What follows belongs to an exercise in optimizing a design on an open flow for small area, a short achievable clock period and few clock cycles; a production flow would make more cautious choices. At most, simulation tests tie the RTL to the original design; equivalence was not proved. Not every run is shown, and edits may drop behaviour that the tests do not exercise. The RTL of runs 2 to 9 was laid out without a check of its function. Power figures rest on the tool's default switching activity, not on a simulated workload.

## design/flow/design.v

```verilog
module register_file (
  input         clk,
  input  [4:0]  raddr1,
  input  [4:0]  raddr2,
  input  [4:0]  waddr,
  input  [31:0] wdata,
  input         wen,
  output [31:0] rdata1,
  output [31:0] rdata2
);
  reg [31:0] regs [1:31];
  always @(posedge clk) begin
    if (wen && waddr != 5'd0) regs[waddr] <= wdata;
  end
  assign rdata1 = (raddr1 == 5'd0) ? 32'd0 : regs[raddr1];
  assign rdata2 = (raddr2 == 5'd0) ? 32'd0 : regs[raddr2];
endmodule
module simple_cpu
#(parameter DATA_WIDTH = 32)(
  input clk,
  input rstn,
  output [DATA_WIDTH-1:0] imem_addr,
  input  [DATA_WIDTH-1:0] imem_rdata,
  output [DATA_WIDTH-1:0] dmem_addr,
  output [DATA_WIDTH-1:0] dmem_wdata,
  output [3:0]            dmem_wstrb,
  output                  dmem_re,
  input  [DATA_WIDTH-1:0] dmem_rdata
);
reg [31:0] ir;       
reg [31:0] pc;       
wire [31:0] next_pc;
always @(posedge clk) begin
  if (!rstn) begin
    ir <= 32'd0;
    pc <= 32'hFFFF_FFFC;    
  end else begin
    ir <= imem_rdata;
    pc <= next_pc;
  end
end
assign imem_addr = next_pc;
wire [6:0] opcode = ir[6:0];
wire [4:0] rd     = ir[11:7];
wire [2:0] funct3 = ir[14:12];
wire [4:0] rs1    = ir[19:15];
wire [4:0] rs2    = ir[24:20];
wire       f7b5   = ir[30];
wire is_op     = (opcode == 7'b0110011);
wire is_opimm  = (opcode == 7'b0010011);
wire is_load   = (opcode == 7'b0000011);
wire is_store  = (opcode == 7'b0100011);
wire is_branch = (opcode == 7'b1100011);
wire is_jalr   = (opcode == 7'b1100111);
wire is_jal    = (opcode == 7'b1101111);
wire is_lui    = (opcode == 7'b0110111);
wire is_auipc  = (opcode == 7'b0010111);
wire [31:0] imm_i = {{20{ir[31]}}, ir[31:20]};
wire [31:0] imm_s = {{20{ir[31]}}, ir[31:25], ir[11:7]};
wire [31:0] imm_b = {{20{ir[31]}}, ir[7], ir[30:25], ir[11:8], 1'b0};
wire [31:0] imm_j = {{12{ir[31]}}, ir[19:12], ir[20], ir[30:21], 1'b0};
wire [31:0] imm_u = {ir[31:12], 12'b0};
wire [31:0] rv1, rv2;
wire [31:0] wb_data;
wire        wb_en = is_op | is_opimm | is_load | is_jalr | is_jal | is_lui | is_auipc;
register_file m_rf (
  .clk(clk),
  .raddr1(rs1), .raddr2(rs2),
  .waddr(rd), .wdata(wb_data), .wen(wb_en & rstn),
  .rdata1(rv1), .rdata2(rv2)
);
wire [31:0] pc_plus4 = pc + 32'd4;
wire [31:0] pc_imm   = pc + (is_jal ? imm_j : imm_b);
wire [31:0] agu      = rv1 + (is_store ? imm_s : imm_i);    
wire        br_eq  = (rv1 == rv2);
wire [32:0] br_sub = {1'b0, rv1} - {1'b0, rv2};
wire        br_ltu = br_sub[32];
wire        br_lt  = (rv1[31] ^ rv2[31]) ? rv1[31] : br_sub[32];
reg br_cond;
always @(*) begin
  case (funct3)
    3'b000:  br_cond = br_eq;
    3'b001:  br_cond = !br_eq;
    3'b100:  br_cond = br_lt;
    3'b101:  br_cond = !br_lt;
    3'b110:  br_cond = br_ltu;
    3'b111:  br_cond = !br_ltu;
    default: br_cond = 1'b0;
  endcase
end
wire take_imm = is_jal | (is_branch & br_cond);
assign next_pc = is_jalr ? agu : (take_imm ? pc_imm : pc_plus4);
wire [31:0] op_a = is_lui ? 32'd0 : (is_auipc ? pc : rv1);
wire [31:0] op_b = is_op ? rv2 : (is_lui | is_auipc) ? imm_u : imm_i;
wire        sub     = is_op & f7b5;
wire [32:0] sum     = {1'b0, op_a} + {1'b0, sub ? ~op_b : op_b} + {32'd0, sub};
wire [32:0] cmp     = {1'b0, op_a} - {1'b0, op_b};
wire        lt_u    = cmp[32];
wire        lt_s    = (op_a[31] ^ op_b[31]) ? op_a[31] : cmp[32];
wire [4:0]  shamt   = op_b[4:0];
wire [31:0] sra_out = $signed(op_a) >>> shamt;
reg [31:0] alu_out;
always @(*) begin
  if (is_lui | is_auipc) alu_out = sum[31:0];
  else if (is_op & f7b5 & (funct3 != 3'b000) & (funct3 != 3'b101)) alu_out = 32'd0;
  else begin
    case (funct3)
      3'b000: alu_out = sum[31:0];
      3'b001: alu_out = op_a << shamt;
      3'b010: alu_out = {31'd0, lt_s};
      3'b011: alu_out = {31'd0, lt_u};
      3'b100: alu_out = op_a ^ op_b;
      3'b101: alu_out = f7b5 ? sra_out : (op_a >> shamt);
      3'b110: alu_out = op_a | op_b;
      default: alu_out = op_a & op_b;
    endcase
  end
end
assign dmem_addr = agu;
assign dmem_re   = is_load;
reg [31:0] st_data;
reg [3:0]  st_strb;
always @(*) begin
  st_data = rv2;
  st_strb = 4'b0000;
  case (funct3[1:0])
    2'b00: begin st_data = {4{rv2[7:0]}};  st_strb = 4'b0001 << agu[1:0]; end
    2'b01: begin st_data = {2{rv2[15:0]}}; st_strb = agu[1] ? 4'b1100 : 4'b0011; end
    2'b10: begin st_data = rv2;            st_strb = 4'b1111; end
    default: ;
  endcase
end
assign dmem_wdata = st_data;
assign dmem_wstrb = (is_store & rstn) ? st_strb : 4'b0000;
wire [7:0]  ld_byte = agu[1] ? (agu[0] ? dmem_rdata[31:24] : dmem_rdata[23:16])
                             : (agu[0] ? dmem_rdata[15:8]  : dmem_rdata[7:0]);
wire [15:0] ld_half = agu[1] ? dmem_rdata[31:16] : dmem_rdata[15:0];
reg  [31:0] ld_data;
always @(*) begin
  case (funct3[1:0])
    2'b00:   ld_data = {{24{ld_byte[7]  & ~funct3[2]}}, ld_byte};
    2'b01:   ld_data = {{16{ld_half[15] & ~funct3[2]}}, ld_half};
    2'b10:   ld_data = dmem_rdata;
    default: ld_data = 32'd0;
  endcase
end
assign wb_data = is_load ? ld_data : (is_jal | is_jalr) ? pc_plus4 : alu_out;
endmodule
```

## design/flow/run.sh

```bash
#!/bin/bash
# synth_recipe.tcl (not shown) runs the flow's synth.tcl, then flattens the netlist and writes it again
# the make line also repeats each setting of config.mk as NAME=value (left out here)
make -C /OpenROAD-flow-scripts/flow DESIGN_CONFIG=/design/flow/config.mk WORK_HOME=/design/flow/orfs CLKGATE_MAP_FILE= SYNTH_SCRIPT=/design/flow/synth_recipe.tcl finish
```

## design/flow/config.mk

```make
export PLATFORM = sky130hd
export DESIGN_NAME = simple_cpu
export DESIGN_NICKNAME = simple_cpu
export VERILOG_FILES = /design/flow/design.v
export SDC_FILE = /design/flow/constraint.sdc
export NUM_CORES = 8
export LEC_CHECK = 0
export CAP_MARGIN = 20
export CORE_MARGIN = 2
export CORE_UTILIZATION = 40
export SLEW_MARGIN = 20
```

## design/flow/constraint.sdc

```tcl
create_clock -name core_clock -period 10.0 [get_ports {clk}]
set_input_delay 2.0000 -clock core_clock [delete_from_list [all_inputs] [get_ports {clk}]]
set_output_delay 2.0000 -clock core_clock [all_outputs]
set_load 0.01 [all_outputs]
```

**Run 1: metal layers overlaid**

Two of the layers only.
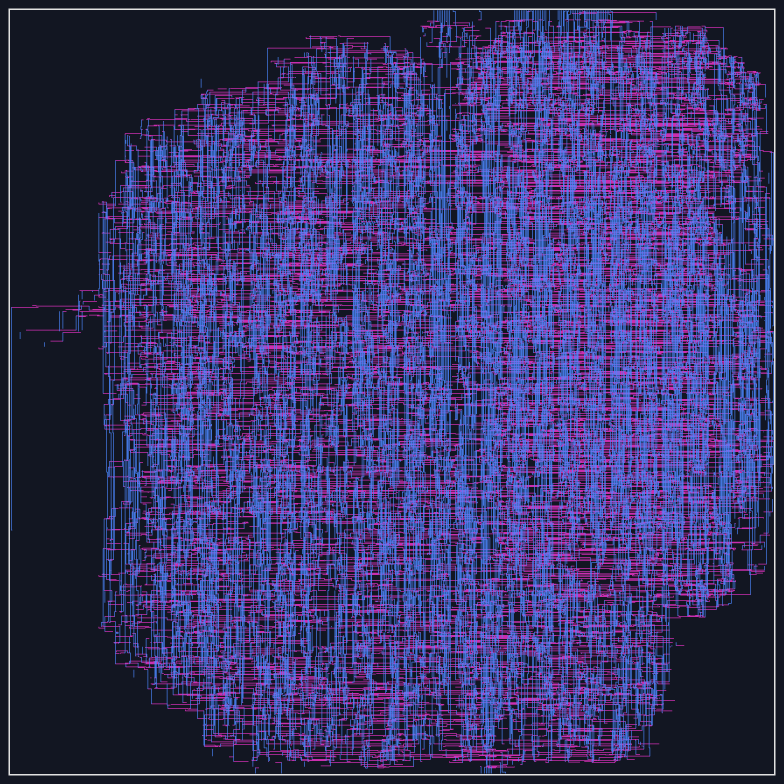
blue -> M2  # wire length 120 mm
magenta -> M1  # wire length 97.2 mm

**Run 1: close-up of the layout**

Region (75, 276) to (125, 326) um. Cells in grey, sequential cells in the stronger grey; small squares are vias.
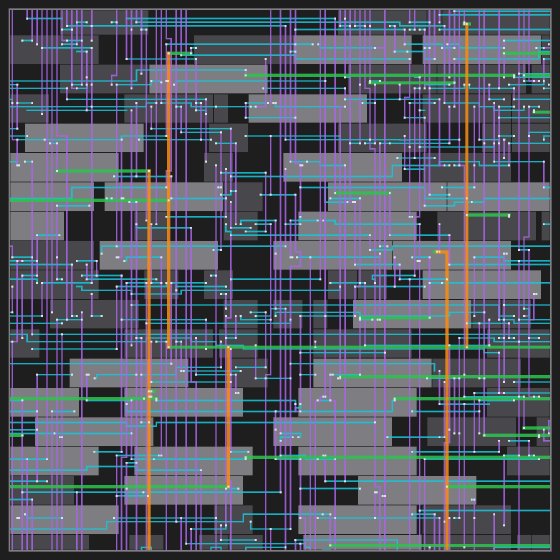
orange -> M4
cyan -> M1
purple -> M2
green -> M3
netlist names of flops here include = m_rf.regs (32)
sequential cells in the window = 32
most frequent = edfxtp_1 (32), mux4_2 (21), mux2i_1 (5)
cells with their middle in the window = 87

==> results.sh, run 1 <==
export IMPL_status="timing/DRC/antenna clean"
export IMPL_port_buffers=166
export IMPL_cts_htree_levels=3
export IMPL_worst_pin_slew_ns=1.31
export IMPL_swShare=0.333
export IMPL_p_int_uw=8910
export IMPL_power_switching_uw=4440
export IMPL_place_hpwl_um=188000
export IMPL_synthTopCellsByArea="edfxtp_1, mux4_2, ha_1"
export IMPL_grt_pass1_wl_um=370000
export IMPL_finalSetupViolCount=0
export IMPL_maxSlewViolCount=0
export IMPL_cp_end_kind="output pin"
export IMPL_syn_num_nets=5029
export IMPL_seqPwrFrac=0.396
export IMPL_layout_drive_gt1_share=0.228
export IMPL_worstSetupPathType="register to output pin"
export IMPL_drt_wl_total_um=270000
export IMPL_min_from="pc[0]$_SDFF_PN0_"
export IMPL_firstDrtPassIters=8
export IMPL_fp_row_count=145
export IMPL_clock_sinks=1056
export IMPL_netlist_instances=4739
export IMPL_gp_congestion=1.11
export IMPL_start_kind="register"
export IMPL_cts_tree="yes"
export IMPL_vias_per_cell=6.81
export IMPL_drtIter0Drc=7283
export IMPL_power_density_nw_per_um2=184
export IMPL_synthArstFlopShare=0
export IMPL_p_leak_uw=0.0248
export IMPL_peakVddDrop_v=0.000164
export IMPL_cts_buffers=109
export IMPL_dieHeight_um=402
export IMPL_hp_class="register to register"
export IMPL_io_pins=167
export IMPL_p_comb_frac=0.287
export IMPL_fin_tns_setup_ns=0
export IMPL_synth_top_cell_area_share=0.471
export IMPL_finalNonFillerCells=7114
export IMPL_crit_required_ns=8.00
export IMPL_whs_ns=0.686
export IMPL_grt_use_total=0.327
export IMPL_placedCellCount=6890
export IMPL_maxCapViolCount=0
export IMPL_finalHoldViolCount=0
export IMPL_area_delta_synth_final_pct=14.6
export IMPL_finalCritPeriodShare=0.981
export IMPL_synth_ff_type="edfxtp_1"
export IMPL_antenna_found_initial=9
export IMPL_avgSynthCellArea_sq_um=13.4
export IMPL_yosysMostFrequentCell="edfxtp_1"
export IMPL_die_x_um=402
export IMPL_route_vias_total=48400
export IMPL_max_freq_ghz=0.102
export IMPL_synth_top_area_cell="edfxtp_1"
export IMPL_nNetsFinal=5246
export IMPL_grt_pass1_vias=46700
export IMPL_hold_buffers=0
export IMPL_ys_warn_count=2
export IMPL_rsz0062_at_grt="no"
export IMPL_reg2reg_from="ir[20]$_SDFF_PN0_"
export IMPL_wl_per_cell_um=37.9
export IMPL_grt_max_degree=62
export IMPL_synth_edf_count=992
export IMPL_synthTopCellsByCount="edfxtp_1, mux4_2, a21oi_1"
export IMPL_start_util=0.404
export IMPL_yosysSeqAreaShare=0.491
export IMPL_dieArea_sq_um=161000
export IMPL_coreArea_sq_um=157000
export IMPL_yosys_register_bits=1056
export IMPL_timing_rr_end="m_rf.regs[21][28]$_DFFE_PP_"
export IMPL_clk_pin_slew_ns=0.06
export IMPL_syn_cell_area_sq_um=63300
export IMPL_root_buffer="clkbuf_16"
export IMPL_min_to="pc[0]$_SDFF_PN0_"
export IMPL_grt_ovfl_total=0
export IMPL_slew_headroom=0.120
export IMPL_crit_fanout=24
export IMPL_reg2reg_slack_ns=1.92
export IMPL_clk_path_buf_depth=3
export IMPL_hold_path_cell_count=3
export IMPL_synth_distinct_cells=101
export IMPL_clkLatencyLatePin_ns=0.77
export IMPL_drcViolationCount=0
export IMPL_fin_skew_ns=0.0541
export IMPL_pwr_share_clk=0.317
export IMPL_period_needed_ns=9.81
export IMPL_ant_nets=0
export IMPL_crit_arrival_ns=7.81
export IMPL_r2r_cells=21
Testbench counts for the RTL of run 1, summed over its fixed seeds: cycles 1,946,880.
**Run 1: the metal 3 layer**

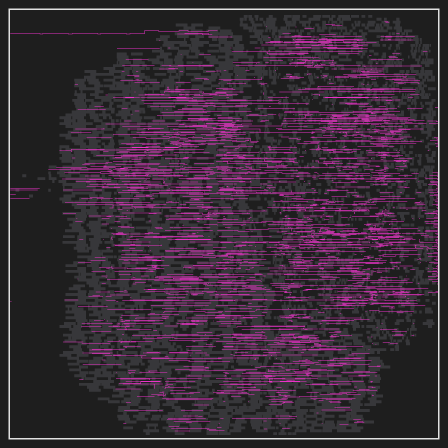
share of all routed wire = 11%
main direction = horizontal

-- run 1: registers in the layout, summed over array words and instances (netlist names) --
name       count
ir            32
pc            32
m_rf.regs    992
-- run 1: power by group through the flow --
stage / registers (uW) / logic, uW / clock network, uW
after floorplan: 5290 / 2090 / 0
after global placement: 5390 / 3670 / 0
after detailed placement: 5390 / 3670 / 0
after CTS: 5290 / 3700 / 4280
after global routing: 5290 / 3990 / 4440
final: 5300 / 3830 / 4230
-- run 1: cells by family (layout without fill, tap and decap cells) --
family / count (synthesis) / in the layout / synth area share
AO/OA/AOI/OAI: 1180 / 1180 / 0.125
XOR/XNOR: 127 / 127 / 0.0177
adder cells (fa/ha/maj): 224 / 224 / 0.0446
buffers and inverters: 466 / 776 / 0.0331
flip-flops: 1056 / 1056 / 0.491
multiplexers: 826 / 826 / 0.226
other: 0 / 7 / 0
AND/OR/NAND/NOR: 860 / 860 / 0.0626
-- run 1: critical path, cell delays in order, from the launching register on --
cell and delay (ns):
dfxtp_4 0.62, or3b_2 0.76, buf_4 0.32, buf_4 0.20, o221ai_1 0.25, a211oi_1 0.08, a31oi_1 0.49, and2_1 0.29
ha_1 0.17, nand4_1 0.09, or3_1 0.41, nor3_1 0.34, nand2_1 0.14, nor4_1 0.35, a21oi_1 0.06, o21ai_0 0.22
a41oi_1 0.38, nand2_1 0.20, buf_4 0.38, mux2_2 0.40, o21ai_0 0.26, clkdlybuf4s50_1 0.61
-- run 1: layout make-up --
type,instances,area (sq um)
antenna,7,17.5
multi-input combinational,3217,30600
timing repair buffer,446,4030
inverter,126,474
sequential,1056,31100
fill,13800,84200
clock inverter,73,880
tap,2058,2570
clock buffer,131,2840
-- run 1: what timing repair did --
action | 4_1_cts | 5_1_grt
setup buffers | 8 | 4
setup endpoints to repair | 7 | 22
gates resized for setup | 1 | 3
-- run 1: layer usage --
layer,vias up,wire (um),track usage
li1,19500,-,-
met4,6,22100,0.222
met5,-,44,0
met3,817,30400,0.0725
met1,24500,97200,0.413
met2,3529,120000,0.502
-- run 1: how the worst max path moves through the flow --
stage | start | depth (start not counted) | to
finish | ir[16]$_SDFF_PN0_ | 21 | imem_addr[29]
global placement | ir[18]$_SDFF_PN0_ | 20 | imem_addr[28]
CTS | ir[20]$_SDFF_PN0_ | 20 | imem_addr[28]
global route | ir[16]$_SDFF_PN0_ | 21 | imem_addr[28]
detailed placement | ir[18]$_SDFF_PN0_ | 21 | imem_addr[28]
floorplan | ir[20]$_SDFF_PN0_ | 26 | imem_addr[17]
-- run 1: cells in the final DEF, fill, tap and decap left out, types with 48 or more instances in the layout --
cell type        count
a211oi_1            61
a21o_1              74
a21oi_1            320
a221oi_1            48
a22oi_1             82
and2_1              56
buf_4              257
clkbuf_16          109
clkdlybuf4s50_1    165
dfxtp_1             52
edfxtp_1           992
ha_1               221
inv_1              117
mux2_2              98
mux2i_1            255
mux4_2             466
nand2_1            252
nand3_1             53
nor2_1             261
o21ai_0            172
xnor2_1             91
-- run 1: through the flow --
step	instance area [sq um]	util	worst slack [ns]	power, uW
finish	72500	0.463	0.186	13400
global route	72500	0.463	0.0342	13700
CTS	72400	0.462	0.0624	13300
detailed placement	68600	0.437	0.564	9060
global placement	68500	0.437	0.700	9060
floorplan	63300	-	1.96	7380
**Run 1: track usage over the die**

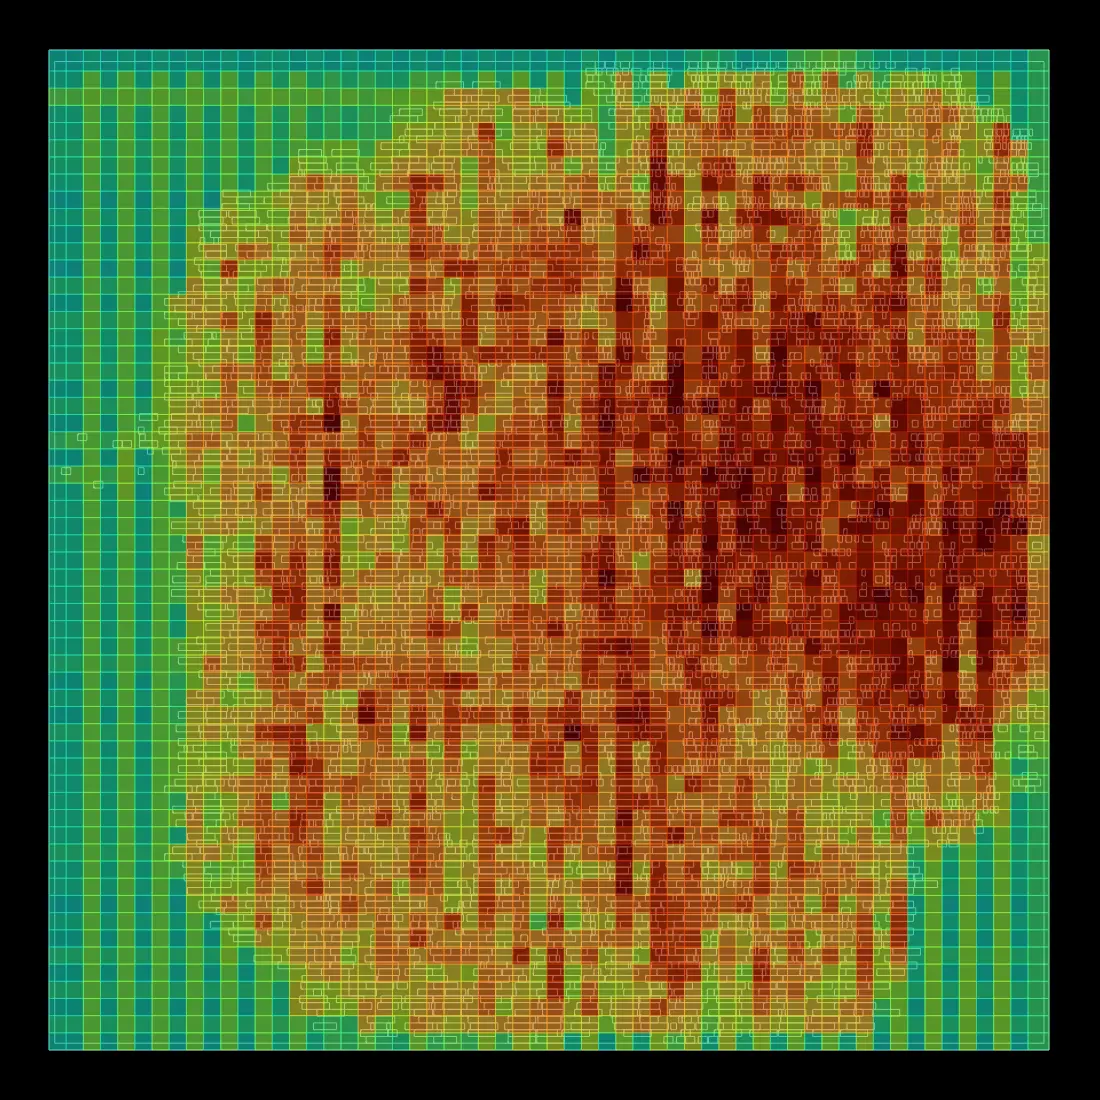

## Run 2: files that changed since run 1, shown whole
==> design/flow/design.v <==
module register_file (
  input         clk,
  input  [4:0]  raddr1,
  input  [4:0]  raddr2,
  input  [4:0]  waddr,
  input  [31:0] wdata,
  input         wen,
  output [31:0] rdata1,
  output [31:0] rdata2
);
  reg [31:0] regs [1:31];
  always @(posedge clk) begin
    if (wen) regs[waddr] <= wdata;
  end
  assign rdata1 = (raddr1 == 5'd0) ? 32'd0 : regs[raddr1];
  assign rdata2 = (raddr2 == 5'd0) ? 32'd0 : regs[raddr2];
endmodule
module simple_cpu
#(parameter DATA_WIDTH = 32)(
  input clk,
  input rstn,
  output [DATA_WIDTH-1:0] imem_addr,
  input  [DATA_WIDTH-1:0] imem_rdata,
  output [DATA_WIDTH-1:0] dmem_addr,
  output [DATA_WIDTH-1:0] dmem_wdata,
  output [3:0]            dmem_wstrb,
  output                  dmem_re,
  input  [DATA_WIDTH-1:0] dmem_rdata
);
wire [31:0] f_inst = imem_rdata;
wire [6:0]  f_op   = f_inst[6:0];
wire [4:0]  f_rd   = f_inst[11:7];
wire [4:0]  f_rs1  = f_inst[19:15];
wire [4:0]  f_rs2  = f_inst[24:20];
wire f_is_op     = (f_op == 7'b0110011);
wire f_is_opimm  = (f_op == 7'b0010011);
wire f_is_load   = (f_op == 7'b0000011);
wire f_is_store  = (f_op == 7'b0100011);
wire f_is_branch = (f_op == 7'b1100011);
wire f_is_jalr   = (f_op == 7'b1100111);
wire f_is_jal    = (f_op == 7'b1101111);
wire f_is_lui    = (f_op == 7'b0110111);
wire f_is_auipc  = (f_op == 7'b0010111);
wire f_wr = (f_is_op | f_is_opimm | f_is_load | f_is_jalr | f_is_jal | f_is_lui | f_is_auipc)
            & (f_rd != 5'd0);
reg [31:0] f_imm;
always @(*) begin
  if (f_is_store)
    f_imm = {{20{f_inst[31]}}, f_inst[31:25], f_inst[11:7]};
  else if (f_is_branch)
    f_imm = {{20{f_inst[31]}}, f_inst[7], f_inst[30:25], f_inst[11:8], 1'b0};
  else if (f_is_jal)
    f_imm = {{12{f_inst[31]}}, f_inst[19:12], f_inst[20], f_inst[30:21], 1'b0};
  else if (f_is_lui | f_is_auipc)
    f_imm = {f_inst[31:12], 12'b0};
  else
    f_imm = {{20{f_inst[31]}}, f_inst[31:20]};
end
reg [31:0] pc;           
reg [31:0] imm;
reg [31:0] rv1, rv2;
reg [4:0]  rd;
reg [2:0]  funct3;
reg        f7b5;
reg        is_op, is_opimm, is_load, is_store, is_branch, is_jalr, is_jal, is_lui, is_auipc;
reg        wr;           
wire [31:0] wb_data;
wire [31:0] next_pc;
wire [31:0] rf_rd1, rf_rd2;
register_file m_rf (
  .clk(clk),
  .raddr1(f_rs1), .raddr2(f_rs2),
  .waddr(rd), .wdata(wb_data), .wen(wr),
  .rdata1(rf_rd1), .rdata2(rf_rd2)
);
wire [31:0] f_rv1 = (wr && rd == f_rs1) ? wb_data : rf_rd1;
wire [31:0] f_rv2 = (wr && rd == f_rs2) ? wb_data : rf_rd2;
always @(posedge clk) begin
  if (!rstn) begin
    pc        <= 32'hFFFF_FFFC;
    is_op     <= 1'b0;
    is_opimm  <= 1'b0;
    is_load   <= 1'b0;
    is_store  <= 1'b0;
    is_branch <= 1'b0;
    is_jalr   <= 1'b0;
    is_jal    <= 1'b0;
    is_lui    <= 1'b0;
    is_auipc  <= 1'b0;
    wr        <= 1'b0;
  end else begin
    pc        <= next_pc;
    is_op     <= f_is_op;
    is_opimm  <= f_is_opimm;
    is_load   <= f_is_load;
    is_store  <= f_is_store;
    is_branch <= f_is_branch;
    is_jalr   <= f_is_jalr;
    is_jal    <= f_is_jal;
    is_lui    <= f_is_lui;
    is_auipc  <= f_is_auipc;
    wr        <= f_wr;
  end
  imm    <= f_imm;
  rd     <= f_rd;
  funct3 <= f_inst[14:12];
  f7b5   <= f_inst[30];
  rv1    <= f_rv1;
  rv2    <= f_rv2;
end
assign imem_addr = next_pc;
wire [31:0] pc_plus4 = pc + 32'd4;
wire [31:0] pc_imm   = pc + imm;          
wire [31:0] agu      = rv1 + imm;         
wire        br_eq  = (rv1 == rv2);
wire [32:0] br_sub = {1'b0, rv1} - {1'b0, rv2};
wire        br_ltu = br_sub[32];
wire        br_lt  = (rv1[31] ^ rv2[31]) ? rv1[31] : br_sub[32];
reg br_cond;
always @(*) begin
  case (funct3)
    3'b000:  br_cond = br_eq;
    3'b001:  br_cond = !br_eq;
    3'b100:  br_cond = br_lt;
    3'b101:  br_cond = !br_lt;
    3'b110:  br_cond = br_ltu;
    3'b111:  br_cond = !br_ltu;
    default: br_cond = 1'b0;
  endcase
end
wire take_imm = is_jal | (is_branch & br_cond);
assign next_pc = is_jalr ? agu : (take_imm ? pc_imm : pc_plus4);
wire [31:0] op_b = is_op ? rv2 : imm;
wire        sub     = is_op & f7b5;
wire [31:0] sum     = rv1 + (sub ? ~op_b : op_b) + {31'd0, sub};
wire [32:0] cmp     = {1'b0, rv1} - {1'b0, op_b};
wire        lt_u    = cmp[32];
wire        lt_s    = (rv1[31] ^ op_b[31]) ? rv1[31] : cmp[32];
wire [4:0]  shamt   = op_b[4:0];
wire [31:0] sra_out = $signed(rv1) >>> shamt;
reg [31:0] alu_out;
always @(*) begin
  if (is_op & f7b5 & (funct3 != 3'b000) & (funct3 != 3'b101)) alu_out = 32'd0;
  else begin
    case (funct3)
      3'b000: alu_out = sum;
      3'b001: alu_out = rv1 << shamt;
      3'b010: alu_out = {31'd0, lt_s};
      3'b011: alu_out = {31'd0, lt_u};
      3'b100: alu_out = rv1 ^ op_b;
      3'b101: alu_out = f7b5 ? sra_out : (rv1 >> shamt);
      3'b110: alu_out = rv1 | op_b;
      default: alu_out = rv1 & op_b;
    endcase
  end
end
assign dmem_addr = agu;
assign dmem_re   = is_load;
reg [31:0] st_data;
reg [3:0]  st_strb;
always @(*) begin
  st_data = rv2;
  st_strb = 4'b0000;
  case (funct3[1:0])
    2'b00: begin st_data = {4{rv2[7:0]}};  st_strb = 4'b0001 << agu[1:0]; end
    2'b01: begin st_data = {2{rv2[15:0]}}; st_strb = agu[1] ? 4'b1100 : 4'b0011; end
    2'b10: begin st_data = rv2;            st_strb = 4'b1111; end
    default: ;
  endcase
end
assign dmem_wdata = st_data;
assign dmem_wstrb = is_store ? st_strb : 4'b0000;
wire [7:0]  ld_byte = agu[1] ? (agu[0] ? dmem_rdata[31:24] : dmem_rdata[23:16])
                             : (agu[0] ? dmem_rdata[15:8]  : dmem_rdata[7:0]);
wire [15:0] ld_half = agu[1] ? dmem_rdata[31:16] : dmem_rdata[15:0];
reg  [31:0] ld_data;
always @(*) begin
  case (funct3[1:0])
    2'b00:   ld_data = {{24{ld_byte[7]  & ~funct3[2]}}, ld_byte};
    2'b01:   ld_data = {{16{ld_half[15] & ~funct3[2]}}, ld_half};
    2'b10:   ld_data = dmem_rdata;
    default: ld_data = 32'd0;
  endcase
end
assign wb_data = is_load             ? ld_data  :
                 (is_jal | is_jalr)  ? pc_plus4 :
                 is_lui              ? imm      :
                 is_auipc            ? pc_imm   : alu_out;
endmodule
==> design/flow/config.mk <==
export PLATFORM = sky130hd
export DESIGN_NAME = simple_cpu
export DESIGN_NICKNAME = simple_cpu
export VERILOG_FILES = /design/flow/design.v
export SDC_FILE = /design/flow/constraint.sdc
export NUM_CORES = 8
export LEC_CHECK = 0
export CAP_MARGIN = 20
export CORE_MARGIN = 2
export CORE_UTILIZATION = 40
export SETUP_SLACK_MARGIN = 5
export SLEW_MARGIN = 20
**Run 2: track usage over the die**

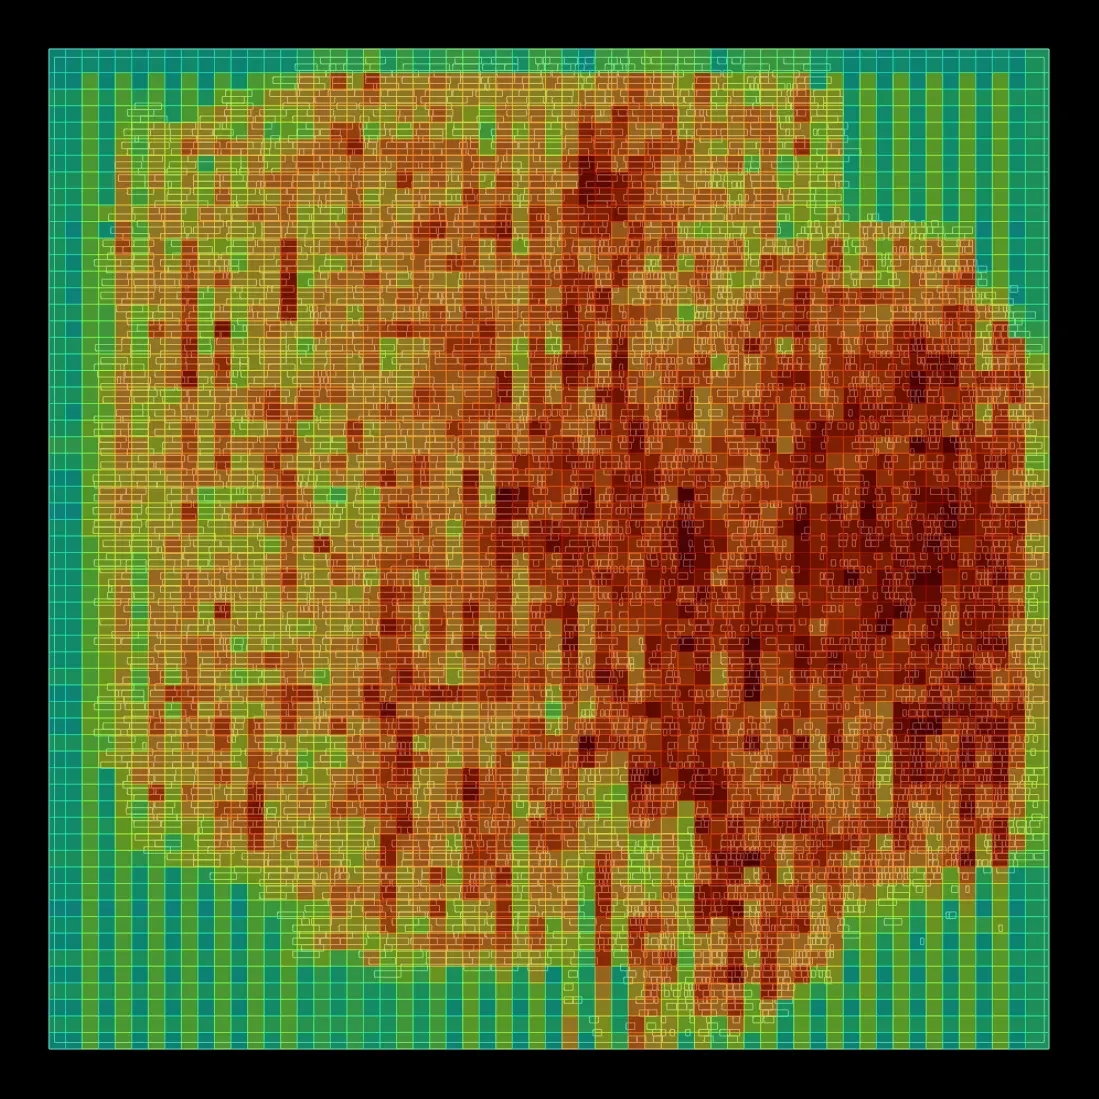
WL/cell: 38.0 um
busiest grt layer: met2
met1 Use GR: 0.417
end-of-flow core utilization: 0.481
total track usage: 0.333

==> results.sh, run 2 <==
export IMPL_grt_max_degree=129
export IMPL_clock_sinks=1138
export IMPL_nNetsFinal=5725
export IMPL_clk_pin_slew_ns=0.06
export IMPL_gp_congestion=1.07
export IMPL_fp_row_count=151
export IMPL_grt_pass1_vias=50600
export IMPL_avgSynthCellArea_sq_um=13.3
export IMPL_syn_num_nets=5417
export IMPL_netlist_instances=5126
export IMPL_drtIter0Drc=7735
export IMPL_power_density_nw_per_um2=182
export IMPL_firstDrtPassIters=6
export IMPL_final_cell_mix="edfxtp_1, mux4_2, nor2_1"
export IMPL_max_freq_ghz=0.161
export IMPL_largest_register="m_rf.regs"
export IMPL_synth_top_cell_area_share=0.437
export IMPL_die_x_um=417
export IMPL_coreArea_sq_um=169000
export IMPL_fin_tns_setup_ns=0
export IMPL_placedCellCount=7295
export IMPL_final_common_cell="edfxtp_1"
export IMPL_largest_reg_flops=992
export IMPL_finalHoldViolCount=0
export IMPL_drcViolationCount=0
export IMPL_vias_per_cell=6.79
export IMPL_crit_arrival_ns=4.21
export IMPL_yosysMostFrequentCell="edfxtp_1"
export IMPL_start_util=0.402
export IMPL_ant_nets=0
export IMPL_slew_headroom=0.244
export IMPL_synth_top_area_cell="edfxtp_1"
export IMPL_cts_htree_levels=3
export IMPL_worst_slack_ns=3.79
export IMPL_clk_path_buf_depth=3
export IMPL_dpl_worst_slack_ns=3.21
export IMPL_layout_drive_gt1_share=0.307
export IMPL_yosysSeqAreaShare=0.480
export IMPL_grt_pass1_wl_um=407000
export IMPL_ys_warn_count=2
export IMPL_multi_input_area_sq_um=35800
export IMPL_rsz0062_at_grt="yes"
export IMPL_synthTopCellsByCount="edfxtp_1, mux4_2, nor2_1"
export IMPL_finalSetupViolCount=0
export IMPL_port_buffers=166
export IMPL_status="timing/DRC/antenna clean"
export IMPL_maxSlewViolCount=0
export IMPL_worstSetupPathType="register to output pin"
export IMPL_drt_wl_total_um=295000
export IMPL_peakVddDrop_v=0.000163
export IMPL_yosys_register_bits=1138
export IMPL_synth_distinct_cells=95
export IMPL_worst_pin_slew_ns=1.13
export IMPL_antenna_found_initial=7
export IMPL_syn_cell_area_sq_um=68200
export IMPL_root_buffer="clkbuf_16"
export IMPL_clkLatencyLatePin_ns=0.79
export IMPL_area_delta_synth_final_pct=19.6
export IMPL_crit_fanout=6
export IMPL_dieHeight_um=417
export IMPL_synthTopCellsByArea="edfxtp_1, mux4_2, mux2i_1"
export IMPL_io_pins=167
export IMPL_final_area_sq_um=81600
export IMPL_finalCritPeriodShare=0.621
export IMPL_cp_end_kind="output pin"
export IMPL_place_hpwl_um=192000
export IMPL_grt_ovfl_total=0
export IMPL_hold_buffers=0
export IMPL_dieArea_sq_um=174000
export IMPL_synth_edf_count=992
export IMPL_period_needed_ns=6.21
export IMPL_synth_ff_type="edfxtp_1"
export IMPL_maxCapViolCount=0
export IMPL_hp_class="register to register"
export IMPL_finalNonFillerCells=7755
export IMPL_seqCellArea_sq_um=32900
export IMPL_route_vias_total=52700
**Run 2: close-up of the layout**

Region (79, 288) to (129, 338) um. Cells in grey, sequential cells in the stronger grey; small squares are vias.
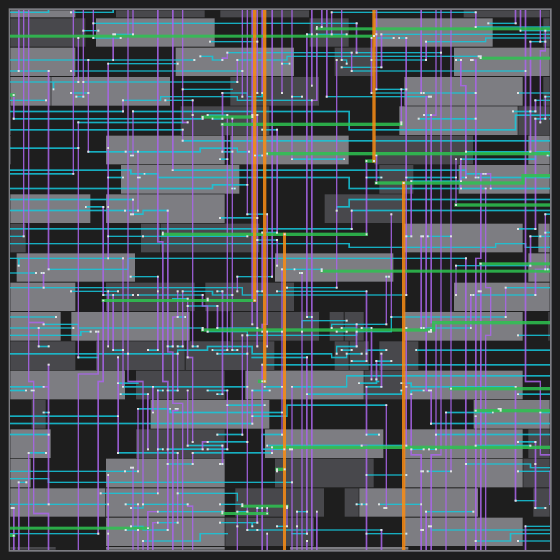
green -> M3
orange -> M4
cyan -> M1
purple -> M2
most frequent = edfxtp_1 (35), mux4_2 (11), clkbuf_16 (5)
sequential cells in the window = 35
netlist names of flops here include = m_rf.regs (35)
cells with their middle in the window = 65

[run 2: cell types whose count changed after synthesis, sizes merged, moves of 23 or more]
cell    delta
clkbuf    +46
nand3     +28
mux4     +136
dfxtp     +82
o22ai     +43
a22oi     -70
a22o      -34
inv       +47
mux2i     +57
a221oi    -23
nor2      +74
and2      -39
mux2      -80
[run 2: critical path: stages, from the launching register on]
cell and delay, ns:
dfxtp_4 0.37, inv_4 0.04, ha_4 0.25, nand4_1 0.20, or3_4 0.48, nor4_4 0.22
mux2i_2 0.38, nand2_2 0.14, o41a_4 0.40, buf_12 0.17, and2_4 0.17, a22o_1 0.27
a21o_1 0.21, buf_2 0.17
[run 2: path summary, 6_finish.rpt]
| check | start | to | slack [ns] | depth (start not counted) |
|---|---|---|---|---|
| worst max-delay path | rv2[8]$_DFF_P_ | imem_addr[23] | 3.79 | 13 |
| worst min-delay path | pc[2]$_SDFF_PN1_ | pc[2]$_SDFF_PN1_ | 0.73 | 2 |
| worst max register to register | rv2[1]$_DFF_P_ | m_rf.regs[29][15]$_DFFE_PP_ | 5.00 | 13 |
| worst min register to register | pc[2]$_SDFF_PN1_ | pc[2]$_SDFF_PN1_ | 0.73 | 2 |
[run 2: metal layers]
metal / share of wire / global-route usage
met1: 0.36 / 0.417
met2: 0.45 / 0.517
met3: 0.11 / 0.0879
met4: 0.078 / 0.206
met5: 0.00015 / 0
[run 2: cells by family after synthesis]
| group | after synthesis | synth area share |
|---|---|---|
| AO/OA/AOI/OAI | 1122 | 0.108 |
| XOR/XNOR | 138 | 0.0177 |
| adder cells (fa/ha/maj) | 225 | 0.0416 |
| buffers and inverters | 547 | 0.0331 |
| flip-flops | 1138 | 0.480 |
| multiplexers | 939 | 0.251 |
| AND/OR/NAND/NOR | 1017 | 0.0691 |
[run 2: report_power, final]
part | switching [uW] | leakage [uW] | total (uW) | internal [uW]
Combinational | 2890 | 0.0161 | 4780 | 1890
Sequential | 151 | 0.0102 | 5570 | 5420
Clock | 1970 | 0.00187 | 4470 | 2490
[run 2: layout make-up]
cell class                 instances  area share
multi-input combinational       3444       0.438
inverter                         172     0.00862
clock inverter                    65     0.00854
timing repair buffer             549      0.0668
timing repair inverter             9    0.000828
sequential                      1138       0.404
tap                             2218      0.0340
antenna                            1   0.0000307
clock buffer                     159      0.0392
[run 2: timing repair]
item | CTS | global route
pin swaps | 103 | 68
gates resized for setup | 751 | 165
setup endpoints to repair | 973 | 870
setup buffers | 165 | 47
cloned | 18 | 2
[run 2: metrics by stage]
step | hold slack [ns] | total power (uW)
after global routing | 0.757 | 15200
after global placement | 0.763 | 9460
after CTS | 0.732 | 14500
final | 0.735 | 14800
after floorplan | 0.634 | 7820
after detailed placement | 0.775 | 9460
**Run 2: routed clock nets over the placement**

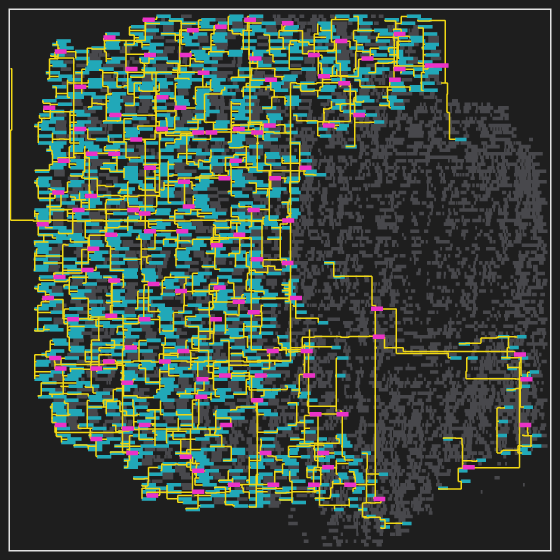

==> run 2 -> run 3 <==
--- a/design/flow/config.mk
+++ b/design/flow/config.mk
@@ -8,5 +8,5 @@
 export CAP_MARGIN = 20
 export CORE_MARGIN = 2
 export CORE_UTILIZATION = 40
-export SETUP_SLACK_MARGIN = 5
+export SETUP_SLACK_MARGIN = 3
 export SLEW_MARGIN = 20
**Run 3: routed clock nets over the placement**

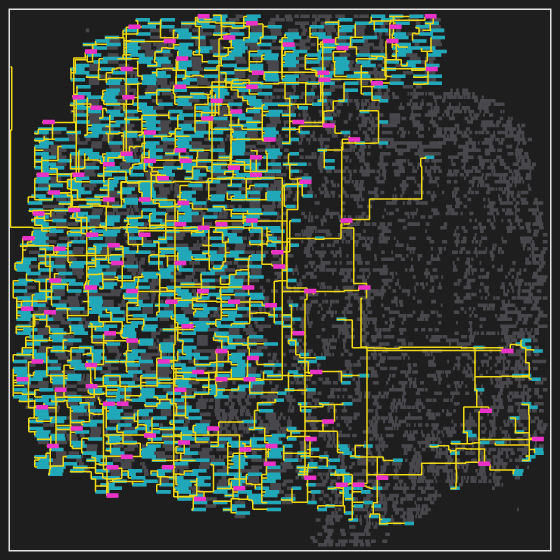
yellow -> clock wires  # length 15300 um
cyan -> flip-flops  # count 1138
magenta -> clock-net drivers  # count 121
routed clock nets = 122

**Run 3: close-up of the layout**

Region (79, 288) to (129, 338) um. Cells in grey, sequential cells in the stronger grey; small squares are vias.
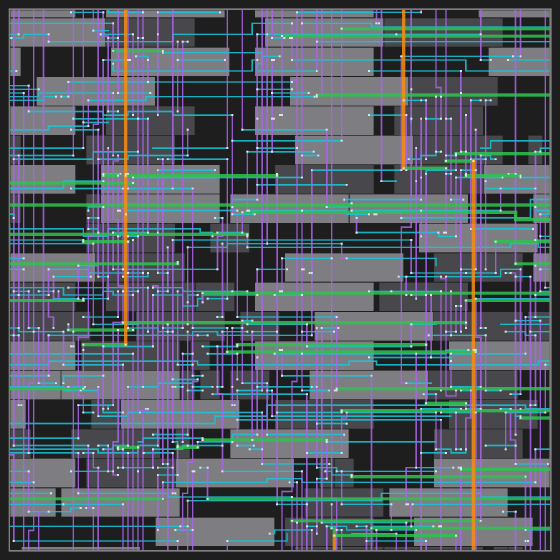
purple -> M2
orange -> M4
green -> M3
cyan -> M1
netlist names of flops here include = m_rf.regs (35)
sequential cells in the window = 35
cells with their middle in the window = 75
most frequent = edfxtp_1 (35), mux4_2 (22), mux2i_1 (4)

==> results.sh, run 3 <==
export IMPL_area_delta_synth_final_pct=13.1
export IMPL_globalRouteMet3Util=0.0655
export IMPL_fin_skew_ns=0.0818
export IMPL_clkLatencyLatePin_ns=0.80
export IMPL_synthArstFlopShare=0
export IMPL_reg2reg_slack_ns=3.76
export IMPL_p_leak_uw=0.0265
export IMPL_synth_edf_count=992
export IMPL_min_to="rv1[23]$_DFF_P_"
export IMPL_cp_common_cell="nor2_1"
export IMPL_power_density_nw_per_um2=185
export IMPL_slew_headroom=0.195
export IMPL_hold_buffers=0
export IMPL_place_hpwl_um=200000
export IMPL_cp_end_kind="output pin"
export IMPL_status="timing/DRC/antenna clean"
export IMPL_avgSynthCellArea_sq_um=13.3
export IMPL_finalCoreUtilization=0.455
export IMPL_synth_top_area_cell="edfxtp_1"
export IMPL_clk_pin_slew_ns=0.07
export IMPL_antenna_found_initial=10
export IMPL_netlist_instances=5126
export IMPL_die_x_um=417
export IMPL_crit_family="compound AO/OA/AOI/OAI gates"
export IMPL_use_met1=0.426
export IMPL_rsz0062_at_grt="yes"
export IMPL_grt_use_total=0.332
export IMPL_synth_ff_type="edfxtp_1"
export IMPL_worstSetupPathType="register to output pin"
export IMPL_path_buf_inv=2
export IMPL_top_usage_layer="met2"
export IMPL_cts_htree_levels=3
export IMPL_finalSetupViolCount=0
export IMPL_fin_tns_setup_ns=0
export IMPL_ys_warn_count=2
export IMPL_maxCapViolCount=0
export IMPL_drcViolationCount=0
export IMPL_syn_cell_area_sq_um=68200
export IMPL_finalCritPeriodShare=0.702
export IMPL_firstDrtPassIters=6
export IMPL_r2r_cells=10
export IMPL_placed_area_sq_um=72800
export IMPL_clock_sinks=1138
export IMPL_maxSlewViolCount=0
export IMPL_grt_ovfl_total=0
export IMPL_period_needed_ns=7.02
export IMPL_final_area_sq_um=77100
export IMPL_root_buffer="clkbuf_16"
export IMPL_largest_register="m_rf.regs"
export IMPL_timing_rr_end="m_rf.regs[5][26]$_DFFE_PP_"
export IMPL_synthTopCellsByCount="edfxtp_1, mux4_2, nor2_1"
export IMPL_clk_path_buf_depth=3
export IMPL_grt_pass1_wl_um=403000
export IMPL_dieHeight_um=417
export IMPL_reg2reg_from="is_op$_SDFF_PN0_"
export IMPL_yosys_register_bits=1138
export IMPL_grtUsageMet2=0.522
export IMPL_yosysMostFrequentCell="edfxtp_1"
export IMPL_port_buffers=166
export IMPL_hold_path_cell_count=2
export IMPL_hp_class="register to register"
export IMPL_whs_ns=0.753
export IMPL_gp_congestion=1.06
export IMPL_crit_required_ns=8.00
export IMPL_min_from="wr$_SDFF_PN0_"
export IMPL_start_util=0.402
export IMPL_drt_wl_total_um=294000
export IMPL_ant_nets=0
export IMPL_layout_drive_gt1_share=0.215
export IMPL_crit_chain="ha_1 -> inv_1 -> nor2_1 -> nand4_1 -> o21ai_1 -> a21boi_0 -> xnor2_1 -> a21oi_1 -> nor2_1 -> clkdlybuf4s50_1"
export IMPL_largest_reg_flops=992
export IMPL_coreArea_sq_um=169000
export IMPL_drtIter0Drc=7402
export IMPL_finalHoldViolCount=0
export IMPL_yosysSeqAreaShare=0.480
export IMPL_cts_tree="yes"
export IMPL_start_kind="register"
export IMPL_crit_arrival_ns=5.02
export IMPL_crit_path_top_delay_cell="dfxtp_1"
export IMPL_finalNonFillerCells=7550
export IMPL_nNetsFinal=5510
export IMPL_placedCellCount=7309
export IMPL_cp_slowest_stage_delay_ns=1.00
export IMPL_synth_top_cell_area_share=0.437
export IMPL_peakVddDrop_v=0.000154
export IMPL_syn_num_nets=5417
export IMPL_synthTopCellsByArea="edfxtp_1, mux4_2, mux2i_1"
export IMPL_cts_buffers=121
export IMPL_worst_pin_slew_ns=1.20
export IMPL_io_pins=167
export IMPL_route_vias_total=51000
export IMPL_max_freq_ghz=0.142
export IMPL_final_common_cell="edfxtp_1"
export IMPL_crit_fanout=6
export IMPL_startpoint="imm[14]$_DFF_P_"
export IMPL_vias_per_cell=6.76
export IMPL_dieArea_sq_um=174000
export IMPL_grt_pass1_vias=49400
export IMPL_fp_row_count=151
export IMPL_grt_max_degree=82
export IMPL_wl_per_cell_um=38.9
export IMPL_final_cell_mix="edfxtp_1, mux4_2, a21oi_1"
export IMPL_synth_distinct_cells=95
## run 3: cell types whose count changed in the layout (fill, tap and decap cells not counted), sizes merged, moves of 6 or more
cell / previous run / this run
buf: 445 / 188
clkdlybuf4s50: 94 / 156
clkinvlp: 27 / 5
clkbuf: 163 / 143
clkinv: 46 / 60
inv: 164 / 177
bufinv: 9 / 16
diode: 1 / 7
## run 3: cell families after synthesis
logic type | after synthesis | synth area share
AO/OA/AOI/OAI | 1122 | 0.108
flip-flops | 1138 | 0.480
adder cells (fa/ha/maj) | 225 | 0.0416
multiplexers | 939 | 0.251
XOR/XNOR | 138 | 0.0177
buffers and inverters | 547 | 0.0331
AND/OR/NAND/NOR | 1017 | 0.0691
## run 3: where the power goes
group / total (uW) / switching, uW / internal [uW]
clock: 4700 / 2040 / 2660
sequential: 5600 / 180 / 5420
combinational: 4000 / 2580 / 1420
total: 14300 / 4800 / 9500
## run 3: per-layer routing
metal,vias to the layer above,part of all wire
met4,2,0.074
met3,704,0.093
met2,3232,0.46
li1,20700,-
met1,26400,0.37
met5,-,0.000048
## run 3: worst reg2reg max path: stages, from the launching register on
cell and delay [ns]:
dfxtp_4 0.82, mux2i_4 0.44, buf_4 0.59, buf_4 0.55, mux4_2 0.61, mux2i_1 0.49
o22ai_1 0.22, a311oi_1 0.77, o21ai_1 0.21, o32ai_2 0.56, inv_1 0.59
## run 3: cell type report
type / instances / area, sq um
Timing Repair Buffer: 344 / 3070
Fill cell: 15000 / 92300
Multi-Input combinational cell: 3442 / 33800
Inverter: 172 / 651
Clock buffer: 143 / 3140
Antenna cell: 7 / 17.5
Sequential cell: 1138 / 32700
Clock inverter: 86 / 947
Tap cell: 2218 / 2780
## run 3: worst max-delay path by stage
stage / end / slack (ns) / depth (start not counted)
floorplan: m_rf.regs[10][14]$_DFFE_PP_ / 4.25 / 17
detailed placement: imem_addr[28] / 3.15 / 10
global route: imem_addr[18] / 2.98 / 12
finish: imem_addr[17] / 2.98 / 10
CTS: imem_addr[22] / 2.92 / 12
global placement: imem_addr[28] / 3.16 / 10
## run 3: through the flow
step,total power [uW],setup slack (ns)
after CTS,14200,2.92
after global placement,9530,3.16
after detailed placement,9530,3.15
after floorplan,7810,4.25
after global routing,14700,2.98
final,14300,2.98
## run 3: what timing repair did
action,CTS,global route
setup endpoints to repair,31,34
buffers inserted,4,0
pin swaps,1,1
gates cloned,1,0
gates resized for setup,26,26
**Run 3: the metal 3 layer**

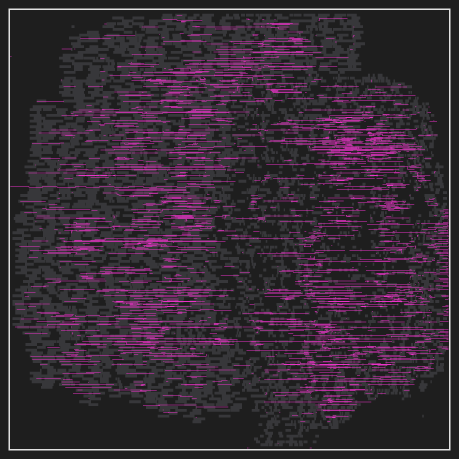

==> run 4: a larger rewrite; changed files in full <==
==> design/flow/design.v <==
module ks_adder #(
  parameter W = 32
)(
  input  [W-1:0] a,
  input  [W-1:0] b,
  input          cin,
  output [W-1:0] sum,
  output         cout
);
  localparam L = $clog2(W);
  wire [W-1:0] p0 = a ^ b;
  wire [W-1:0] g0 = a & b;
  wire [W-1:0] gl [0:L];
  wire [W-1:0] pl [0:L];
  assign gl[0] = {g0[W-1:1], g0[0] | (p0[0] & cin)};
  assign pl[0] = p0;
  genvar l, i;
  generate
    for (l = 0; l < L; l = l + 1) begin : lvl
      for (i = 0; i < W; i = i + 1) begin : bit_
        if (i >= (1 << l)) begin : node
          assign gl[l+1][i] = gl[l][i] | (pl[l][i] & gl[l][i - (1 << l)]);
          assign pl[l+1][i] = pl[l][i] & pl[l][i - (1 << l)];
        end else begin : pass
          assign gl[l+1][i] = gl[l][i];
          assign pl[l+1][i] = pl[l][i];
        end
      end
    end
  endgenerate
  wire [W:0] c = {gl[L], cin};
  assign sum  = p0 ^ c[W-1:0];
  assign cout = c[W];
endmodule
module register_file (
  input         clk,
  input  [4:0]  raddr1,
  input  [4:0]  raddr2,
  input  [4:0]  waddr,
  input  [31:0] wdata,
  input         wen,
  output reg [31:0] rdata1,
  output reg [31:0] rdata2
);
  reg [31:0] regs [1:31];
  always @(posedge clk) begin
    if (wen) regs[waddr] <= wdata;
  end
  integer i;
  always @(*) begin
    rdata1 = 32'd0;
    rdata2 = 32'd0;
    for (i = 1; i < 32; i = i + 1) begin
      rdata1 = rdata1 | ({32{raddr1 == i}} & regs[i]);
      rdata2 = rdata2 | ({32{raddr2 == i}} & regs[i]);
    end
  end
endmodule
module simple_cpu
#(parameter DATA_WIDTH = 32)(
  input clk,
  input rstn,
  output [DATA_WIDTH-1:0] imem_addr,
  input  [DATA_WIDTH-1:0] imem_rdata,
  output [DATA_WIDTH-1:0] dmem_addr,
  output [DATA_WIDTH-1:0] dmem_wdata,
  output [3:0]            dmem_wstrb,
  output                  dmem_re,
  input  [DATA_WIDTH-1:0] dmem_rdata
);
wire [31:0] f_inst = imem_rdata;
wire [6:0]  f_op   = f_inst[6:0];
wire [4:0]  f_rd   = f_inst[11:7];
wire [4:0]  f_rs1  = f_inst[19:15];
wire [4:0]  f_rs2  = f_inst[24:20];
wire f_is_op     = (f_op == 7'b0110011);
wire f_is_opimm  = (f_op == 7'b0010011);
wire f_is_load   = (f_op == 7'b0000011);
wire f_is_store  = (f_op == 7'b0100011);
wire f_is_branch = (f_op == 7'b1100011);
wire f_is_jalr   = (f_op == 7'b1100111);
wire f_is_jal    = (f_op == 7'b1101111);
wire f_is_lui    = (f_op == 7'b0110111);
wire f_is_auipc  = (f_op == 7'b0010111);
wire f_wr = (f_is_op | f_is_opimm | f_is_load | f_is_jalr | f_is_jal | f_is_lui | f_is_auipc)
            & (f_rd != 5'd0);
wire [2:0] f_f3 = f_inst[14:12];
wire f_tk_always = f_is_jal | f_is_jalr;
wire f_tk_eq  = f_is_branch & (f_f3 == 3'b000);
wire f_tk_ne  = f_is_branch & (f_f3 == 3'b001);
wire f_tk_lt  = f_is_branch & (f_f3 == 3'b100);
wire f_tk_ge  = f_is_branch & (f_f3 == 3'b101);
wire f_tk_ltu = f_is_branch & (f_f3 == 3'b110);
wire f_tk_geu = f_is_branch & (f_f3 == 3'b111);
reg [31:0] f_imm;
always @(*) begin
  if (f_is_store)
    f_imm = {{20{f_inst[31]}}, f_inst[31:25], f_inst[11:7]};
  else if (f_is_branch)
    f_imm = {{20{f_inst[31]}}, f_inst[7], f_inst[30:25], f_inst[11:8], 1'b0};
  else if (f_is_jal)
    f_imm = {{12{f_inst[31]}}, f_inst[19:12], f_inst[20], f_inst[30:21], 1'b0};
  else if (f_is_lui | f_is_auipc)
    f_imm = {f_inst[31:12], 12'b0};
  else
    f_imm = {{20{f_inst[31]}}, f_inst[31:20]};
end
reg [31:0] pc;           
reg [31:0] imm;
reg [31:0] rv1, rv2;
reg [4:0]  rd;
reg [2:0]  funct3;
reg        f7b5;
reg        is_op, is_opimm, is_load, is_store, is_branch, is_jalr, is_jal, is_lui, is_auipc;
reg        wr;           
reg        tk_always, tk_eq, tk_ne, tk_lt, tk_ge, tk_ltu, tk_geu;
wire [31:0] wb_data;
wire [31:0] next_pc;
wire [31:0] rf_rd1, rf_rd2;
register_file m_rf (
  .clk(clk),
  .raddr1(f_rs1), .raddr2(f_rs2),
  .waddr(rd), .wdata(wb_data), .wen(wr),
  .rdata1(rf_rd1), .rdata2(rf_rd2)
);
wire [31:0] f_rv1 = (wr && rd == f_rs1) ? wb_data : rf_rd1;
wire [31:0] f_rv2 = (wr && rd == f_rs2) ? wb_data : rf_rd2;
always @(posedge clk) begin
  if (!rstn) begin
    pc        <= 32'hFFFF_FFFC;
    is_op     <= 1'b0;
    is_opimm  <= 1'b0;
    is_load   <= 1'b0;
    is_store  <= 1'b0;
    is_branch <= 1'b0;
    is_jalr   <= 1'b0;
    is_jal    <= 1'b0;
    is_lui    <= 1'b0;
    is_auipc  <= 1'b0;
    wr        <= 1'b0;
    tk_always <= 1'b0;
    tk_eq     <= 1'b0;
    tk_ne     <= 1'b0;
    tk_lt     <= 1'b0;
    tk_ge     <= 1'b0;
    tk_ltu    <= 1'b0;
    tk_geu    <= 1'b0;
  end else begin
    pc        <= next_pc;
    is_op     <= f_is_op;
    is_opimm  <= f_is_opimm;
    is_load   <= f_is_load;
    is_store  <= f_is_store;
    is_branch <= f_is_branch;
    is_jalr   <= f_is_jalr;
    is_jal    <= f_is_jal;
    is_lui    <= f_is_lui;
    is_auipc  <= f_is_auipc;
    wr        <= f_wr;
    tk_always <= f_tk_always;
    tk_eq     <= f_tk_eq;
    tk_ne     <= f_tk_ne;
    tk_lt     <= f_tk_lt;
    tk_ge     <= f_tk_ge;
    tk_ltu    <= f_tk_ltu;
    tk_geu    <= f_tk_geu;
  end
  imm    <= f_imm;
  rd     <= f_rd;
  funct3 <= f_inst[14:12];
  f7b5   <= f_inst[30];
  rv1    <= f_rv1;
  rv2    <= f_rv2;
end
assign imem_addr = next_pc;
wire [31:0] pc_plus4 = pc + 32'd4;
wire [31:0] pc_imm   = pc + imm;          
wire [31:0] agu;                          
wire        agu_co;
ks_adder #(.W(32)) m_agu (.a(rv1), .b(imm), .cin(1'b0), .sum(agu), .cout(agu_co));
wire [31:0] br_diff;
wire        br_co;
ks_adder #(.W(32)) m_cmp (.a(rv1), .b(~rv2), .cin(1'b1), .sum(br_diff), .cout(br_co));
wire br_eq  = (rv1 == rv2);
wire br_ltu = ~br_co;
wire br_lt  = (rv1[31] ^ rv2[31]) ? rv1[31] : br_ltu;
wire take = tk_always | (tk_eq & br_eq) | (tk_ne & ~br_eq) | (tk_lt & br_lt) |
            (tk_ge & ~br_lt) | (tk_ltu & br_ltu) | (tk_geu & ~br_ltu);
wire [31:0] target = is_jalr ? agu : pc_imm;
assign next_pc = take ? target : pc_plus4;
wire [31:0] op_b = is_op ? rv2 : imm;
wire        sub     = (is_op & f7b5 & (funct3 == 3'b000)) | (funct3[2:1] == 2'b01);
wire [32:0] sum     = {1'b0, rv1} + {1'b0, op_b ^ {32{sub}}} + {32'd0, sub};
wire        lt_u    = ~sum[32];
wire        lt_s    = (rv1[31] ^ op_b[31]) ? rv1[31] : sum[31];
wire [4:0]  shamt   = op_b[4:0];
wire        sh_left = (funct3 == 3'b001);
reg  [31:0] sh_in, sh_out;
integer k;
always @(*) begin
  for (k = 0; k < 32; k = k + 1) sh_in[k] = sh_left ? rv1[31-k] : rv1[k];
end
wire [63:0] sh_ext = {{32{f7b5 & rv1[31] & ~sh_left}}, sh_in};
wire [31:0] sh_r   = sh_ext >> shamt;
always @(*) begin
  for (k = 0; k < 32; k = k + 1) sh_out[k] = sh_left ? sh_r[31-k] : sh_r[k];
end
reg [31:0] alu_out;
always @(*) begin
  if (is_op & f7b5 & (funct3 != 3'b000) & (funct3 != 3'b101)) alu_out = 32'd0;
  else begin
    case (funct3)
      3'b000: alu_out = sum[31:0];
      3'b001: alu_out = sh_out;
      3'b010: alu_out = {31'd0, lt_s};
      3'b011: alu_out = {31'd0, lt_u};
      3'b100: alu_out = rv1 ^ op_b;
      3'b101: alu_out = sh_out;
      3'b110: alu_out = rv1 | op_b;
      default: alu_out = rv1 & op_b;
    endcase
  end
end
assign dmem_addr = agu;
assign dmem_re   = is_load;
reg [31:0] st_data;
reg [3:0]  st_strb;
always @(*) begin
  st_data = rv2;
  st_strb = 4'b0000;
  case (funct3[1:0])
    2'b00: begin st_data = {4{rv2[7:0]}};  st_strb = 4'b0001 << agu[1:0]; end
    2'b01: begin st_data = {2{rv2[15:0]}}; st_strb = agu[1] ? 4'b1100 : 4'b0011; end
    2'b10: begin st_data = rv2;            st_strb = 4'b1111; end
    default: ;
  endcase
end
assign dmem_wdata = st_data;
assign dmem_wstrb = is_store ? st_strb : 4'b0000;
wire [7:0]  ld_byte = agu[1] ? (agu[0] ? dmem_rdata[31:24] : dmem_rdata[23:16])
                             : (agu[0] ? dmem_rdata[15:8]  : dmem_rdata[7:0]);
wire [15:0] ld_half = agu[1] ? dmem_rdata[31:16] : dmem_rdata[15:0];
reg  [31:0] ld_data;
always @(*) begin
  case (funct3[1:0])
    2'b00:   ld_data = {{24{ld_byte[7]  & ~funct3[2]}}, ld_byte};
    2'b01:   ld_data = {{16{ld_half[15] & ~funct3[2]}}, ld_half};
    2'b10:   ld_data = dmem_rdata;
    default: ld_data = 32'd0;
  endcase
end
assign wb_data = is_load             ? ld_data  :
                 (is_jal | is_jalr)  ? pc_plus4 :
                 is_lui              ? imm      :
                 is_auipc            ? pc_imm   : alu_out;
endmodule
==> design/flow/config.mk <==
export PLATFORM = sky130hd
export DESIGN_NAME = simple_cpu
export DESIGN_NICKNAME = simple_cpu
export VERILOG_FILES = /design/flow/design.v
export SDC_FILE = /design/flow/constraint.sdc
export NUM_CORES = 8
export LEC_CHECK = 0
export CAP_MARGIN = 20
export CORE_MARGIN = 2
export CORE_UTILIZATION = 40
export SETUP_SLACK_MARGIN = 5
export SLEW_MARGIN = 20
**Run 4: the metal 3 layer**

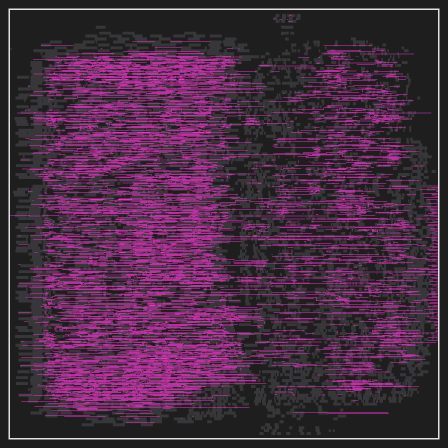
main direction = horizontal
nets with wire on the layer = 1226
share of all routed wire = 16%
longest straight run = 196 um

==> results.sh, run 4 <==
export IMPL_max_freq_ghz=0.161
export IMPL_fin_skew_ns=0.0770
export IMPL_worstSetupPathType="register to output pin"
export IMPL_firstDrtPassIters=14
export IMPL_root_buffer="clkbuf_16"
export IMPL_synth_edf_count=992
export IMPL_power_density_nw_per_um2=198
export IMPL_crit_path_top_delay_cell="dfxtp_2"
export IMPL_cts_tree="yes"
export IMPL_finalSetupViolCount=0
export IMPL_fin_tns_setup_ns=0
export IMPL_drcViolationCount=0
export IMPL_wl_per_cell_um=45.3
export IMPL_cts_buffers=116
export IMPL_start_kind="register"
export IMPL_yosys_register_bits=1144
export IMPL_maxCapViolCount=0
export IMPL_drt_wl_total_um=361000
export IMPL_p_leak_uw=0.0254
export IMPL_final_common_cell="edfxtp_1"
export IMPL_synth_top_area_cell="edfxtp_1"
export IMPL_area_delta_synth_final_pct=20.8
export IMPL_slew_headroom=0.127
export IMPL_grt_pass1_wl_um=477000
export IMPL_peakVddDrop_v=0.000165
export IMPL_gp_congestion=1.09
export IMPL_grt_max_degree=45
export IMPL_cts_htree_levels=3
export IMPL_start_util=0.403
export IMPL_crit_family="compound AO/OA/AOI/OAI gates"
export IMPL_grt_use_total=0.443
export IMPL_synthArstFlopShare=0
export IMPL_port_buffers=166
export IMPL_maxSlewViolCount=0
export IMPL_crit_fanout=7
export IMPL_cp_common_cell="mux2i_4"
export IMPL_io_pins=167
export IMPL_clock_sinks=1144
export IMPL_crit_arrival_ns=4.20
export IMPL_largest_reg_flops=992
export IMPL_finalCritPeriodShare=0.620
export IMPL_finalNonFillerCells=7984
export IMPL_route_vias_total=60100
export IMPL_syn_cell_area_sq_um=61300
export IMPL_hp_class="register to register"
export IMPL_vias_per_cell=7.53
export IMPL_grt_pass1_vias=55900
export IMPL_layout_drive_gt1_share=0.189
export IMPL_netlist_instances=5571
export IMPL_n_fill_cell=13800
export IMPL_cp_slowest_stage_delay_ns=0.57
export IMPL_synth_top_cell_area_share=0.486
export IMPL_yosysMostFrequentCell="edfxtp_1"
export IMPL_crit_required_ns=8.00
export IMPL_clk_path_buf_depth=3
export IMPL_synth_distinct_cells=96
export IMPL_antenna_found_initial=20
export IMPL_coreArea_sq_um=152000
export IMPL_fp_row_count=143
export IMPL_grt_ovfl_total=0
export IMPL_worst_pin_slew_ns=1.30
export IMPL_status="timing/DRC/antenna clean"
export IMPL_largest_register="m_rf.regs"
export IMPL_synth_ff_type="edfxtp_1"
export IMPL_yosysSeqAreaShare=0.536
export IMPL_dieArea_sq_um=156000
export IMPL_ys_warn_count=3
export IMPL_place_hpwl_um=219000
export IMPL_dpl_worst_slack_ns=2.92
export IMPL_drtIter0Drc=12300
export IMPL_die_x_um=395
export IMPL_placedCellCount=7582
export IMPL_period_needed_ns=6.20
export IMPL_clk_pin_slew_ns=0.06
export IMPL_clkLatencyLatePin_ns=0.81
export IMPL_worst_slack_ns=3.80
export IMPL_syn_num_nets=5830
export IMPL_nNetsFinal=6112
export IMPL_ant_nets=0
export IMPL_synthTopCellsByArea="edfxtp_1, a22oi_1, dfxtp_1"
export IMPL_cp_end_kind="output pin"
export IMPL_finalHoldViolCount=0
export IMPL_path_buf_inv=4
export IMPL_crit_chain="ha_1 -> and4_1 -> a221oi_4 -> nor2_4 -> o41ai_4 -> mux2i_4 -> buf_6 -> nand3_4 -> buf_8 -> buf_12 -> mux2i_4 -> buf_2"
export IMPL_final_cell_mix="edfxtp_1, a22oi_1, nand2_1"
export IMPL_avgSynthCellArea_sq_um=11.0
export IMPL_dieHeight_um=395
export IMPL_rsz0062_at_grt="yes"
export IMPL_synthTopCellsByCount="edfxtp_1, a22oi_1, nand2_1"
**Run 4: routed clock nets over the placement**

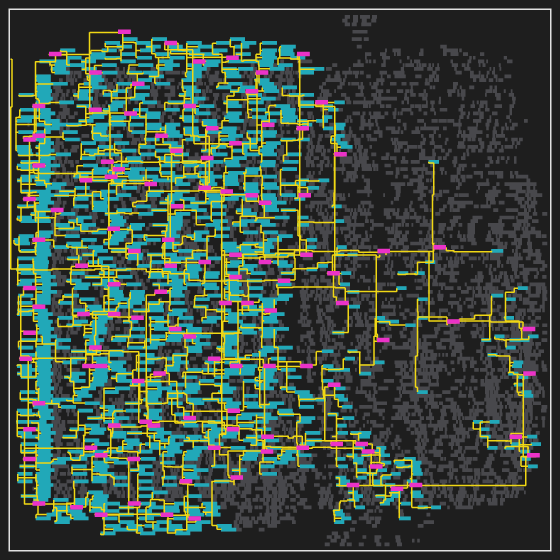
yellow -> clock wires  # length 14000 um
cyan -> flip-flops  # count 1144
magenta -> clock-net drivers  # count 116
routed clock nets = 117

-- run 4: cell count changes in the layout (fill, tap and decap cells not counted), moves of 114 or more --
cell / before / now
mux2i_1: 307 / 76
a22oi_1: 15 / 850
nor2_1: 333 / 216
buf_4: 177 / 291
nand2_1: 254 / 439
mux4_2: 606 / 5
-- run 4: per-layer routing --
layer / share of wire / vias to the layer above / routed length (um) / GRT usage
met5: 0.0012 / - / 428 / 0.00400
met4: 0.11 / 28 / 38100 / 0.351
met3: 0.16 / 1986 / 58900 / 0.185
met2: 0.40 / 6473 / 145000 / 0.634
met1: 0.33 / 28800 / 119000 / 0.521
li1: - / 22800 / - / -
-- run 4: worst paths after layout --
path,startpoint,end,slack [ns],cells past startpoint
max,rv1[15]$_DFF_P_,imem_addr[23],3.80,12
min,m_rf.regs[24][13]$_DFFE_PP_,rv1[13]$_DFF_P_,0.63,2
max reg2reg,is_op$_SDFF_PN0_,rv2[7]$_DFF_P_,4.77,13
min reg2reg,m_rf.regs[24][13]$_DFFE_PP_,rv1[13]$_DFF_P_,0.63,2
-- run 4: cell type report --
cell class                 count  area (sq um)  area share
multi-input combinational   3906         29300       0.396
tap                         2030          2540      0.0343
inverter                     148           596     0.00805
timing repair inverter        11          80.1     0.00108
sequential                  1144         33000       0.445
timing repair buffer         526          4760      0.0644
clock buffer                 148          3020      0.0409
clock inverter                64           696     0.00940
antenna                        7          17.5    0.000237
-- run 4: what timing repair did --
action                                  4_1_cts  5_1_grt
gates cloned                                 11        9
pin swaps                                    80       66
buffers inserted                            111       50
endpoints found under the setup margin     1061      834
hold buffers                                  0        0
resized for setup                           616      181
-- run 4: stage by stage --
step,power (uW),utilization,area (sq um),hold slack [ns]
after floorplan,7730,-,61300,0.543
after global placement,9580,0.436,66300,0.605
after detailed placement,9550,0.436,66400,0.594
after CTS,14200,0.479,72800,0.619
after global routing,14900,0.486,74000,0.677
final,14600,0.486,74000,0.626
-- run 4: kinds of logic (layout without fill, tap and decap cells) --
group	Yosys count	after routing	share of synthesized area
adders and majority gates	193	193	0.0398
and+or+nand+nor	1490	1493	0.119
xor gates and xnor gates	144	144	0.0206
AOI/OAI and AO/OA	1938	1941	0.227
DFF	1144	1144	0.536
buffers and inverters	527	897	0.0338
other	0	7	0
muxes	135	135	0.0238
-- run 4: worst register-to-register path, stage by stage, from the launching register on --
cell      delay (ns)
dfxtp_4         0.38
buf_12          0.20
mux2i_4         0.24
buf_12          0.19
inv_2           0.10
buf_4           0.43
nand2_1         0.29
nor3_1          0.42
nor3_2          0.15
o22ai_1         0.70
o211a_1         0.40
a221oi_1        0.17
o21ai_4         0.89
o21a_1          0.54
-- run 4: report_power, final --
group | switching [uW] | total [uW] | internal [uW]
Sequential | 230 | 5710 | 5480
Combinational | 2990 | 4570 | 1580
Clock | 1970 | 4370 | 2400
**Run 4: metal layers overlaid**

Two of the layers only.
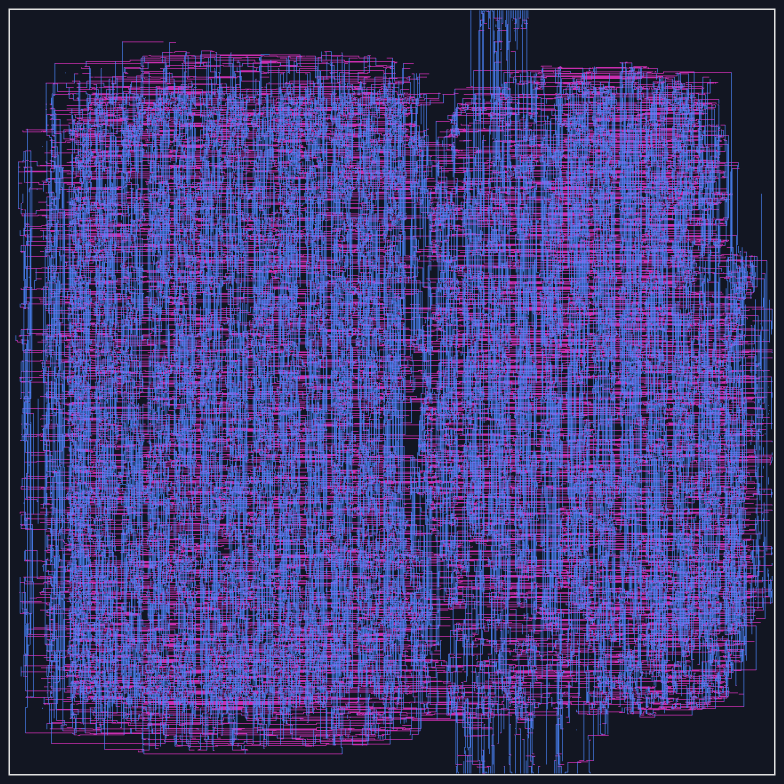

==> run 4 -> run 5 <==
--- a/design/flow/config.mk
+++ b/design/flow/config.mk
@@ -8,5 +8,5 @@
 export CAP_MARGIN = 20
 export CORE_MARGIN = 2
 export CORE_UTILIZATION = 40
-export SETUP_SLACK_MARGIN = 5
+export SETUP_SLACK_MARGIN = 4
 export SLEW_MARGIN = 20
**Run 5: metal layers overlaid**

Two of the layers only.
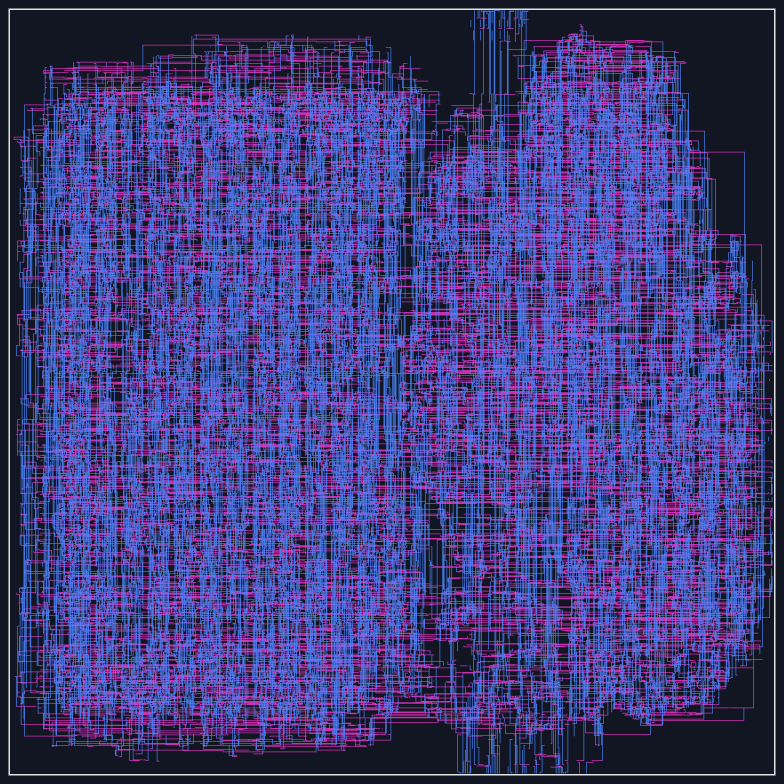
magenta -> M1  # wire length 121 mm
blue -> M2  # wire length 146 mm

==> results.sh, run 5 <==
export IMPL_status="timing/DRC/antenna clean"
export IMPL_drt_wl_total_um=359000
export IMPL_route_vias_total=59400
export IMPL_cp_slowest_stage_delay_ns=0.46
export IMPL_endpoint="imem_addr[10]"
export IMPL_place_hpwl_um=223000
export IMPL_period_needed_ns=6.22
export IMPL_fin_skew_ns=0.0947
export IMPL_rsz0062_at_grt="yes"
export IMPL_fin_tns_setup_ns=0
export IMPL_synthTopCellsByCount="edfxtp_1, a22oi_1, nand2_1"
export IMPL_synth_distinct_cells=96
export IMPL_hp_class="register to register"
export IMPL_gp_congestion=1.08
export IMPL_cts_tree="yes"
export IMPL_firstDrtPassIters=12
export IMPL_drcViolationCount=0
export IMPL_final_common_cell="edfxtp_1"
export IMPL_start_util=0.403
export IMPL_slew_headroom=0.123
export IMPL_antenna_found_initial=18
export IMPL_clk_pin_slew_ns=0.07
export IMPL_worst_slack_ns=3.78
export IMPL_crit_path_top_delay_cell="a221oi_4"
export IMPL_cts_buffers=118
export IMPL_cp_end_kind="output pin"
export IMPL_clock_sinks=1144
export IMPL_reg2reg_from="funct3[1]$_DFF_P_"
export IMPL_finalHoldViolCount=0
export IMPL_start_kind="register"
export IMPL_dieArea_sq_um=156000
export IMPL_timing_rr_end="m_rf.regs[20][21]$_DFFE_PP_"
export IMPL_max_freq_ghz=0.161
export IMPL_n_fill_cell=13800
export IMPL_clkLatencyLatePin_ns=0.83
export IMPL_nNetsFinal=5997
export IMPL_multi_input_area_sq_um=28200
export IMPL_io_pins=167
export IMPL_clk_path_buf_depth=3
export IMPL_hold_path_cell_count=2
export IMPL_crit_arrival_ns=4.22
export IMPL_crit_family="compound AO/OA/AOI/OAI gates"
export IMPL_largest_reg_flops=992
export IMPL_synth_top_area_cell="edfxtp_1"
export IMPL_syn_cell_area_sq_um=61300
export IMPL_grt_max_degree=59
export IMPL_crit_chain="inv_1 -> ha_2 -> a21o_1 -> a221o_1 -> a221oi_4 -> nor2_4 -> o41ai_4 -> mux2i_2 -> buf_4 -> nand3_4 -> buf_12 -> buf_16 -> buf_8 -> mux2i_4 -> buf_2"
export IMPL_finalSetupViolCount=0
export IMPL_layout_drive_gt1_share=0.148
export IMPL_reg2reg_slack_ns=4.03
export IMPL_grt_pass1_vias=54800
export IMPL_worstSetupPathType="register to output pin"
export IMPL_fp_row_count=143
export IMPL_power_density_nw_per_um2=205
export IMPL_synthTopCellsByArea="edfxtp_1, a22oi_1, dfxtp_1"
export IMPL_drtIter0Drc=12200
export IMPL_die_x_um=395
export IMPL_port_buffers=166
export IMPL_crit_required_ns=8.00
export IMPL_r2r_cells=11
export IMPL_seqCellArea_sq_um=32900
export IMPL_grt_use_total=0.442
export IMPL_vias_per_cell=7.53
export IMPL_cts_htree_levels=3
export IMPL_coreArea_sq_um=152000
export IMPL_root_buffer="clkbuf_16"
export IMPL_p_leak_uw=0.0248
export IMPL_maxSlewViolCount=0
export IMPL_dpl_worst_slack_ns=2.70
export IMPL_yosysSeqAreaShare=0.536
export IMPL_peakVddDrop_v=0.000165
export IMPL_synth_ff_type="edfxtp_1"
export IMPL_finalCritPeriodShare=0.622
export IMPL_crit_cells=15
export IMPL_synth_top_cell_area_share=0.486
export IMPL_placed_area_sq_um=66300
export IMPL_final_cell_mix="edfxtp_1, a22oi_1, nand2_1"
export IMPL_grt_ovfl_total=0
export IMPL_startpoint="rv2[8]$_DFF_P_"
export IMPL_avgSynthCellArea_sq_um=11.0
export IMPL_yosys_register_bits=1144
export IMPL_ant_nets=0
export IMPL_dieHeight_um=395
export IMPL_p_total_uw=14800
export IMPL_netlist_instances=5571
export IMPL_area_delta_synth_final_pct=18.0
export IMPL_crit_fanout=4
export IMPL_ys_warn_count=3
export IMPL_worst_pin_slew_ns=1.31
export IMPL_synth_edf_count=992
export IMPL_grt_pass1_wl_um=474000
**Run 5: routed clock nets over the placement**

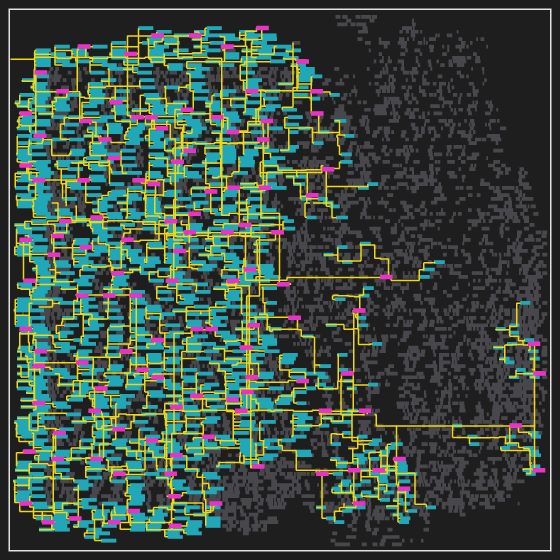
magenta -> clock-net drivers  # count 118
yellow -> clock wires  # length 14300 um
cyan -> flip-flops  # count 1144
routed clock nets = 119

==> run 5: worst min-delay path by stage <==
stage                           startpoint              end  slack (ns)
3_5_place_dp    m_rf.regs[29][6]$_DFFE_PP_   rv1[6]$_DFF_P_        0.64
4_1_cts         m_rf.regs[29][6]$_DFFE_PP_   rv1[6]$_DFF_P_        0.66
5_1_grt         m_rf.regs[29][6]$_DFFE_PP_   rv1[6]$_DFF_P_        0.67
2_1_floorplan  m_rf.regs[26][28]$_DFFE_PP_  rv2[28]$_DFF_P_        0.54
3_3_place_gp   m_rf.regs[24][13]$_DFFE_PP_  rv1[13]$_DFF_P_        0.64
6_report        m_rf.regs[29][6]$_DFFE_PP_   rv1[6]$_DFF_P_        0.65
==> run 5: layout make-up <==
type | instances | area share
Tap cell | 2030 | 0.0351
Clock inverter | 79 | 0.0161
Clock buffer | 144 | 0.0429
Antenna cell | 18 | 0.000623
Timing Repair inverter | 3 | 0.000312
Multi-Input combinational cell | 3901 | 0.390
Inverter | 148 | 0.00790
Sequential cell | 1144 | 0.456
Timing Repair Buffer | 422 | 0.0517
==> run 5: kinds of logic after synthesis <==
| logic type | synth area share |
|---|---|
| XOR/XNOR | 0.0206 |
| AO/OA/AOI/OAI | 0.227 |
| multiplexers | 0.0238 |
| AND/OR/NAND/NOR | 0.119 |
| adder cells (fa/ha/maj) | 0.0398 |
| buffers and inverters | 0.0338 |
| flip-flops | 0.536 |
==> run 5: layer usage <==
layer | track usage | wire [um]
met5 | 0.00462 | 252
met4 | 0.352 | 37100
met3 | 0.169 | 55300
met2 | 0.632 | 146000
met1 | 0.531 | 121000
==> run 5: where the power goes <==
part	switching, uW	internal [uW]	total [uW]
sequential	227	5480	5710
combinational	2850	1400	4250
clock	2060	2820	4890
==> run 5: metrics by stage <==
| stage | instances | utilization | hold slack (ns) |
|---|---|---|---|
| 2_1_floorplan | 5571 | - | 0.543 |
| 6_report | 7889 | 0.475 | 0.647 |
| 3_5_place_dp | 7578 | 0.436 | 0.643 |
| 3_3_place_gp | 7577 | 0.436 | 0.642 |
| 4_1_cts | 7848 | 0.470 | 0.655 |
| 5_1_grt | 7871 | 0.475 | 0.665 |
==> run 5: repair_timing <==
item                                    CTS  global route
buffers inserted                         44            18
gates cloned                              3             2
pin swaps                                23            23
hold buffers                              0             0
gates resized for setup                 318           105
endpoints found under the setup margin  501           450
==> run 5: worst reg2reg max path, cell delays in order, from the launching register on <==
cell	delay, ns
dfxtp_4	0.46
buf_4	0.37
buf_6	0.53
nor4bb_1	0.23
a211oi_1	0.70
nor2_1	0.33
a221oi_1	0.65
o22ai_1	0.15
nor2_1	0.69
o221ai_1	0.52
o31ai_2	0.59
nand2_4	0.35
**Run 5: close-up of the layout**

Region (74, 272) to (124, 322) um. Cells in grey, sequential cells in the stronger grey; small squares are vias.
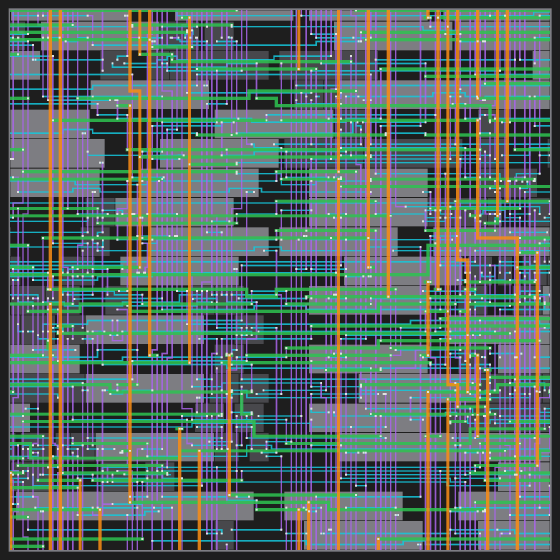

==> run 5 -> run 6 <==
--- a/design/flow/config.mk
+++ b/design/flow/config.mk
@@ -7,6 +7,6 @@
 export LEC_CHECK = 0
 export CAP_MARGIN = 20
 export CORE_MARGIN = 2
-export CORE_UTILIZATION = 40
+export CORE_UTILIZATION = 50
 export SETUP_SLACK_MARGIN = 4
 export SLEW_MARGIN = 20
**Run 6: close-up of the layout**

Region (64, 241) to (114, 291) um. Cells in grey, sequential cells in the stronger grey; small squares are vias.
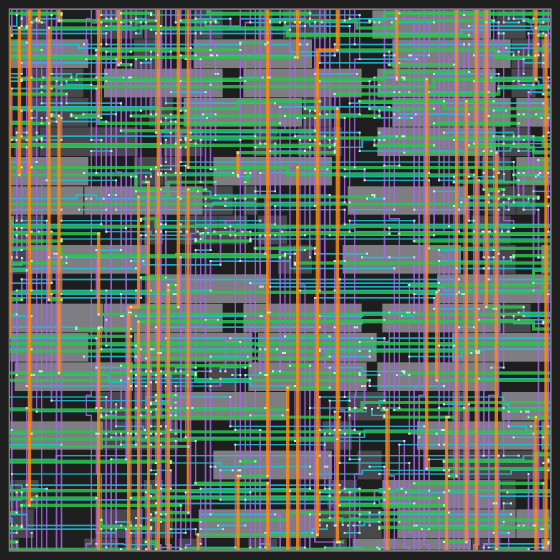
cyan -> M1
orange -> M4
purple -> M2
green -> M3
cells with their middle in the window = 104
most frequent = edfxtp_1 (37), a22oi_1 (32)
netlist names of flops here include = m_rf.regs (37)
sequential cells in the window = 37

**Run 6: track usage over the die**

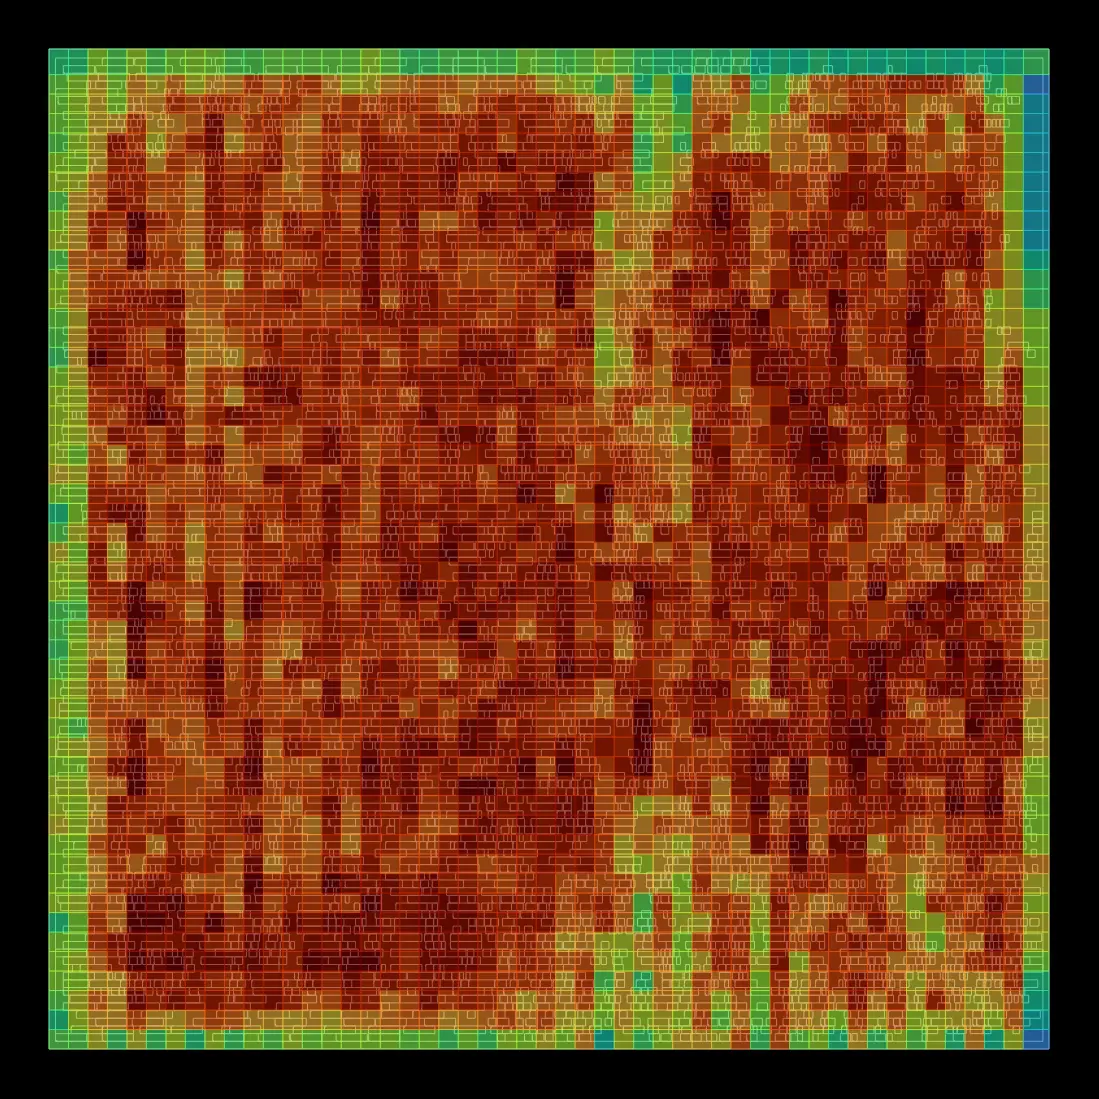
end-of-flow core utilization: 0.584
WL/cell: 46.3 um
met2 usage: 0.752

==> results.sh, run 6 <==
export IMPL_status="timing/DRC/antenna clean"
export IMPL_netlist_instances=5571
export IMPL_cts_buffers=117
export IMPL_crit_chain="buf_4 -> or3b_2 -> a211oi_1 -> nor2_1 -> a221oi_2 -> nand2_1 -> o2111ai_1 -> nor2_1 -> nor3_2 -> nand3_2"
export IMPL_synth_ff_type="edfxtp_1"
export IMPL_antenna_found_initial=29
export IMPL_hold_path_cell_count=2
export IMPL_hp_class="register to register"
export IMPL_start_util=0.503
export IMPL_layout_drive_gt1_share=0.143
export IMPL_route_vias_total=59900
export IMPL_wl_met1_um=110000
export IMPL_synthTopCellsByArea="edfxtp_1, a22oi_1, dfxtp_1"
export IMPL_p_int_uw=9240
export IMPL_fp_row_count=128
export IMPL_yosysMostFrequentCell="edfxtp_1"
export IMPL_hold_buffers=0
export IMPL_final_cell_mix="edfxtp_1, a22oi_1, nand2_1"
export IMPL_power_switching_uw=4920
export IMPL_grt_use_total=0.533
export IMPL_maxCapViolCount=0
export IMPL_syn_cell_area_sq_um=61300
export IMPL_clkLatencyLatePin_ns=0.81
export IMPL_yosysSeqAreaShare=0.536
export IMPL_start_kind="register"
export IMPL_nNetsFinal=5989
export IMPL_final_common_cell="edfxtp_1"
export IMPL_yosys_register_bits=1144
export IMPL_grt_ovfl_total=0
export IMPL_grt_max_degree=49
export IMPL_synth_distinct_cells=96
export IMPL_synth_top_cell_area_share=0.486
export IMPL_area_delta_synth_final_pct=16.0
export IMPL_crit_arrival_ns=6.44
export IMPL_rsz0062_at_grt="yes"
export IMPL_period_needed_ns=6.16
export IMPL_maxSlewViolCount=0
export IMPL_gp_congestion=1.11
export IMPL_dieArea_sq_um=125000
export IMPL_drtIter0Drc=12800
export IMPL_crit_family="simple AND/OR/NAND/NOR gates"
export IMPL_placedCellCount=7173
export IMPL_cts_htree_levels=3
export IMPL_place_hpwl_um=212000
export IMPL_synthArstFlopShare=0
export IMPL_worstSetupPathType="register to register"
export IMPL_p_comb_frac=0.283
export IMPL_clk_path_buf_depth=3
export IMPL_max_freq_ghz=0.162
export IMPL_dieHeight_um=354
export IMPL_grt_pass1_wl_um=459000
export IMPL_whs_ns=0.654
export IMPL_worst_pin_slew_ns=1.37
export IMPL_finalHoldViolCount=0
export IMPL_largest_register="m_rf.regs"
export IMPL_avgSynthCellArea_sq_um=11.0
export IMPL_reg2reg_slack_ns=3.84
export IMPL_swShare=0.347
export IMPL_r2r_cells=10
export IMPL_grt_pass1_vias=54700
export IMPL_ys_warn_count=3
export IMPL_min_to="rv1[6]$_DFF_P_"
export IMPL_power_density_nw_per_um2=199
export IMPL_fin_skew_ns=0.104
export IMPL_drcViolationCount=0
export IMPL_crit_cells=10
export IMPL_synth_edf_count=992
export IMPL_cp_end_kind="register"
export IMPL_slew_headroom=0.0796
export IMPL_fin_tns_setup_ns=0
export IMPL_die_x_um=354
export IMPL_cp_common_cell="nor2_1"
export IMPL_synthTopCellsByCount="edfxtp_1, a22oi_1, nand2_1"
export IMPL_syn_num_nets=5830
export IMPL_crit_path_top_delay_cell="a211oi_1"
export IMPL_finalCritPeriodShare=0.616
export IMPL_finalNonFillerCells=7471
export IMPL_seqPwrFrac=0.403
export IMPL_cts_tree="yes"
export IMPL_p_leak_uw=0.0245
export IMPL_ant_nets=0
export IMPL_clock_sinks=1144
export IMPL_reg2reg_from="funct3[0]$_DFF_P_"
export IMPL_peakVddDrop_v=0.000209
export IMPL_firstDrtPassIters=14
export IMPL_min_from="m_rf.regs[29][6]$_DFFE_PP_"
export IMPL_cp_slowest_stage_delay_ns=1.04
export IMPL_coreArea_sq_um=122000
export IMPL_pwr_share_clk=0.315
export IMPL_finalSetupViolCount=0
export IMPL_wl_met3_um=58000
export IMPL_io_pins=167
export IMPL_n_fill_cell=10200
export IMPL_clk_pin_slew_ns=0.07
export IMPL_startpoint="funct3[0]$_DFF_P_"
export IMPL_path_buf_inv=1
export IMPL_synth_top_area_cell="edfxtp_1"
export IMPL_wl_met2_um=138000
export IMPL_timing_rr_end="m_rf.regs[26][31]$_DFFE_PP_"
export IMPL_drt_wl_total_um=346000
export IMPL_port_buffers=166
-- run 6: cell types whose count changed in the layout (fill, tap and decap cells not counted), sizes merged, moves of 3 or more --
cell and delta:
inv -3, clkbuf -3, clkinv +13, bufinv -12, buf -10
-- run 6: cell type report --
type	count	area, sq um	share of cell area
Antenna cell	17	42.5	0.000599
Clock buffer	141	3030	0.0426
Clock inverter	77	808	0.0114
Inverter	148	571	0.00803
Multi-Input combinational cell	3902	28000	0.394
Sequential cell	1144	32900	0.463
Tap cell	1625	2030	0.0286
Timing Repair Buffer	413	3620	0.0510
Timing Repair inverter	4	27.5	0.000387
-- run 6: per-stage QoR --
step	util	power [uW]	instance area, sq um	setup slack [ns]
finish	0.584	14200	71000	3.84
global route	0.583	14400	71000	3.83
CTS	0.579	13800	70500	3.85
detailed placement	0.540	9420	65800	2.93
global placement	0.540	9440	65700	2.95
floorplan	-	7720	61300	4.01
-- run 6: worst max path at each step --
stage                                       end
floorplan           m_rf.regs[10][17]$_DFFE_PP_
finish              m_rf.regs[26][31]$_DFFE_PP_
global route                      imem_addr[30]
CTS                               imem_addr[30]
detailed placement                imem_addr[30]
global placement                  imem_addr[28]
-- run 6: per-layer routing --
metal  up-vias  global-route usage
li1      22500                   -
met1     28500               0.620
met2      6715               0.752
met3      2111               0.239
met4        38               0.447
met5         -             0.00264
-- run 6: timing repair --
action | in CTS | in global routing
gates cloned | 5 | 4
endpoints found under the setup margin | 424 | 467
pin swaps | 21 | 14
buffers inserted | 38 | 10
resized for setup | 266 | 88
-- run 6: worst min-delay path, stage by stage, from the launching register on --
cell      delay (ns)
edfxtp_1        0.36
a222oi_1        0.08
a22oi_1         0.16
-- run 6: logic make-up after synthesis --
| logic type | after synthesis | share of synthesized area |
|---|---|---|
| AO/OA/AOI/OAI | 1938 | 0.227 |
| XOR/XNOR | 144 | 0.0206 |
| buffers and inverters | 527 | 0.0338 |
| AND/OR/NAND/NOR | 1490 | 0.119 |
| adder cells (fa/ha/maj) | 193 | 0.0398 |
| flip-flops | 1144 | 0.536 |
| multiplexers | 135 | 0.0238 |
-- run 6: power by group through the flow --
stage	Sequential, uW	Clock [uW]	Combinational (uW)
final	5700	4460	4000
after global routing	5700	4600	4120
after CTS	5690	4410	3700
after detailed placement	5790	0	3640
after global placement	5780	0	3660
after floorplan	5680	0	2050
**Run 6: the metal 3 layer**

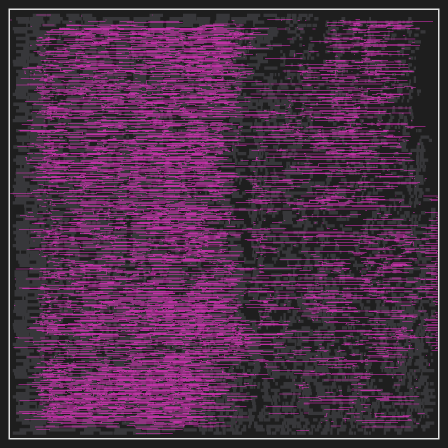

==> run 6 -> run 7 <==
--- a/design/flow/config.mk
+++ b/design/flow/config.mk
@@ -7,6 +7,7 @@
 export LEC_CHECK = 0
 export CAP_MARGIN = 20
 export CORE_MARGIN = 2
-export CORE_UTILIZATION = 50
+export CORE_UTILIZATION = 40
+export CTS_BUF_LIST = sky130_fd_sc_hd__clkbuf_8
 export SETUP_SLACK_MARGIN = 4
 export SLEW_MARGIN = 20
**Run 7: the metal 3 layer**

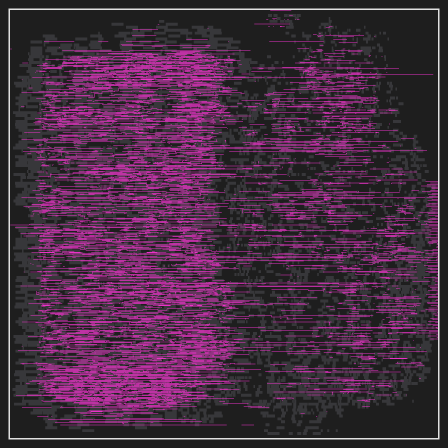
nets with wire on the layer = 1193
wire length on this layer = 55.4 mm

**Run 7: close-up of the layout**

Region (74, 272) to (124, 322) um. Cells in grey, sequential cells in the stronger grey; small squares are vias.
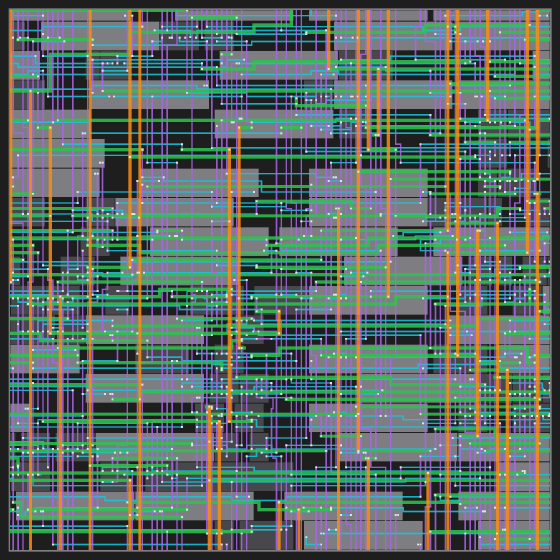
purple -> M2
orange -> M4
green -> M3
cyan -> M1
sequential cells in the window = 37
cells with their middle in the window = 95
most frequent = edfxtp_1 (37), a22oi_1 (26), clkbuf_8 (8)
netlist names of flops here include = m_rf.regs (37)

==> results.sh, run 7 <==
export IMPL_dieHeight_um=395
export IMPL_whs_ns=0.641
export IMPL_ant_nets=0
export IMPL_largest_reg_flops=992
export IMPL_start_util=0.403
export IMPL_synth_ff_type="edfxtp_1"
export IMPL_cp_common_cell="buf_6"
export IMPL_syn_num_nets=5830
export IMPL_hp_class="register to register"
export IMPL_path_buf_inv=4
export IMPL_finalHoldViolCount=0
export IMPL_synthArstFlopShare=0
export IMPL_maxSlewViolCount=0
export IMPL_slew_headroom=0.131
export IMPL_drcViolationCount=0
export IMPL_power_switching_uw=5190
export IMPL_coreArea_sq_um=152000
export IMPL_reg2reg_from="funct3[1]$_DFF_P_"
export IMPL_synthTopCellsByArea="edfxtp_1, a22oi_1, dfxtp_1"
export IMPL_avgSynthCellArea_sq_um=11.0
export IMPL_grt_use_total=0.445
export IMPL_crit_arrival_ns=4.38
export IMPL_place_hpwl_um=223000
export IMPL_rsz0062_at_grt="yes"
export IMPL_synthTopCellsByCount="edfxtp_1, a22oi_1, nand2_1"
export IMPL_finalSetupViolCount=0
export IMPL_seqPwrFrac=0.407
export IMPL_clk_pin_slew_ns=0.06
export IMPL_cp_slowest_stage_delay_ns=0.46
export IMPL_start_kind="register"
export IMPL_yosys_register_bits=1144
export IMPL_drt_wl_total_um=361000
export IMPL_max_freq_ghz=0.157
export IMPL_clock_sinks=1144
export IMPL_placed_area_sq_um=66300
export IMPL_yosysMostFrequentCell="edfxtp_1"
export IMPL_crit_required_ns=8.00
export IMPL_die_x_um=395
export IMPL_synth_edf_count=992
export IMPL_dieArea_sq_um=156000
export IMPL_grt_max_degree=59
export IMPL_gp_congestion=1.08
export IMPL_io_pins=167
export IMPL_p_total_uw=14000
export IMPL_cts_tree="yes"
export IMPL_period_needed_ns=6.38
export IMPL_finalCritPeriodShare=0.638
export IMPL_crit_cells=13
export IMPL_nNetsFinal=6063
export IMPL_p_int_uw=8840
export IMPL_crit_chain="ha_4 -> a21o_1 -> a221o_1 -> a221oi_4 -> nor2_4 -> o41ai_4 -> mux2i_2 -> buf_4 -> nand3_4 -> buf_12 -> buf_6 -> mux2_4 -> buf_6"
export IMPL_power_density_nw_per_um2=196
export IMPL_cts_htree_levels=4
export IMPL_firstDrtPassIters=12
export IMPL_fin_skew_ns=0.0969
export IMPL_largest_register="m_rf.regs"
export IMPL_synth_top_cell_area_share=0.486
export IMPL_reg2reg_slack_ns=4.01
export IMPL_maxCapViolCount=0
export IMPL_fin_tns_setup_ns=0
export IMPL_p_comb_frac=0.301
export IMPL_ys_warn_count=3
export IMPL_status="timing/DRC/antenna clean"
export IMPL_area_delta_synth_final_pct=16.8
export IMPL_final_area_sq_um=71600
export IMPL_crit_path_top_delay_cell="a221oi_4"
export IMPL_peakVddDrop_v=0.000154
export IMPL_syn_cell_area_sq_um=61300
export IMPL_clkLatencyLatePin_ns=1.01
export IMPL_route_vias_total=59900
export IMPL_cts_buffers=186
export IMPL_pwr_share_clk=0.292
export IMPL_yosysSeqAreaShare=0.536
export IMPL_clk_path_buf_depth=3
export IMPL_grt_pass1_vias=55400
==> run 7: cell counts after synthesis <==
Identical to the previous run, type by type.
==> run 7: final cells by class <==
class / instances / area (sq um)
Fill cell: 14000 / 80500
Sequential cell: 1144 / 32900
Multi-Input combinational cell: 3901 / 28200
Timing Repair Buffer: 419 / 3700
Clock buffer: 189 / 2600
Tap cell: 2030 / 2540
Clock inverter: 148 / 970
Inverter: 148 / 574
Antenna cell: 13 / 32.5
Timing Repair inverter: 4 / 30.0
==> run 7: worst min-delay path: stages, from the launching register on <==
cell and delay [ns]:
edfxtp_1 0.34, a222oi_1 0.08, a22oi_1 0.17
==> run 7: logic make-up (layout without fill, tap and decap cells) <==
| group | Yosys count | count (layout) | synth area share |
|---|---|---|---|
| AOI/OAI and AO/OA | 1938 | 1938 | 0.227 |
| xor gates and xnor gates | 144 | 144 | 0.0206 |
| adders and majority gates | 193 | 193 | 0.0398 |
| buffers and inverters | 527 | 908 | 0.0338 |
| DFF | 1144 | 1144 | 0.536 |
| muxes | 135 | 135 | 0.0238 |
| other | 0 | 13 | 0 |
| and+or+nand+nor | 1490 | 1491 | 0.119 |
==> run 7: power groups by stage <==
stage | Clock [uW] | Combinational [uW] | Sequential (uW)
after floorplan | 0 | 2050 | 5680
after global placement | 0 | 3810 | 5800
after detailed placement | 0 | 3770 | 5800
after CTS | 4070 | 3910 | 5690
after global routing | 4270 | 4340 | 5710
final | 4090 | 4230 | 5710
==> run 7: how the worst min path moves through the flow <==
stage                 endpoint  slack [ns]  cells after the start
2_1_floorplan  rv2[28]$_DFF_P_        0.54                      2
3_3_place_gp   rv1[13]$_DFF_P_        0.64                      2
3_5_place_dp    rv1[6]$_DFF_P_        0.64                      2
4_1_cts        rv1[13]$_DFF_P_        0.66                      2
5_1_grt         rv1[6]$_DFF_P_        0.68                      2
6_report       rv1[13]$_DFF_P_        0.64                      2
==> run 7: through the flow <==
step | utilization | instances | worst slack, ns
floorplan | - | 5571 | 4.01
global placement | 0.436 | 7577 | 2.80
detailed placement | 0.436 | 7578 | 2.70
CTS | 0.467 | 7965 | 3.60
global route | 0.470 | 7984 | 3.56
finish | 0.471 | 7996 | 3.62
==> run 7: per-layer routing <==
metal  vias to the layer above  global-route usage  part of all wire
met5                         -             0.00708           0.00080
met4                        20               0.357              0.11
met3                      1983               0.172              0.15
met2                      6417               0.639              0.40
met1                     28800               0.530              0.34
li1                      22700                   -                 -
==> run 7: timing repair <==
action,CTS,global route
setup endpoints to repair,522,545
buffers inserted,46,12
cloned,4,2
gates resized for setup,362,89
pin swaps,30,23
hold buffers,0,0
**Run 7: metal layers overlaid**

Two of the layers only.
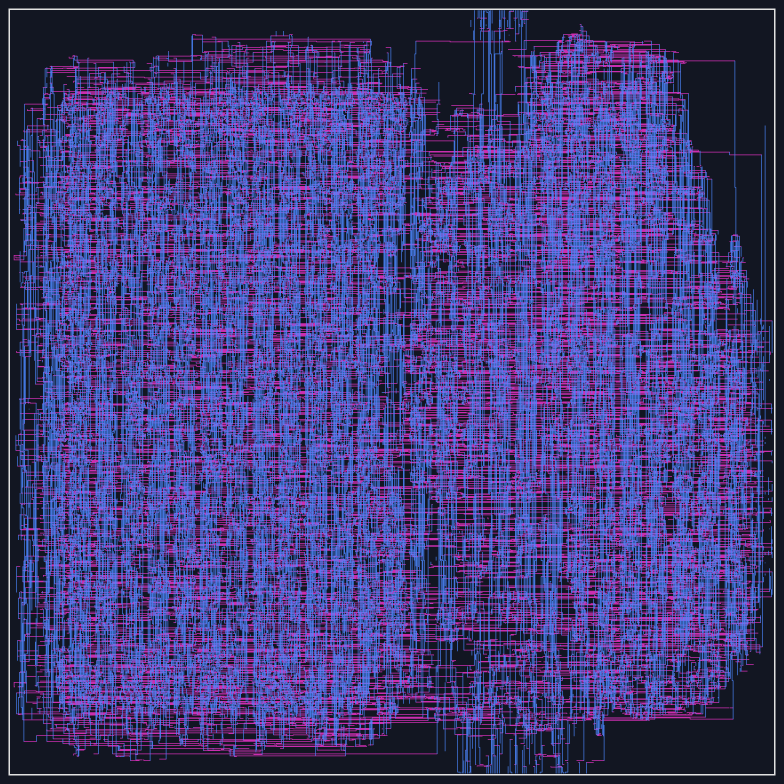

==> run 7 -> run 8 <==
==> design/flow/flow/run.sh (new file) <==
#!/bin/bash
# Own layout flow: the standard flow (standard.sh, standard synthesis and
# the standard floorplan, power grid, placement, CTS and routing), except that
# the ports are buffered with buf_2 cells instead of the slow delay cell that
# buffer_ports picks by default.
set -euo pipefail
export BUFFER_PORTS_ARGS="-buffer_cell sky130_fd_sc_hd__buf_2"
bash standard.sh > standard_flow.log 2>&1
==> design/flow/standard.sh (new file) <==
#!/bin/bash
# synth_recipe.tcl (not shown) runs the flow's synth.tcl, then flattens the netlist and writes it again
# the make line also repeats each setting of config.mk as NAME=value (left out here)
make -C /OpenROAD-flow-scripts/flow DESIGN_CONFIG=/design/flow/config.mk WORK_HOME=/design/flow/orfs CLKGATE_MAP_FILE= SYNTH_SCRIPT=/design/flow/synth_recipe.tcl "${@:-finish}"
==> design/flow/config.mk (replaced) <==
export PLATFORM = sky130hd
export DESIGN_NAME = simple_cpu
export DESIGN_NICKNAME = simple_cpu
export VERILOG_FILES = /design/flow/design.v
export SDC_FILE = /design/flow/constraint.sdc
export NUM_CORES = 8
export LEC_CHECK = 0
export CAP_MARGIN = 40
export CORE_MARGIN = 2
export CORE_UTILIZATION = 40
export SETUP_SLACK_MARGIN = 5
export SLEW_MARGIN = 60
removed: design/flow/run.sh
**Run 8: metal layers overlaid**

Two of the layers only.
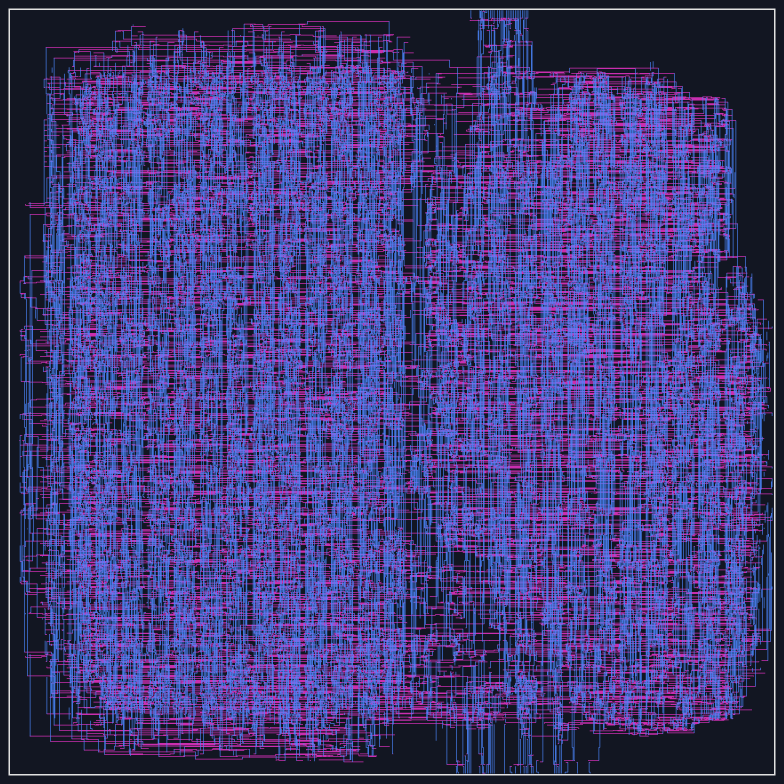
magenta -> M1  # wire length 120 mm
blue -> M2  # wire length 146 mm

**Run 8: routed clock nets over the placement**

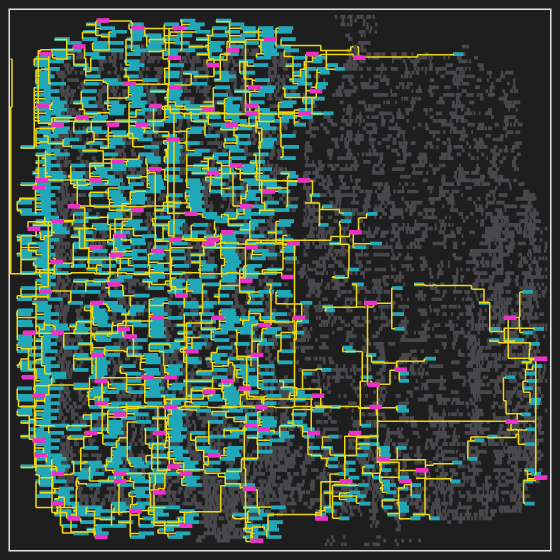
yellow -> clock wires  # length 14500 um
cyan -> flip-flops  # count 1144
magenta -> clock-net drivers  # count 119
routed clock nets = 120

==> results.sh, run 8 <==
export IMPL_wl_per_cell_um=45.0
export IMPL_syn_num_nets=5830
export IMPL_clk_path_buf_depth=3
export IMPL_crit_path_top_delay_cell="a221oi_4"
export IMPL_dieHeight_um=395
export IMPL_firstDrtPassIters=11
export IMPL_grt_pass1_vias=55600
export IMPL_crit_required_ns=8.00
export IMPL_startpoint="rv2[9]$_DFF_P_"
export IMPL_placedCellCount=7642
export IMPL_maxSlewViolCount=0
export IMPL_timing_rr_end="m_rf.regs[7][8]$_DFFE_PP_"
export IMPL_port_buffers=166
export IMPL_pwr_share_clk=0.314
export IMPL_grt_use_total=0.443
export IMPL_seqPwrFrac=0.390
export IMPL_rsz0062_at_grt="yes"
export IMPL_drcViolationCount=0
export IMPL_io_pins=167
export IMPL_die_x_um=395
export IMPL_hp_class="register to register"
export IMPL_yosysSeqAreaShare=0.536
export IMPL_synthTopCellsByArea="edfxtp_1, a22oi_1, dfxtp_1"
export IMPL_min_from="m_rf.regs[6][13]$_DFFE_PP_"
export IMPL_path_buf_inv=4
export IMPL_multi_input_area_sq_um=29300
export IMPL_cts_tree="yes"
export IMPL_start_util=0.403
export IMPL_worst_slack_ns=3.81
export IMPL_maxCapViolCount=0
export IMPL_ys_warn_count=3
export IMPL_dieArea_sq_um=156000
export IMPL_finalCoreUtilization=0.487
export IMPL_period_needed_ns=6.19
export IMPL_final_common_cell="edfxtp_1"
export IMPL_largest_register="m_rf.regs"
export IMPL_largest_reg_flops=992
export IMPL_dpl_worst_slack_ns=3.86
export IMPL_p_comb_frac=0.295
export IMPL_synth_ff_type="edfxtp_1"
export IMPL_slew_headroom=0.506
export IMPL_seqCellArea_sq_um=33000
export IMPL_grt_ovfl_total=0
export IMPL_cts_htree_levels=3
export IMPL_crit_chain="inv_4 -> ha_4 -> a21o_1 -> a221o_1 -> a221oi_4 -> nor2_2 -> o41ai_2 -> mux2i_2 -> buf_4 -> and3_4 -> buf_12 -> a211o_1 -> o21ai_2 -> buf_2"
export IMPL_drtIter0Drc=12100
export IMPL_synth_top_area_cell="edfxtp_1"
export IMPL_min_to="rv1[13]$_DFF_P_"
export IMPL_synth_area_mux_share=0.0238
export IMPL_n_fill_cell=13600
export IMPL_synth_xor_area_share=0.0206
export IMPL_finalCritPeriodShare=0.619
export IMPL_nNetsFinal=6098
export IMPL_crit_arrival_ns=4.19
export IMPL_power_switching_uw=5220
export IMPL_synth_top_cell_area_share=0.486
export IMPL_synth_fa_ha_area_frac=0.0398
export IMPL_clock_sinks=1144
export IMPL_grt_pass1_wl_um=477000
export IMPL_netlist_instances=5571
export IMPL_ant_nets=0
export IMPL_coreArea_sq_um=152000
export IMPL_p_int_uw=9490
export IMPL_reg2reg_from="imm[2]$_DFF_P_"
export IMPL_layout_drive_gt1_share=0.217
export IMPL_finalHoldViolCount=0
export IMPL_crit_fanout=6
export IMPL_drt_wl_total_um=359000
export IMPL_clkLatencyLatePin_ns=0.81
export IMPL_finalNonFillerCells=7983
export IMPL_max_freq_ghz=0.162
export IMPL_hold_path_cell_count=2
export IMPL_grt_max_degree=44
export IMPL_synth_compound_area_frac=0.227
export IMPL_start_kind="register"
export IMPL_peakVddDrop_v=0.000172
export IMPL_finalSetupViolCount=0
export IMPL_synth_distinct_cells=96
export IMPL_root_buffer="clkbuf_16"
export IMPL_antenna_found_initial=22
export IMPL_synth_top_family_by_area="compound AO/OA/AOI/OAI gates"
export IMPL_swShare=0.355
export IMPL_worst_pin_slew_ns=0.739
export IMPL_yosysMostFrequentCell="edfxtp_1"
export IMPL_route_vias_total=60000
export IMPL_power_density_nw_per_um2=199
export IMPL_status="timing/DRC/antenna clean"
export IMPL_yosys_register_bits=1144
export IMPL_cts_buffers=119
export IMPL_worstSetupPathType="register to output pin"
export IMPL_crit_family="compound AO/OA/AOI/OAI gates"
## run 8: cell counts after synthesis
Identical to the previous run, type by type.
## run 8: logic make-up (layout without fill, tap and decap cells)
| logic type | after synthesis | after routing |
|---|---|---|
| simple gates | 1490 | 1491 |
| xor+xnor | 144 | 144 |
| other cells | 0 | 11 |
| flops | 1144 | 1144 |
| mux | 135 | 135 |
| buf+inv | 527 | 897 |
| fa+ha+maj | 193 | 193 |
| compound gates | 1938 | 1938 |
## run 8: timing repair
item / CTS / global route
pin swaps: 55 / 37
endpoints found under the setup margin: 777 / 682
hold buffers: 0 / 0
gates cloned: 0 / 3
buffers inserted: 67 / 24
gates resized for setup: 265 / 100
## run 8: power by group through the flow
stage | clock network (uW) | registers [uW] | logic (uW)
after floorplan | 0 | 5680 | 2050
after global placement | 0 | 5840 | 3550
after detailed placement | 0 | 5840 | 3650
after CTS | 4630 | 5720 | 4000
after global routing | 4820 | 5730 | 4470
final | 4630 | 5740 | 4340
## run 8: layout make-up
class	count	area share
clock buffers	138	0.0423
clock inverters	86	0.0124
flip-flops and latches	1144	0.446
multi-input cells	3901	0.396
inverters	148	0.00774
repair buffers	525	0.0608
well taps	2030	0.0343
diodes	11	0.000372
## run 8: routing by layer
layer	GRT usage	vias up	part of all wire
met5	0.00339	-	0.0012
met4	0.341	34	0.10
met3	0.174	1923	0.15
met2	0.638	6198	0.41
met1	0.528	29100	0.33
li1	-	22700	-
## run 8: worst max-delay path by stage
stage                                  endpoint  depth (start not counted)  slack (ns)
floorplan                         imem_addr[30]                         13        5.00
global placement    m_rf.regs[25][26]$_DFFE_PP_                         15        3.27
finish                            imem_addr[31]                         14        3.81
detailed placement                imem_addr[29]                         13        3.86
CTS                               imem_addr[31]                         14        3.80
global route                      imem_addr[31]                         14        3.73
## run 8: per-stage QoR
stage | area, sq um | hold WS, ns | power [uW]
6_report | 74000 | 0.633 | 14700
5_1_grt | 74000 | 0.671 | 15000
4_1_cts | 73000 | 0.629 | 14400
3_5_place_dp | 67200 | 0.621 | 9490
3_3_place_gp | 65500 | 0.609 | 9400
2_1_floorplan | 61300 | 0.543 | 7730
## run 8: worst register-to-register path, stage by stage, from the launching register on
cell and delay, ns:
dfxtp_2 0.32, buf_12 0.14, buf_8 0.13, buf_4 0.19, mux2i_2 0.23, buf_12 0.23, inv_6 0.16, xnor2_2 0.18
ha_1 0.34, nor2b_1 0.17, o31a_1 0.33, o21ai_0 0.46, xor2_1 0.23, o21ai_0 0.15, a22o_1 0.23, o221ai_2 0.40
a31o_4 0.39, inv_2 0.27
**Run 8: close-up of the layout**

Region (74, 272) to (124, 322) um. Cells in grey, sequential cells in the stronger grey; small squares are vias.
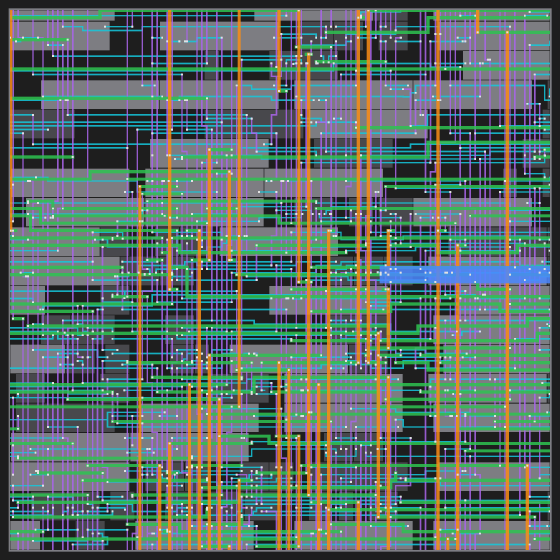

==> run 8 -> run 9 <==
--- a/design/flow/design.v
+++ b/design/flow/design.v
@@ -32,6 +32,33 @@
   assign sum  = p0 ^ c[W-1:0];
   assign cout = c[W];
 endmodule
+module lt_tree #(
+  parameter W = 32           
+)(
+  input  [W-1:0] lt_bit,     
+  input  [W-1:0] eq_bit,     
+  output         lt
+);
+  localparam L = $clog2(W);
+  wire [W-1:0] g [0:L];
+  wire [W-1:0] p [0:L];
+  assign g[0] = lt_bit;
+  assign p[0] = eq_bit;
+  genvar l, i;
+  generate
+    for (l = 0; l < L; l = l + 1) begin : lvl
+      for (i = 0; i < (W >> (l + 1)); i = i + 1) begin : node
+        assign g[l+1][i] = g[l][2*i+1] | (p[l][2*i+1] & g[l][2*i]);
+        assign p[l+1][i] = p[l][2*i+1] & p[l][2*i];
+      end
+      for (i = (W >> (l + 1)); i < W; i = i + 1) begin : unused
+        assign g[l+1][i] = 1'b0;
+        assign p[l+1][i] = 1'b0;
+      end
+    end
+  endgenerate
+  assign lt = g[L][0];
+endmodule
 module register_file (
   input         clk,
   input  [4:0]  raddr1,
@@ -108,6 +135,9 @@
 reg [31:0] pc;           
 reg [31:0] imm;
 reg [31:0] rv1, rv2;
+reg [31:0] c_eq;         
+reg [31:0] c_lt;         
+reg        c_ltu31;      
 reg [4:0]  rd;
 reg [2:0]  funct3;
 reg        f7b5;
@@ -117,14 +147,26 @@
 wire [31:0] wb_data;
 wire [31:0] next_pc;
 wire [31:0] rf_rd1, rf_rd2;
+reg  [31:0] w_data;
+reg  [4:0]  w_rd;
+reg         w_wr;
+always @(posedge clk) begin
+  w_data <= wb_data;
+  w_rd   <= rd;
+  w_wr   <= wr & rstn;
+end
 register_file m_rf (
   .clk(clk),
   .raddr1(f_rs1), .raddr2(f_rs2),
-  .waddr(rd), .wdata(wb_data), .wen(wr),
+  .waddr(w_rd), .wdata(w_data), .wen(w_wr),
   .rdata1(rf_rd1), .rdata2(rf_rd2)
 );
-wire [31:0] f_rv1 = (wr && rd == f_rs1) ? wb_data : rf_rd1;
-wire [31:0] f_rv2 = (wr && rd == f_rs2) ? wb_data : rf_rd2;
+wire x_hit1 = wr & (rd == f_rs1);
+wire x_hit2 = wr & (rd == f_rs2);
+wire w_hit1 = w_wr & (w_rd == f_rs1);
+wire w_hit2 = w_wr & (w_rd == f_rs2);
+wire [31:0] f_rv1 = x_hit1 ? wb_data : w_hit1 ? w_data : rf_rd1;
+wire [31:0] f_rv2 = x_hit2 ? wb_data : w_hit2 ? w_data : rf_rd2;
 always @(posedge clk) begin
   if (!rstn) begin
     pc        <= 32'hFFFF_FFFC;
@@ -171,6 +213,9 @@
   f7b5   <= f_inst[30];
   rv1    <= f_rv1;
   rv2    <= f_rv2;
+  c_eq    <= ~(f_rv1 ^ f_rv2);
+  c_lt    <= {f_rv1[31] & ~f_rv2[31], ~f_rv1[30:0] & f_rv2[30:0]};
+  c_ltu31 <= ~f_rv1[31] & f_rv2[31];
 end
 assign imem_addr = next_pc;
 wire [31:0] pc_plus4 = pc + 32'd4;
@@ -178,12 +223,11 @@
 wire [31:0] agu;                          
 wire        agu_co;
 ks_adder #(.W(32)) m_agu (.a(rv1), .b(imm), .cin(1'b0), .sum(agu), .cout(agu_co));
-wire [31:0] br_diff;
-wire        br_co;
-ks_adder #(.W(32)) m_cmp (.a(rv1), .b(~rv2), .cin(1'b1), .sum(br_diff), .cout(br_co));
-wire br_eq  = (rv1 == rv2);
-wire br_ltu = ~br_co;
-wire br_lt  = (rv1[31] ^ rv2[31]) ? rv1[31] : br_ltu;
+wire lt_low;
+lt_tree #(.W(32)) m_lt (.lt_bit({c_lt[30:0], 1'b0}), .eq_bit({c_eq[30:0], 1'b1}), .lt(lt_low));
+wire br_eq  = &c_eq;
+wire br_lt  = c_lt[31] | (c_eq[31] & lt_low);
+wire br_ltu = c_ltu31  | (c_eq[31] & lt_low);
 wire take = tk_always | (tk_eq & br_eq) | (tk_ne & ~br_eq) | (tk_lt & br_lt) |
             (tk_ge & ~br_lt) | (tk_ltu & br_ltu) | (tk_geu & ~br_ltu);
 wire [31:0] target = is_jalr ? agu : pc_imm;
==> design/flow/config.mk (replaced) <==
export PLATFORM = sky130hd
export DESIGN_NAME = simple_cpu
export DESIGN_NICKNAME = simple_cpu
export VERILOG_FILES = /design/flow/design.v
export SDC_FILE = /design/flow/constraint.sdc
export NUM_CORES = 8
export LEC_CHECK = 0
export CAP_MARGIN = 20
export CORE_MARGIN = 2
export CORE_UTILIZATION = 40
export SETUP_SLACK_MARGIN = 4
export SLEW_MARGIN = 20
**Run 9: close-up of the layout**

Region (76, 277) to (126, 327) um. Cells in grey, sequential cells in the stronger grey; small squares are vias.
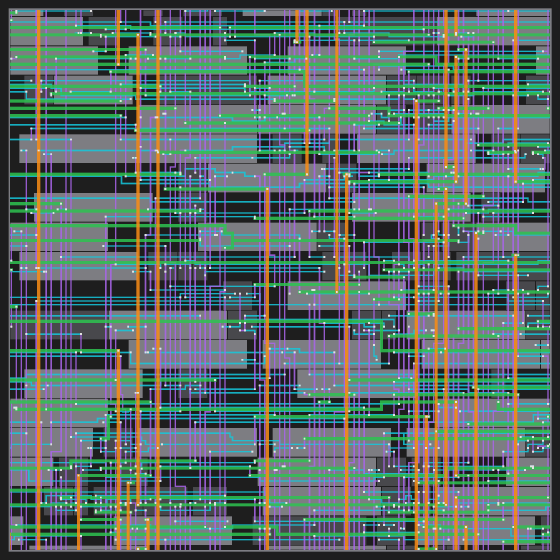
cyan -> M1
purple -> M2
green -> M3
orange -> M4
sequential cells in the window = 40
netlist names of flops here include = m_rf.regs (39), w_data (1)
most frequent = edfxtp_1 (39), a22oi_1 (32), nand2_1 (8)
cells with their middle in the window = 99

**Run 9: metal layers overlaid**

Two of the layers only.
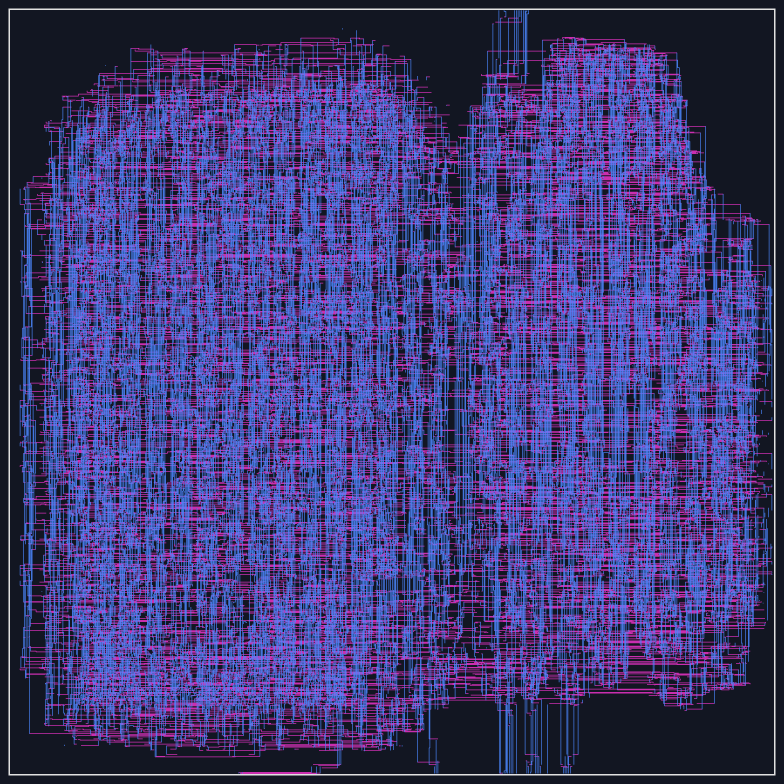
magenta -> M1  # wire length 116 mm
blue -> M2  # wire length 143 mm

==> results.sh, run 9 <==
export IMPL_period_needed_ns=6.08
export IMPL_syn_cell_area_sq_um=63700
export IMPL_fin_tns_setup_ns=0
export IMPL_netlist_instances=5665
export IMPL_timing_rr_end="c_eq[15]$_DFF_P_"
export IMPL_clkCellAreaFrac=0.0632
export IMPL_fin_skew_ns=0.0592
export IMPL_nNonClkBuffers=430
export IMPL_clk_pin_slew_ns=0.08
export IMPL_crit_fanout=3
export IMPL_grt_use_total=0.413
export IMPL_whs_ns=0.413
export IMPL_place_hpwl_um=218000
export IMPL_power_switching_uw=5250
export IMPL_synth_edf_count=992
export IMPL_drtIter0Drc=11300
export IMPL_multi_input_area_share=0.382
export IMPL_dieArea_sq_um=162000
export IMPL_status="timing/DRC/antenna clean"
export IMPL_route_vias_total=59000
export IMPL_cp_end_kind="output pin"
export IMPL_avgSynthCellArea_sq_um=11.2
export IMPL_crit_required_ns=8.00
export IMPL_clock_sinks=1247
export IMPL_p_total_uw=15600
-- run 9: changes by cell type in the layout (fill, tap and decap cells not counted), moves of 28 or more --
cell,change
buf_8,-42
nor2_1,+28
buf_4,+51
buf_6,-82
mux2i_1,+60
nand2_1,+30
o21ai_0,+56
a22o_1,+30
dfxtp_1,+114
-- run 9: worst max-delay path by stage --
stage                     slack [ns]           start       endpoint  cells past startpoint
after detailed placement        3.51  imm[0]$_DFF_P_  imem_addr[30]                     13
final                           3.92  imm[0]$_DFF_P_  imem_addr[30]                     13
after global placement          3.48  imm[0]$_DFF_P_  imem_addr[30]                     13
after CTS                       3.91  imm[0]$_DFF_P_  imem_addr[30]                     13
after floorplan                 4.75  imm[0]$_DFF_P_  imem_addr[30]                     12
after global routing            3.86  imm[5]$_DFF_P_  imem_addr[25]                     12
-- run 9: worst max-delay path: stages (launching register included) --
cell      delay, ns
dfxtp_4        0.37
ha_4           0.17
fa_2           0.39
a211oi_4       0.25
o21ai_2        0.13
a211o_4        0.39
a21oi_4        0.24
o21ai_4        0.11
a21bo_4        0.25
a311oi_4       0.33
xnor2_2        0.15
a21o_1         0.21
o21a_1         0.16
buf_2          0.14

==> screenshots <==
The metal 3 layer.
(a)
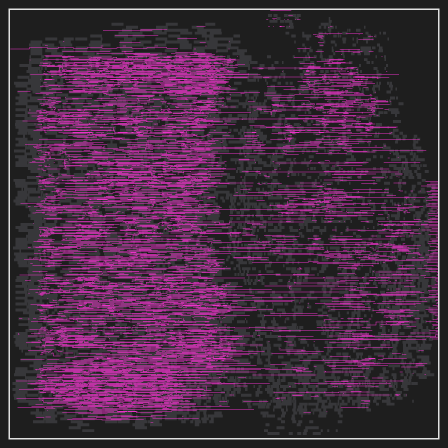
(b)
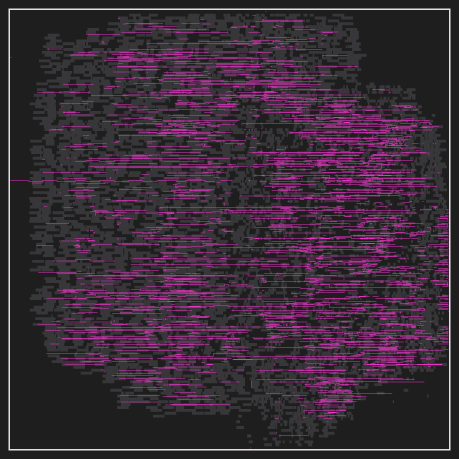
(a) comes from run 5.
(b) comes from run 2.

Key to (b):
share of all routed wire = 11%
longest straight run = 189 um
wire length on this layer = 33.1 mm


==> notes/layouts.md <==
Pictures saved along the way, in no particular order.

Routed clock nets over the placement.
panel A
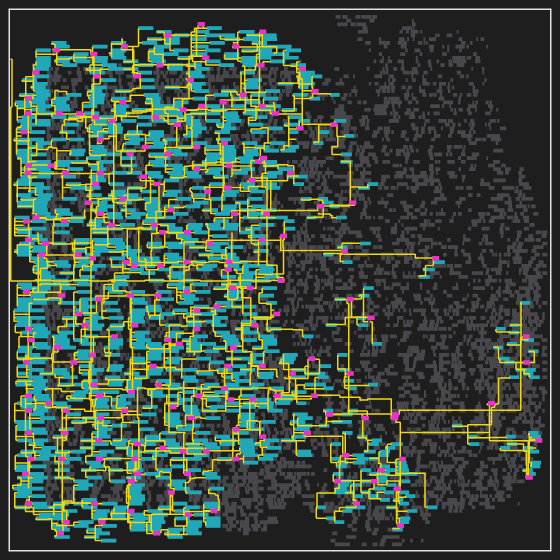
panel B
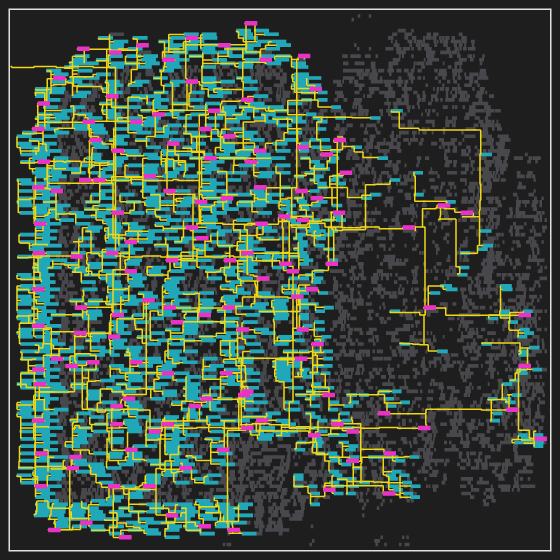
panel C
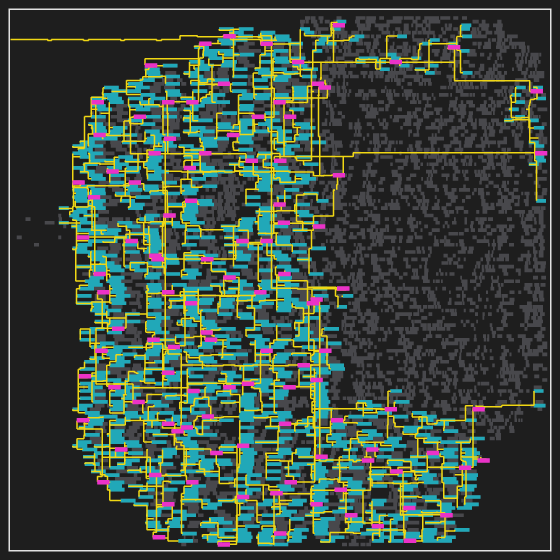
| picture | from |
|---|---|
| panel C | run 1 |
| panel A | run 7 |
| panel B | run 9 |

Key to panel C:
magenta -> clock-net drivers  # count 109
yellow -> clock wires  # length 13200 um
cyan -> flip-flops  # count 1056
routed clock nets = 110

[port drivers added, routing unchanged]
No port has a modelled driver above. Below, the same layouts with a new extraction and two added sets of constraints. Step 1 assumes that a clkbuf_16 drives the clock port and a buf_2 every other input. Step 2 also shifts input and output timing later by t, the mid clock arrival at the registers, as if the neighbouring blocks saw the same clock. Slacks: ideal ports / drivers / drivers and shift; pairs: ideal ports / drivers.
run | shift t [ns] | slack for setup (ns) | cell pins on the clock port's net
run 1 | 0.832 | 0.186 / 0.095 / 0.927 | 1
run 2 | 0.823 | 3.789 / 3.712 / 4.228 | 1
run 3 | 0.833 | 2.981 / 2.905 / 3.281 | 1
run 4 | 0.847 | 3.796 / 3.716 / 4.045 | 1
run 5 | 0.867 | 3.778 / 3.690 / 3.578 | 1
run 6 | 0.841 | 3.838 / 3.771 / 3.511 | 1
run 7 | 1.038 | 3.620 / 3.544 / 3.533 | 1
run 8 | 0.847 | 3.812 / 3.734 / 4.463 | 1
run 9 | 0.869 | 3.923 / 3.837 / 3.469 | 1
After both steps setup and hold are still met in every run listed. For run 9, which loses most, drivers alone change the setup slack by -0.086 ns; drivers and shift together by -0.454 ns.
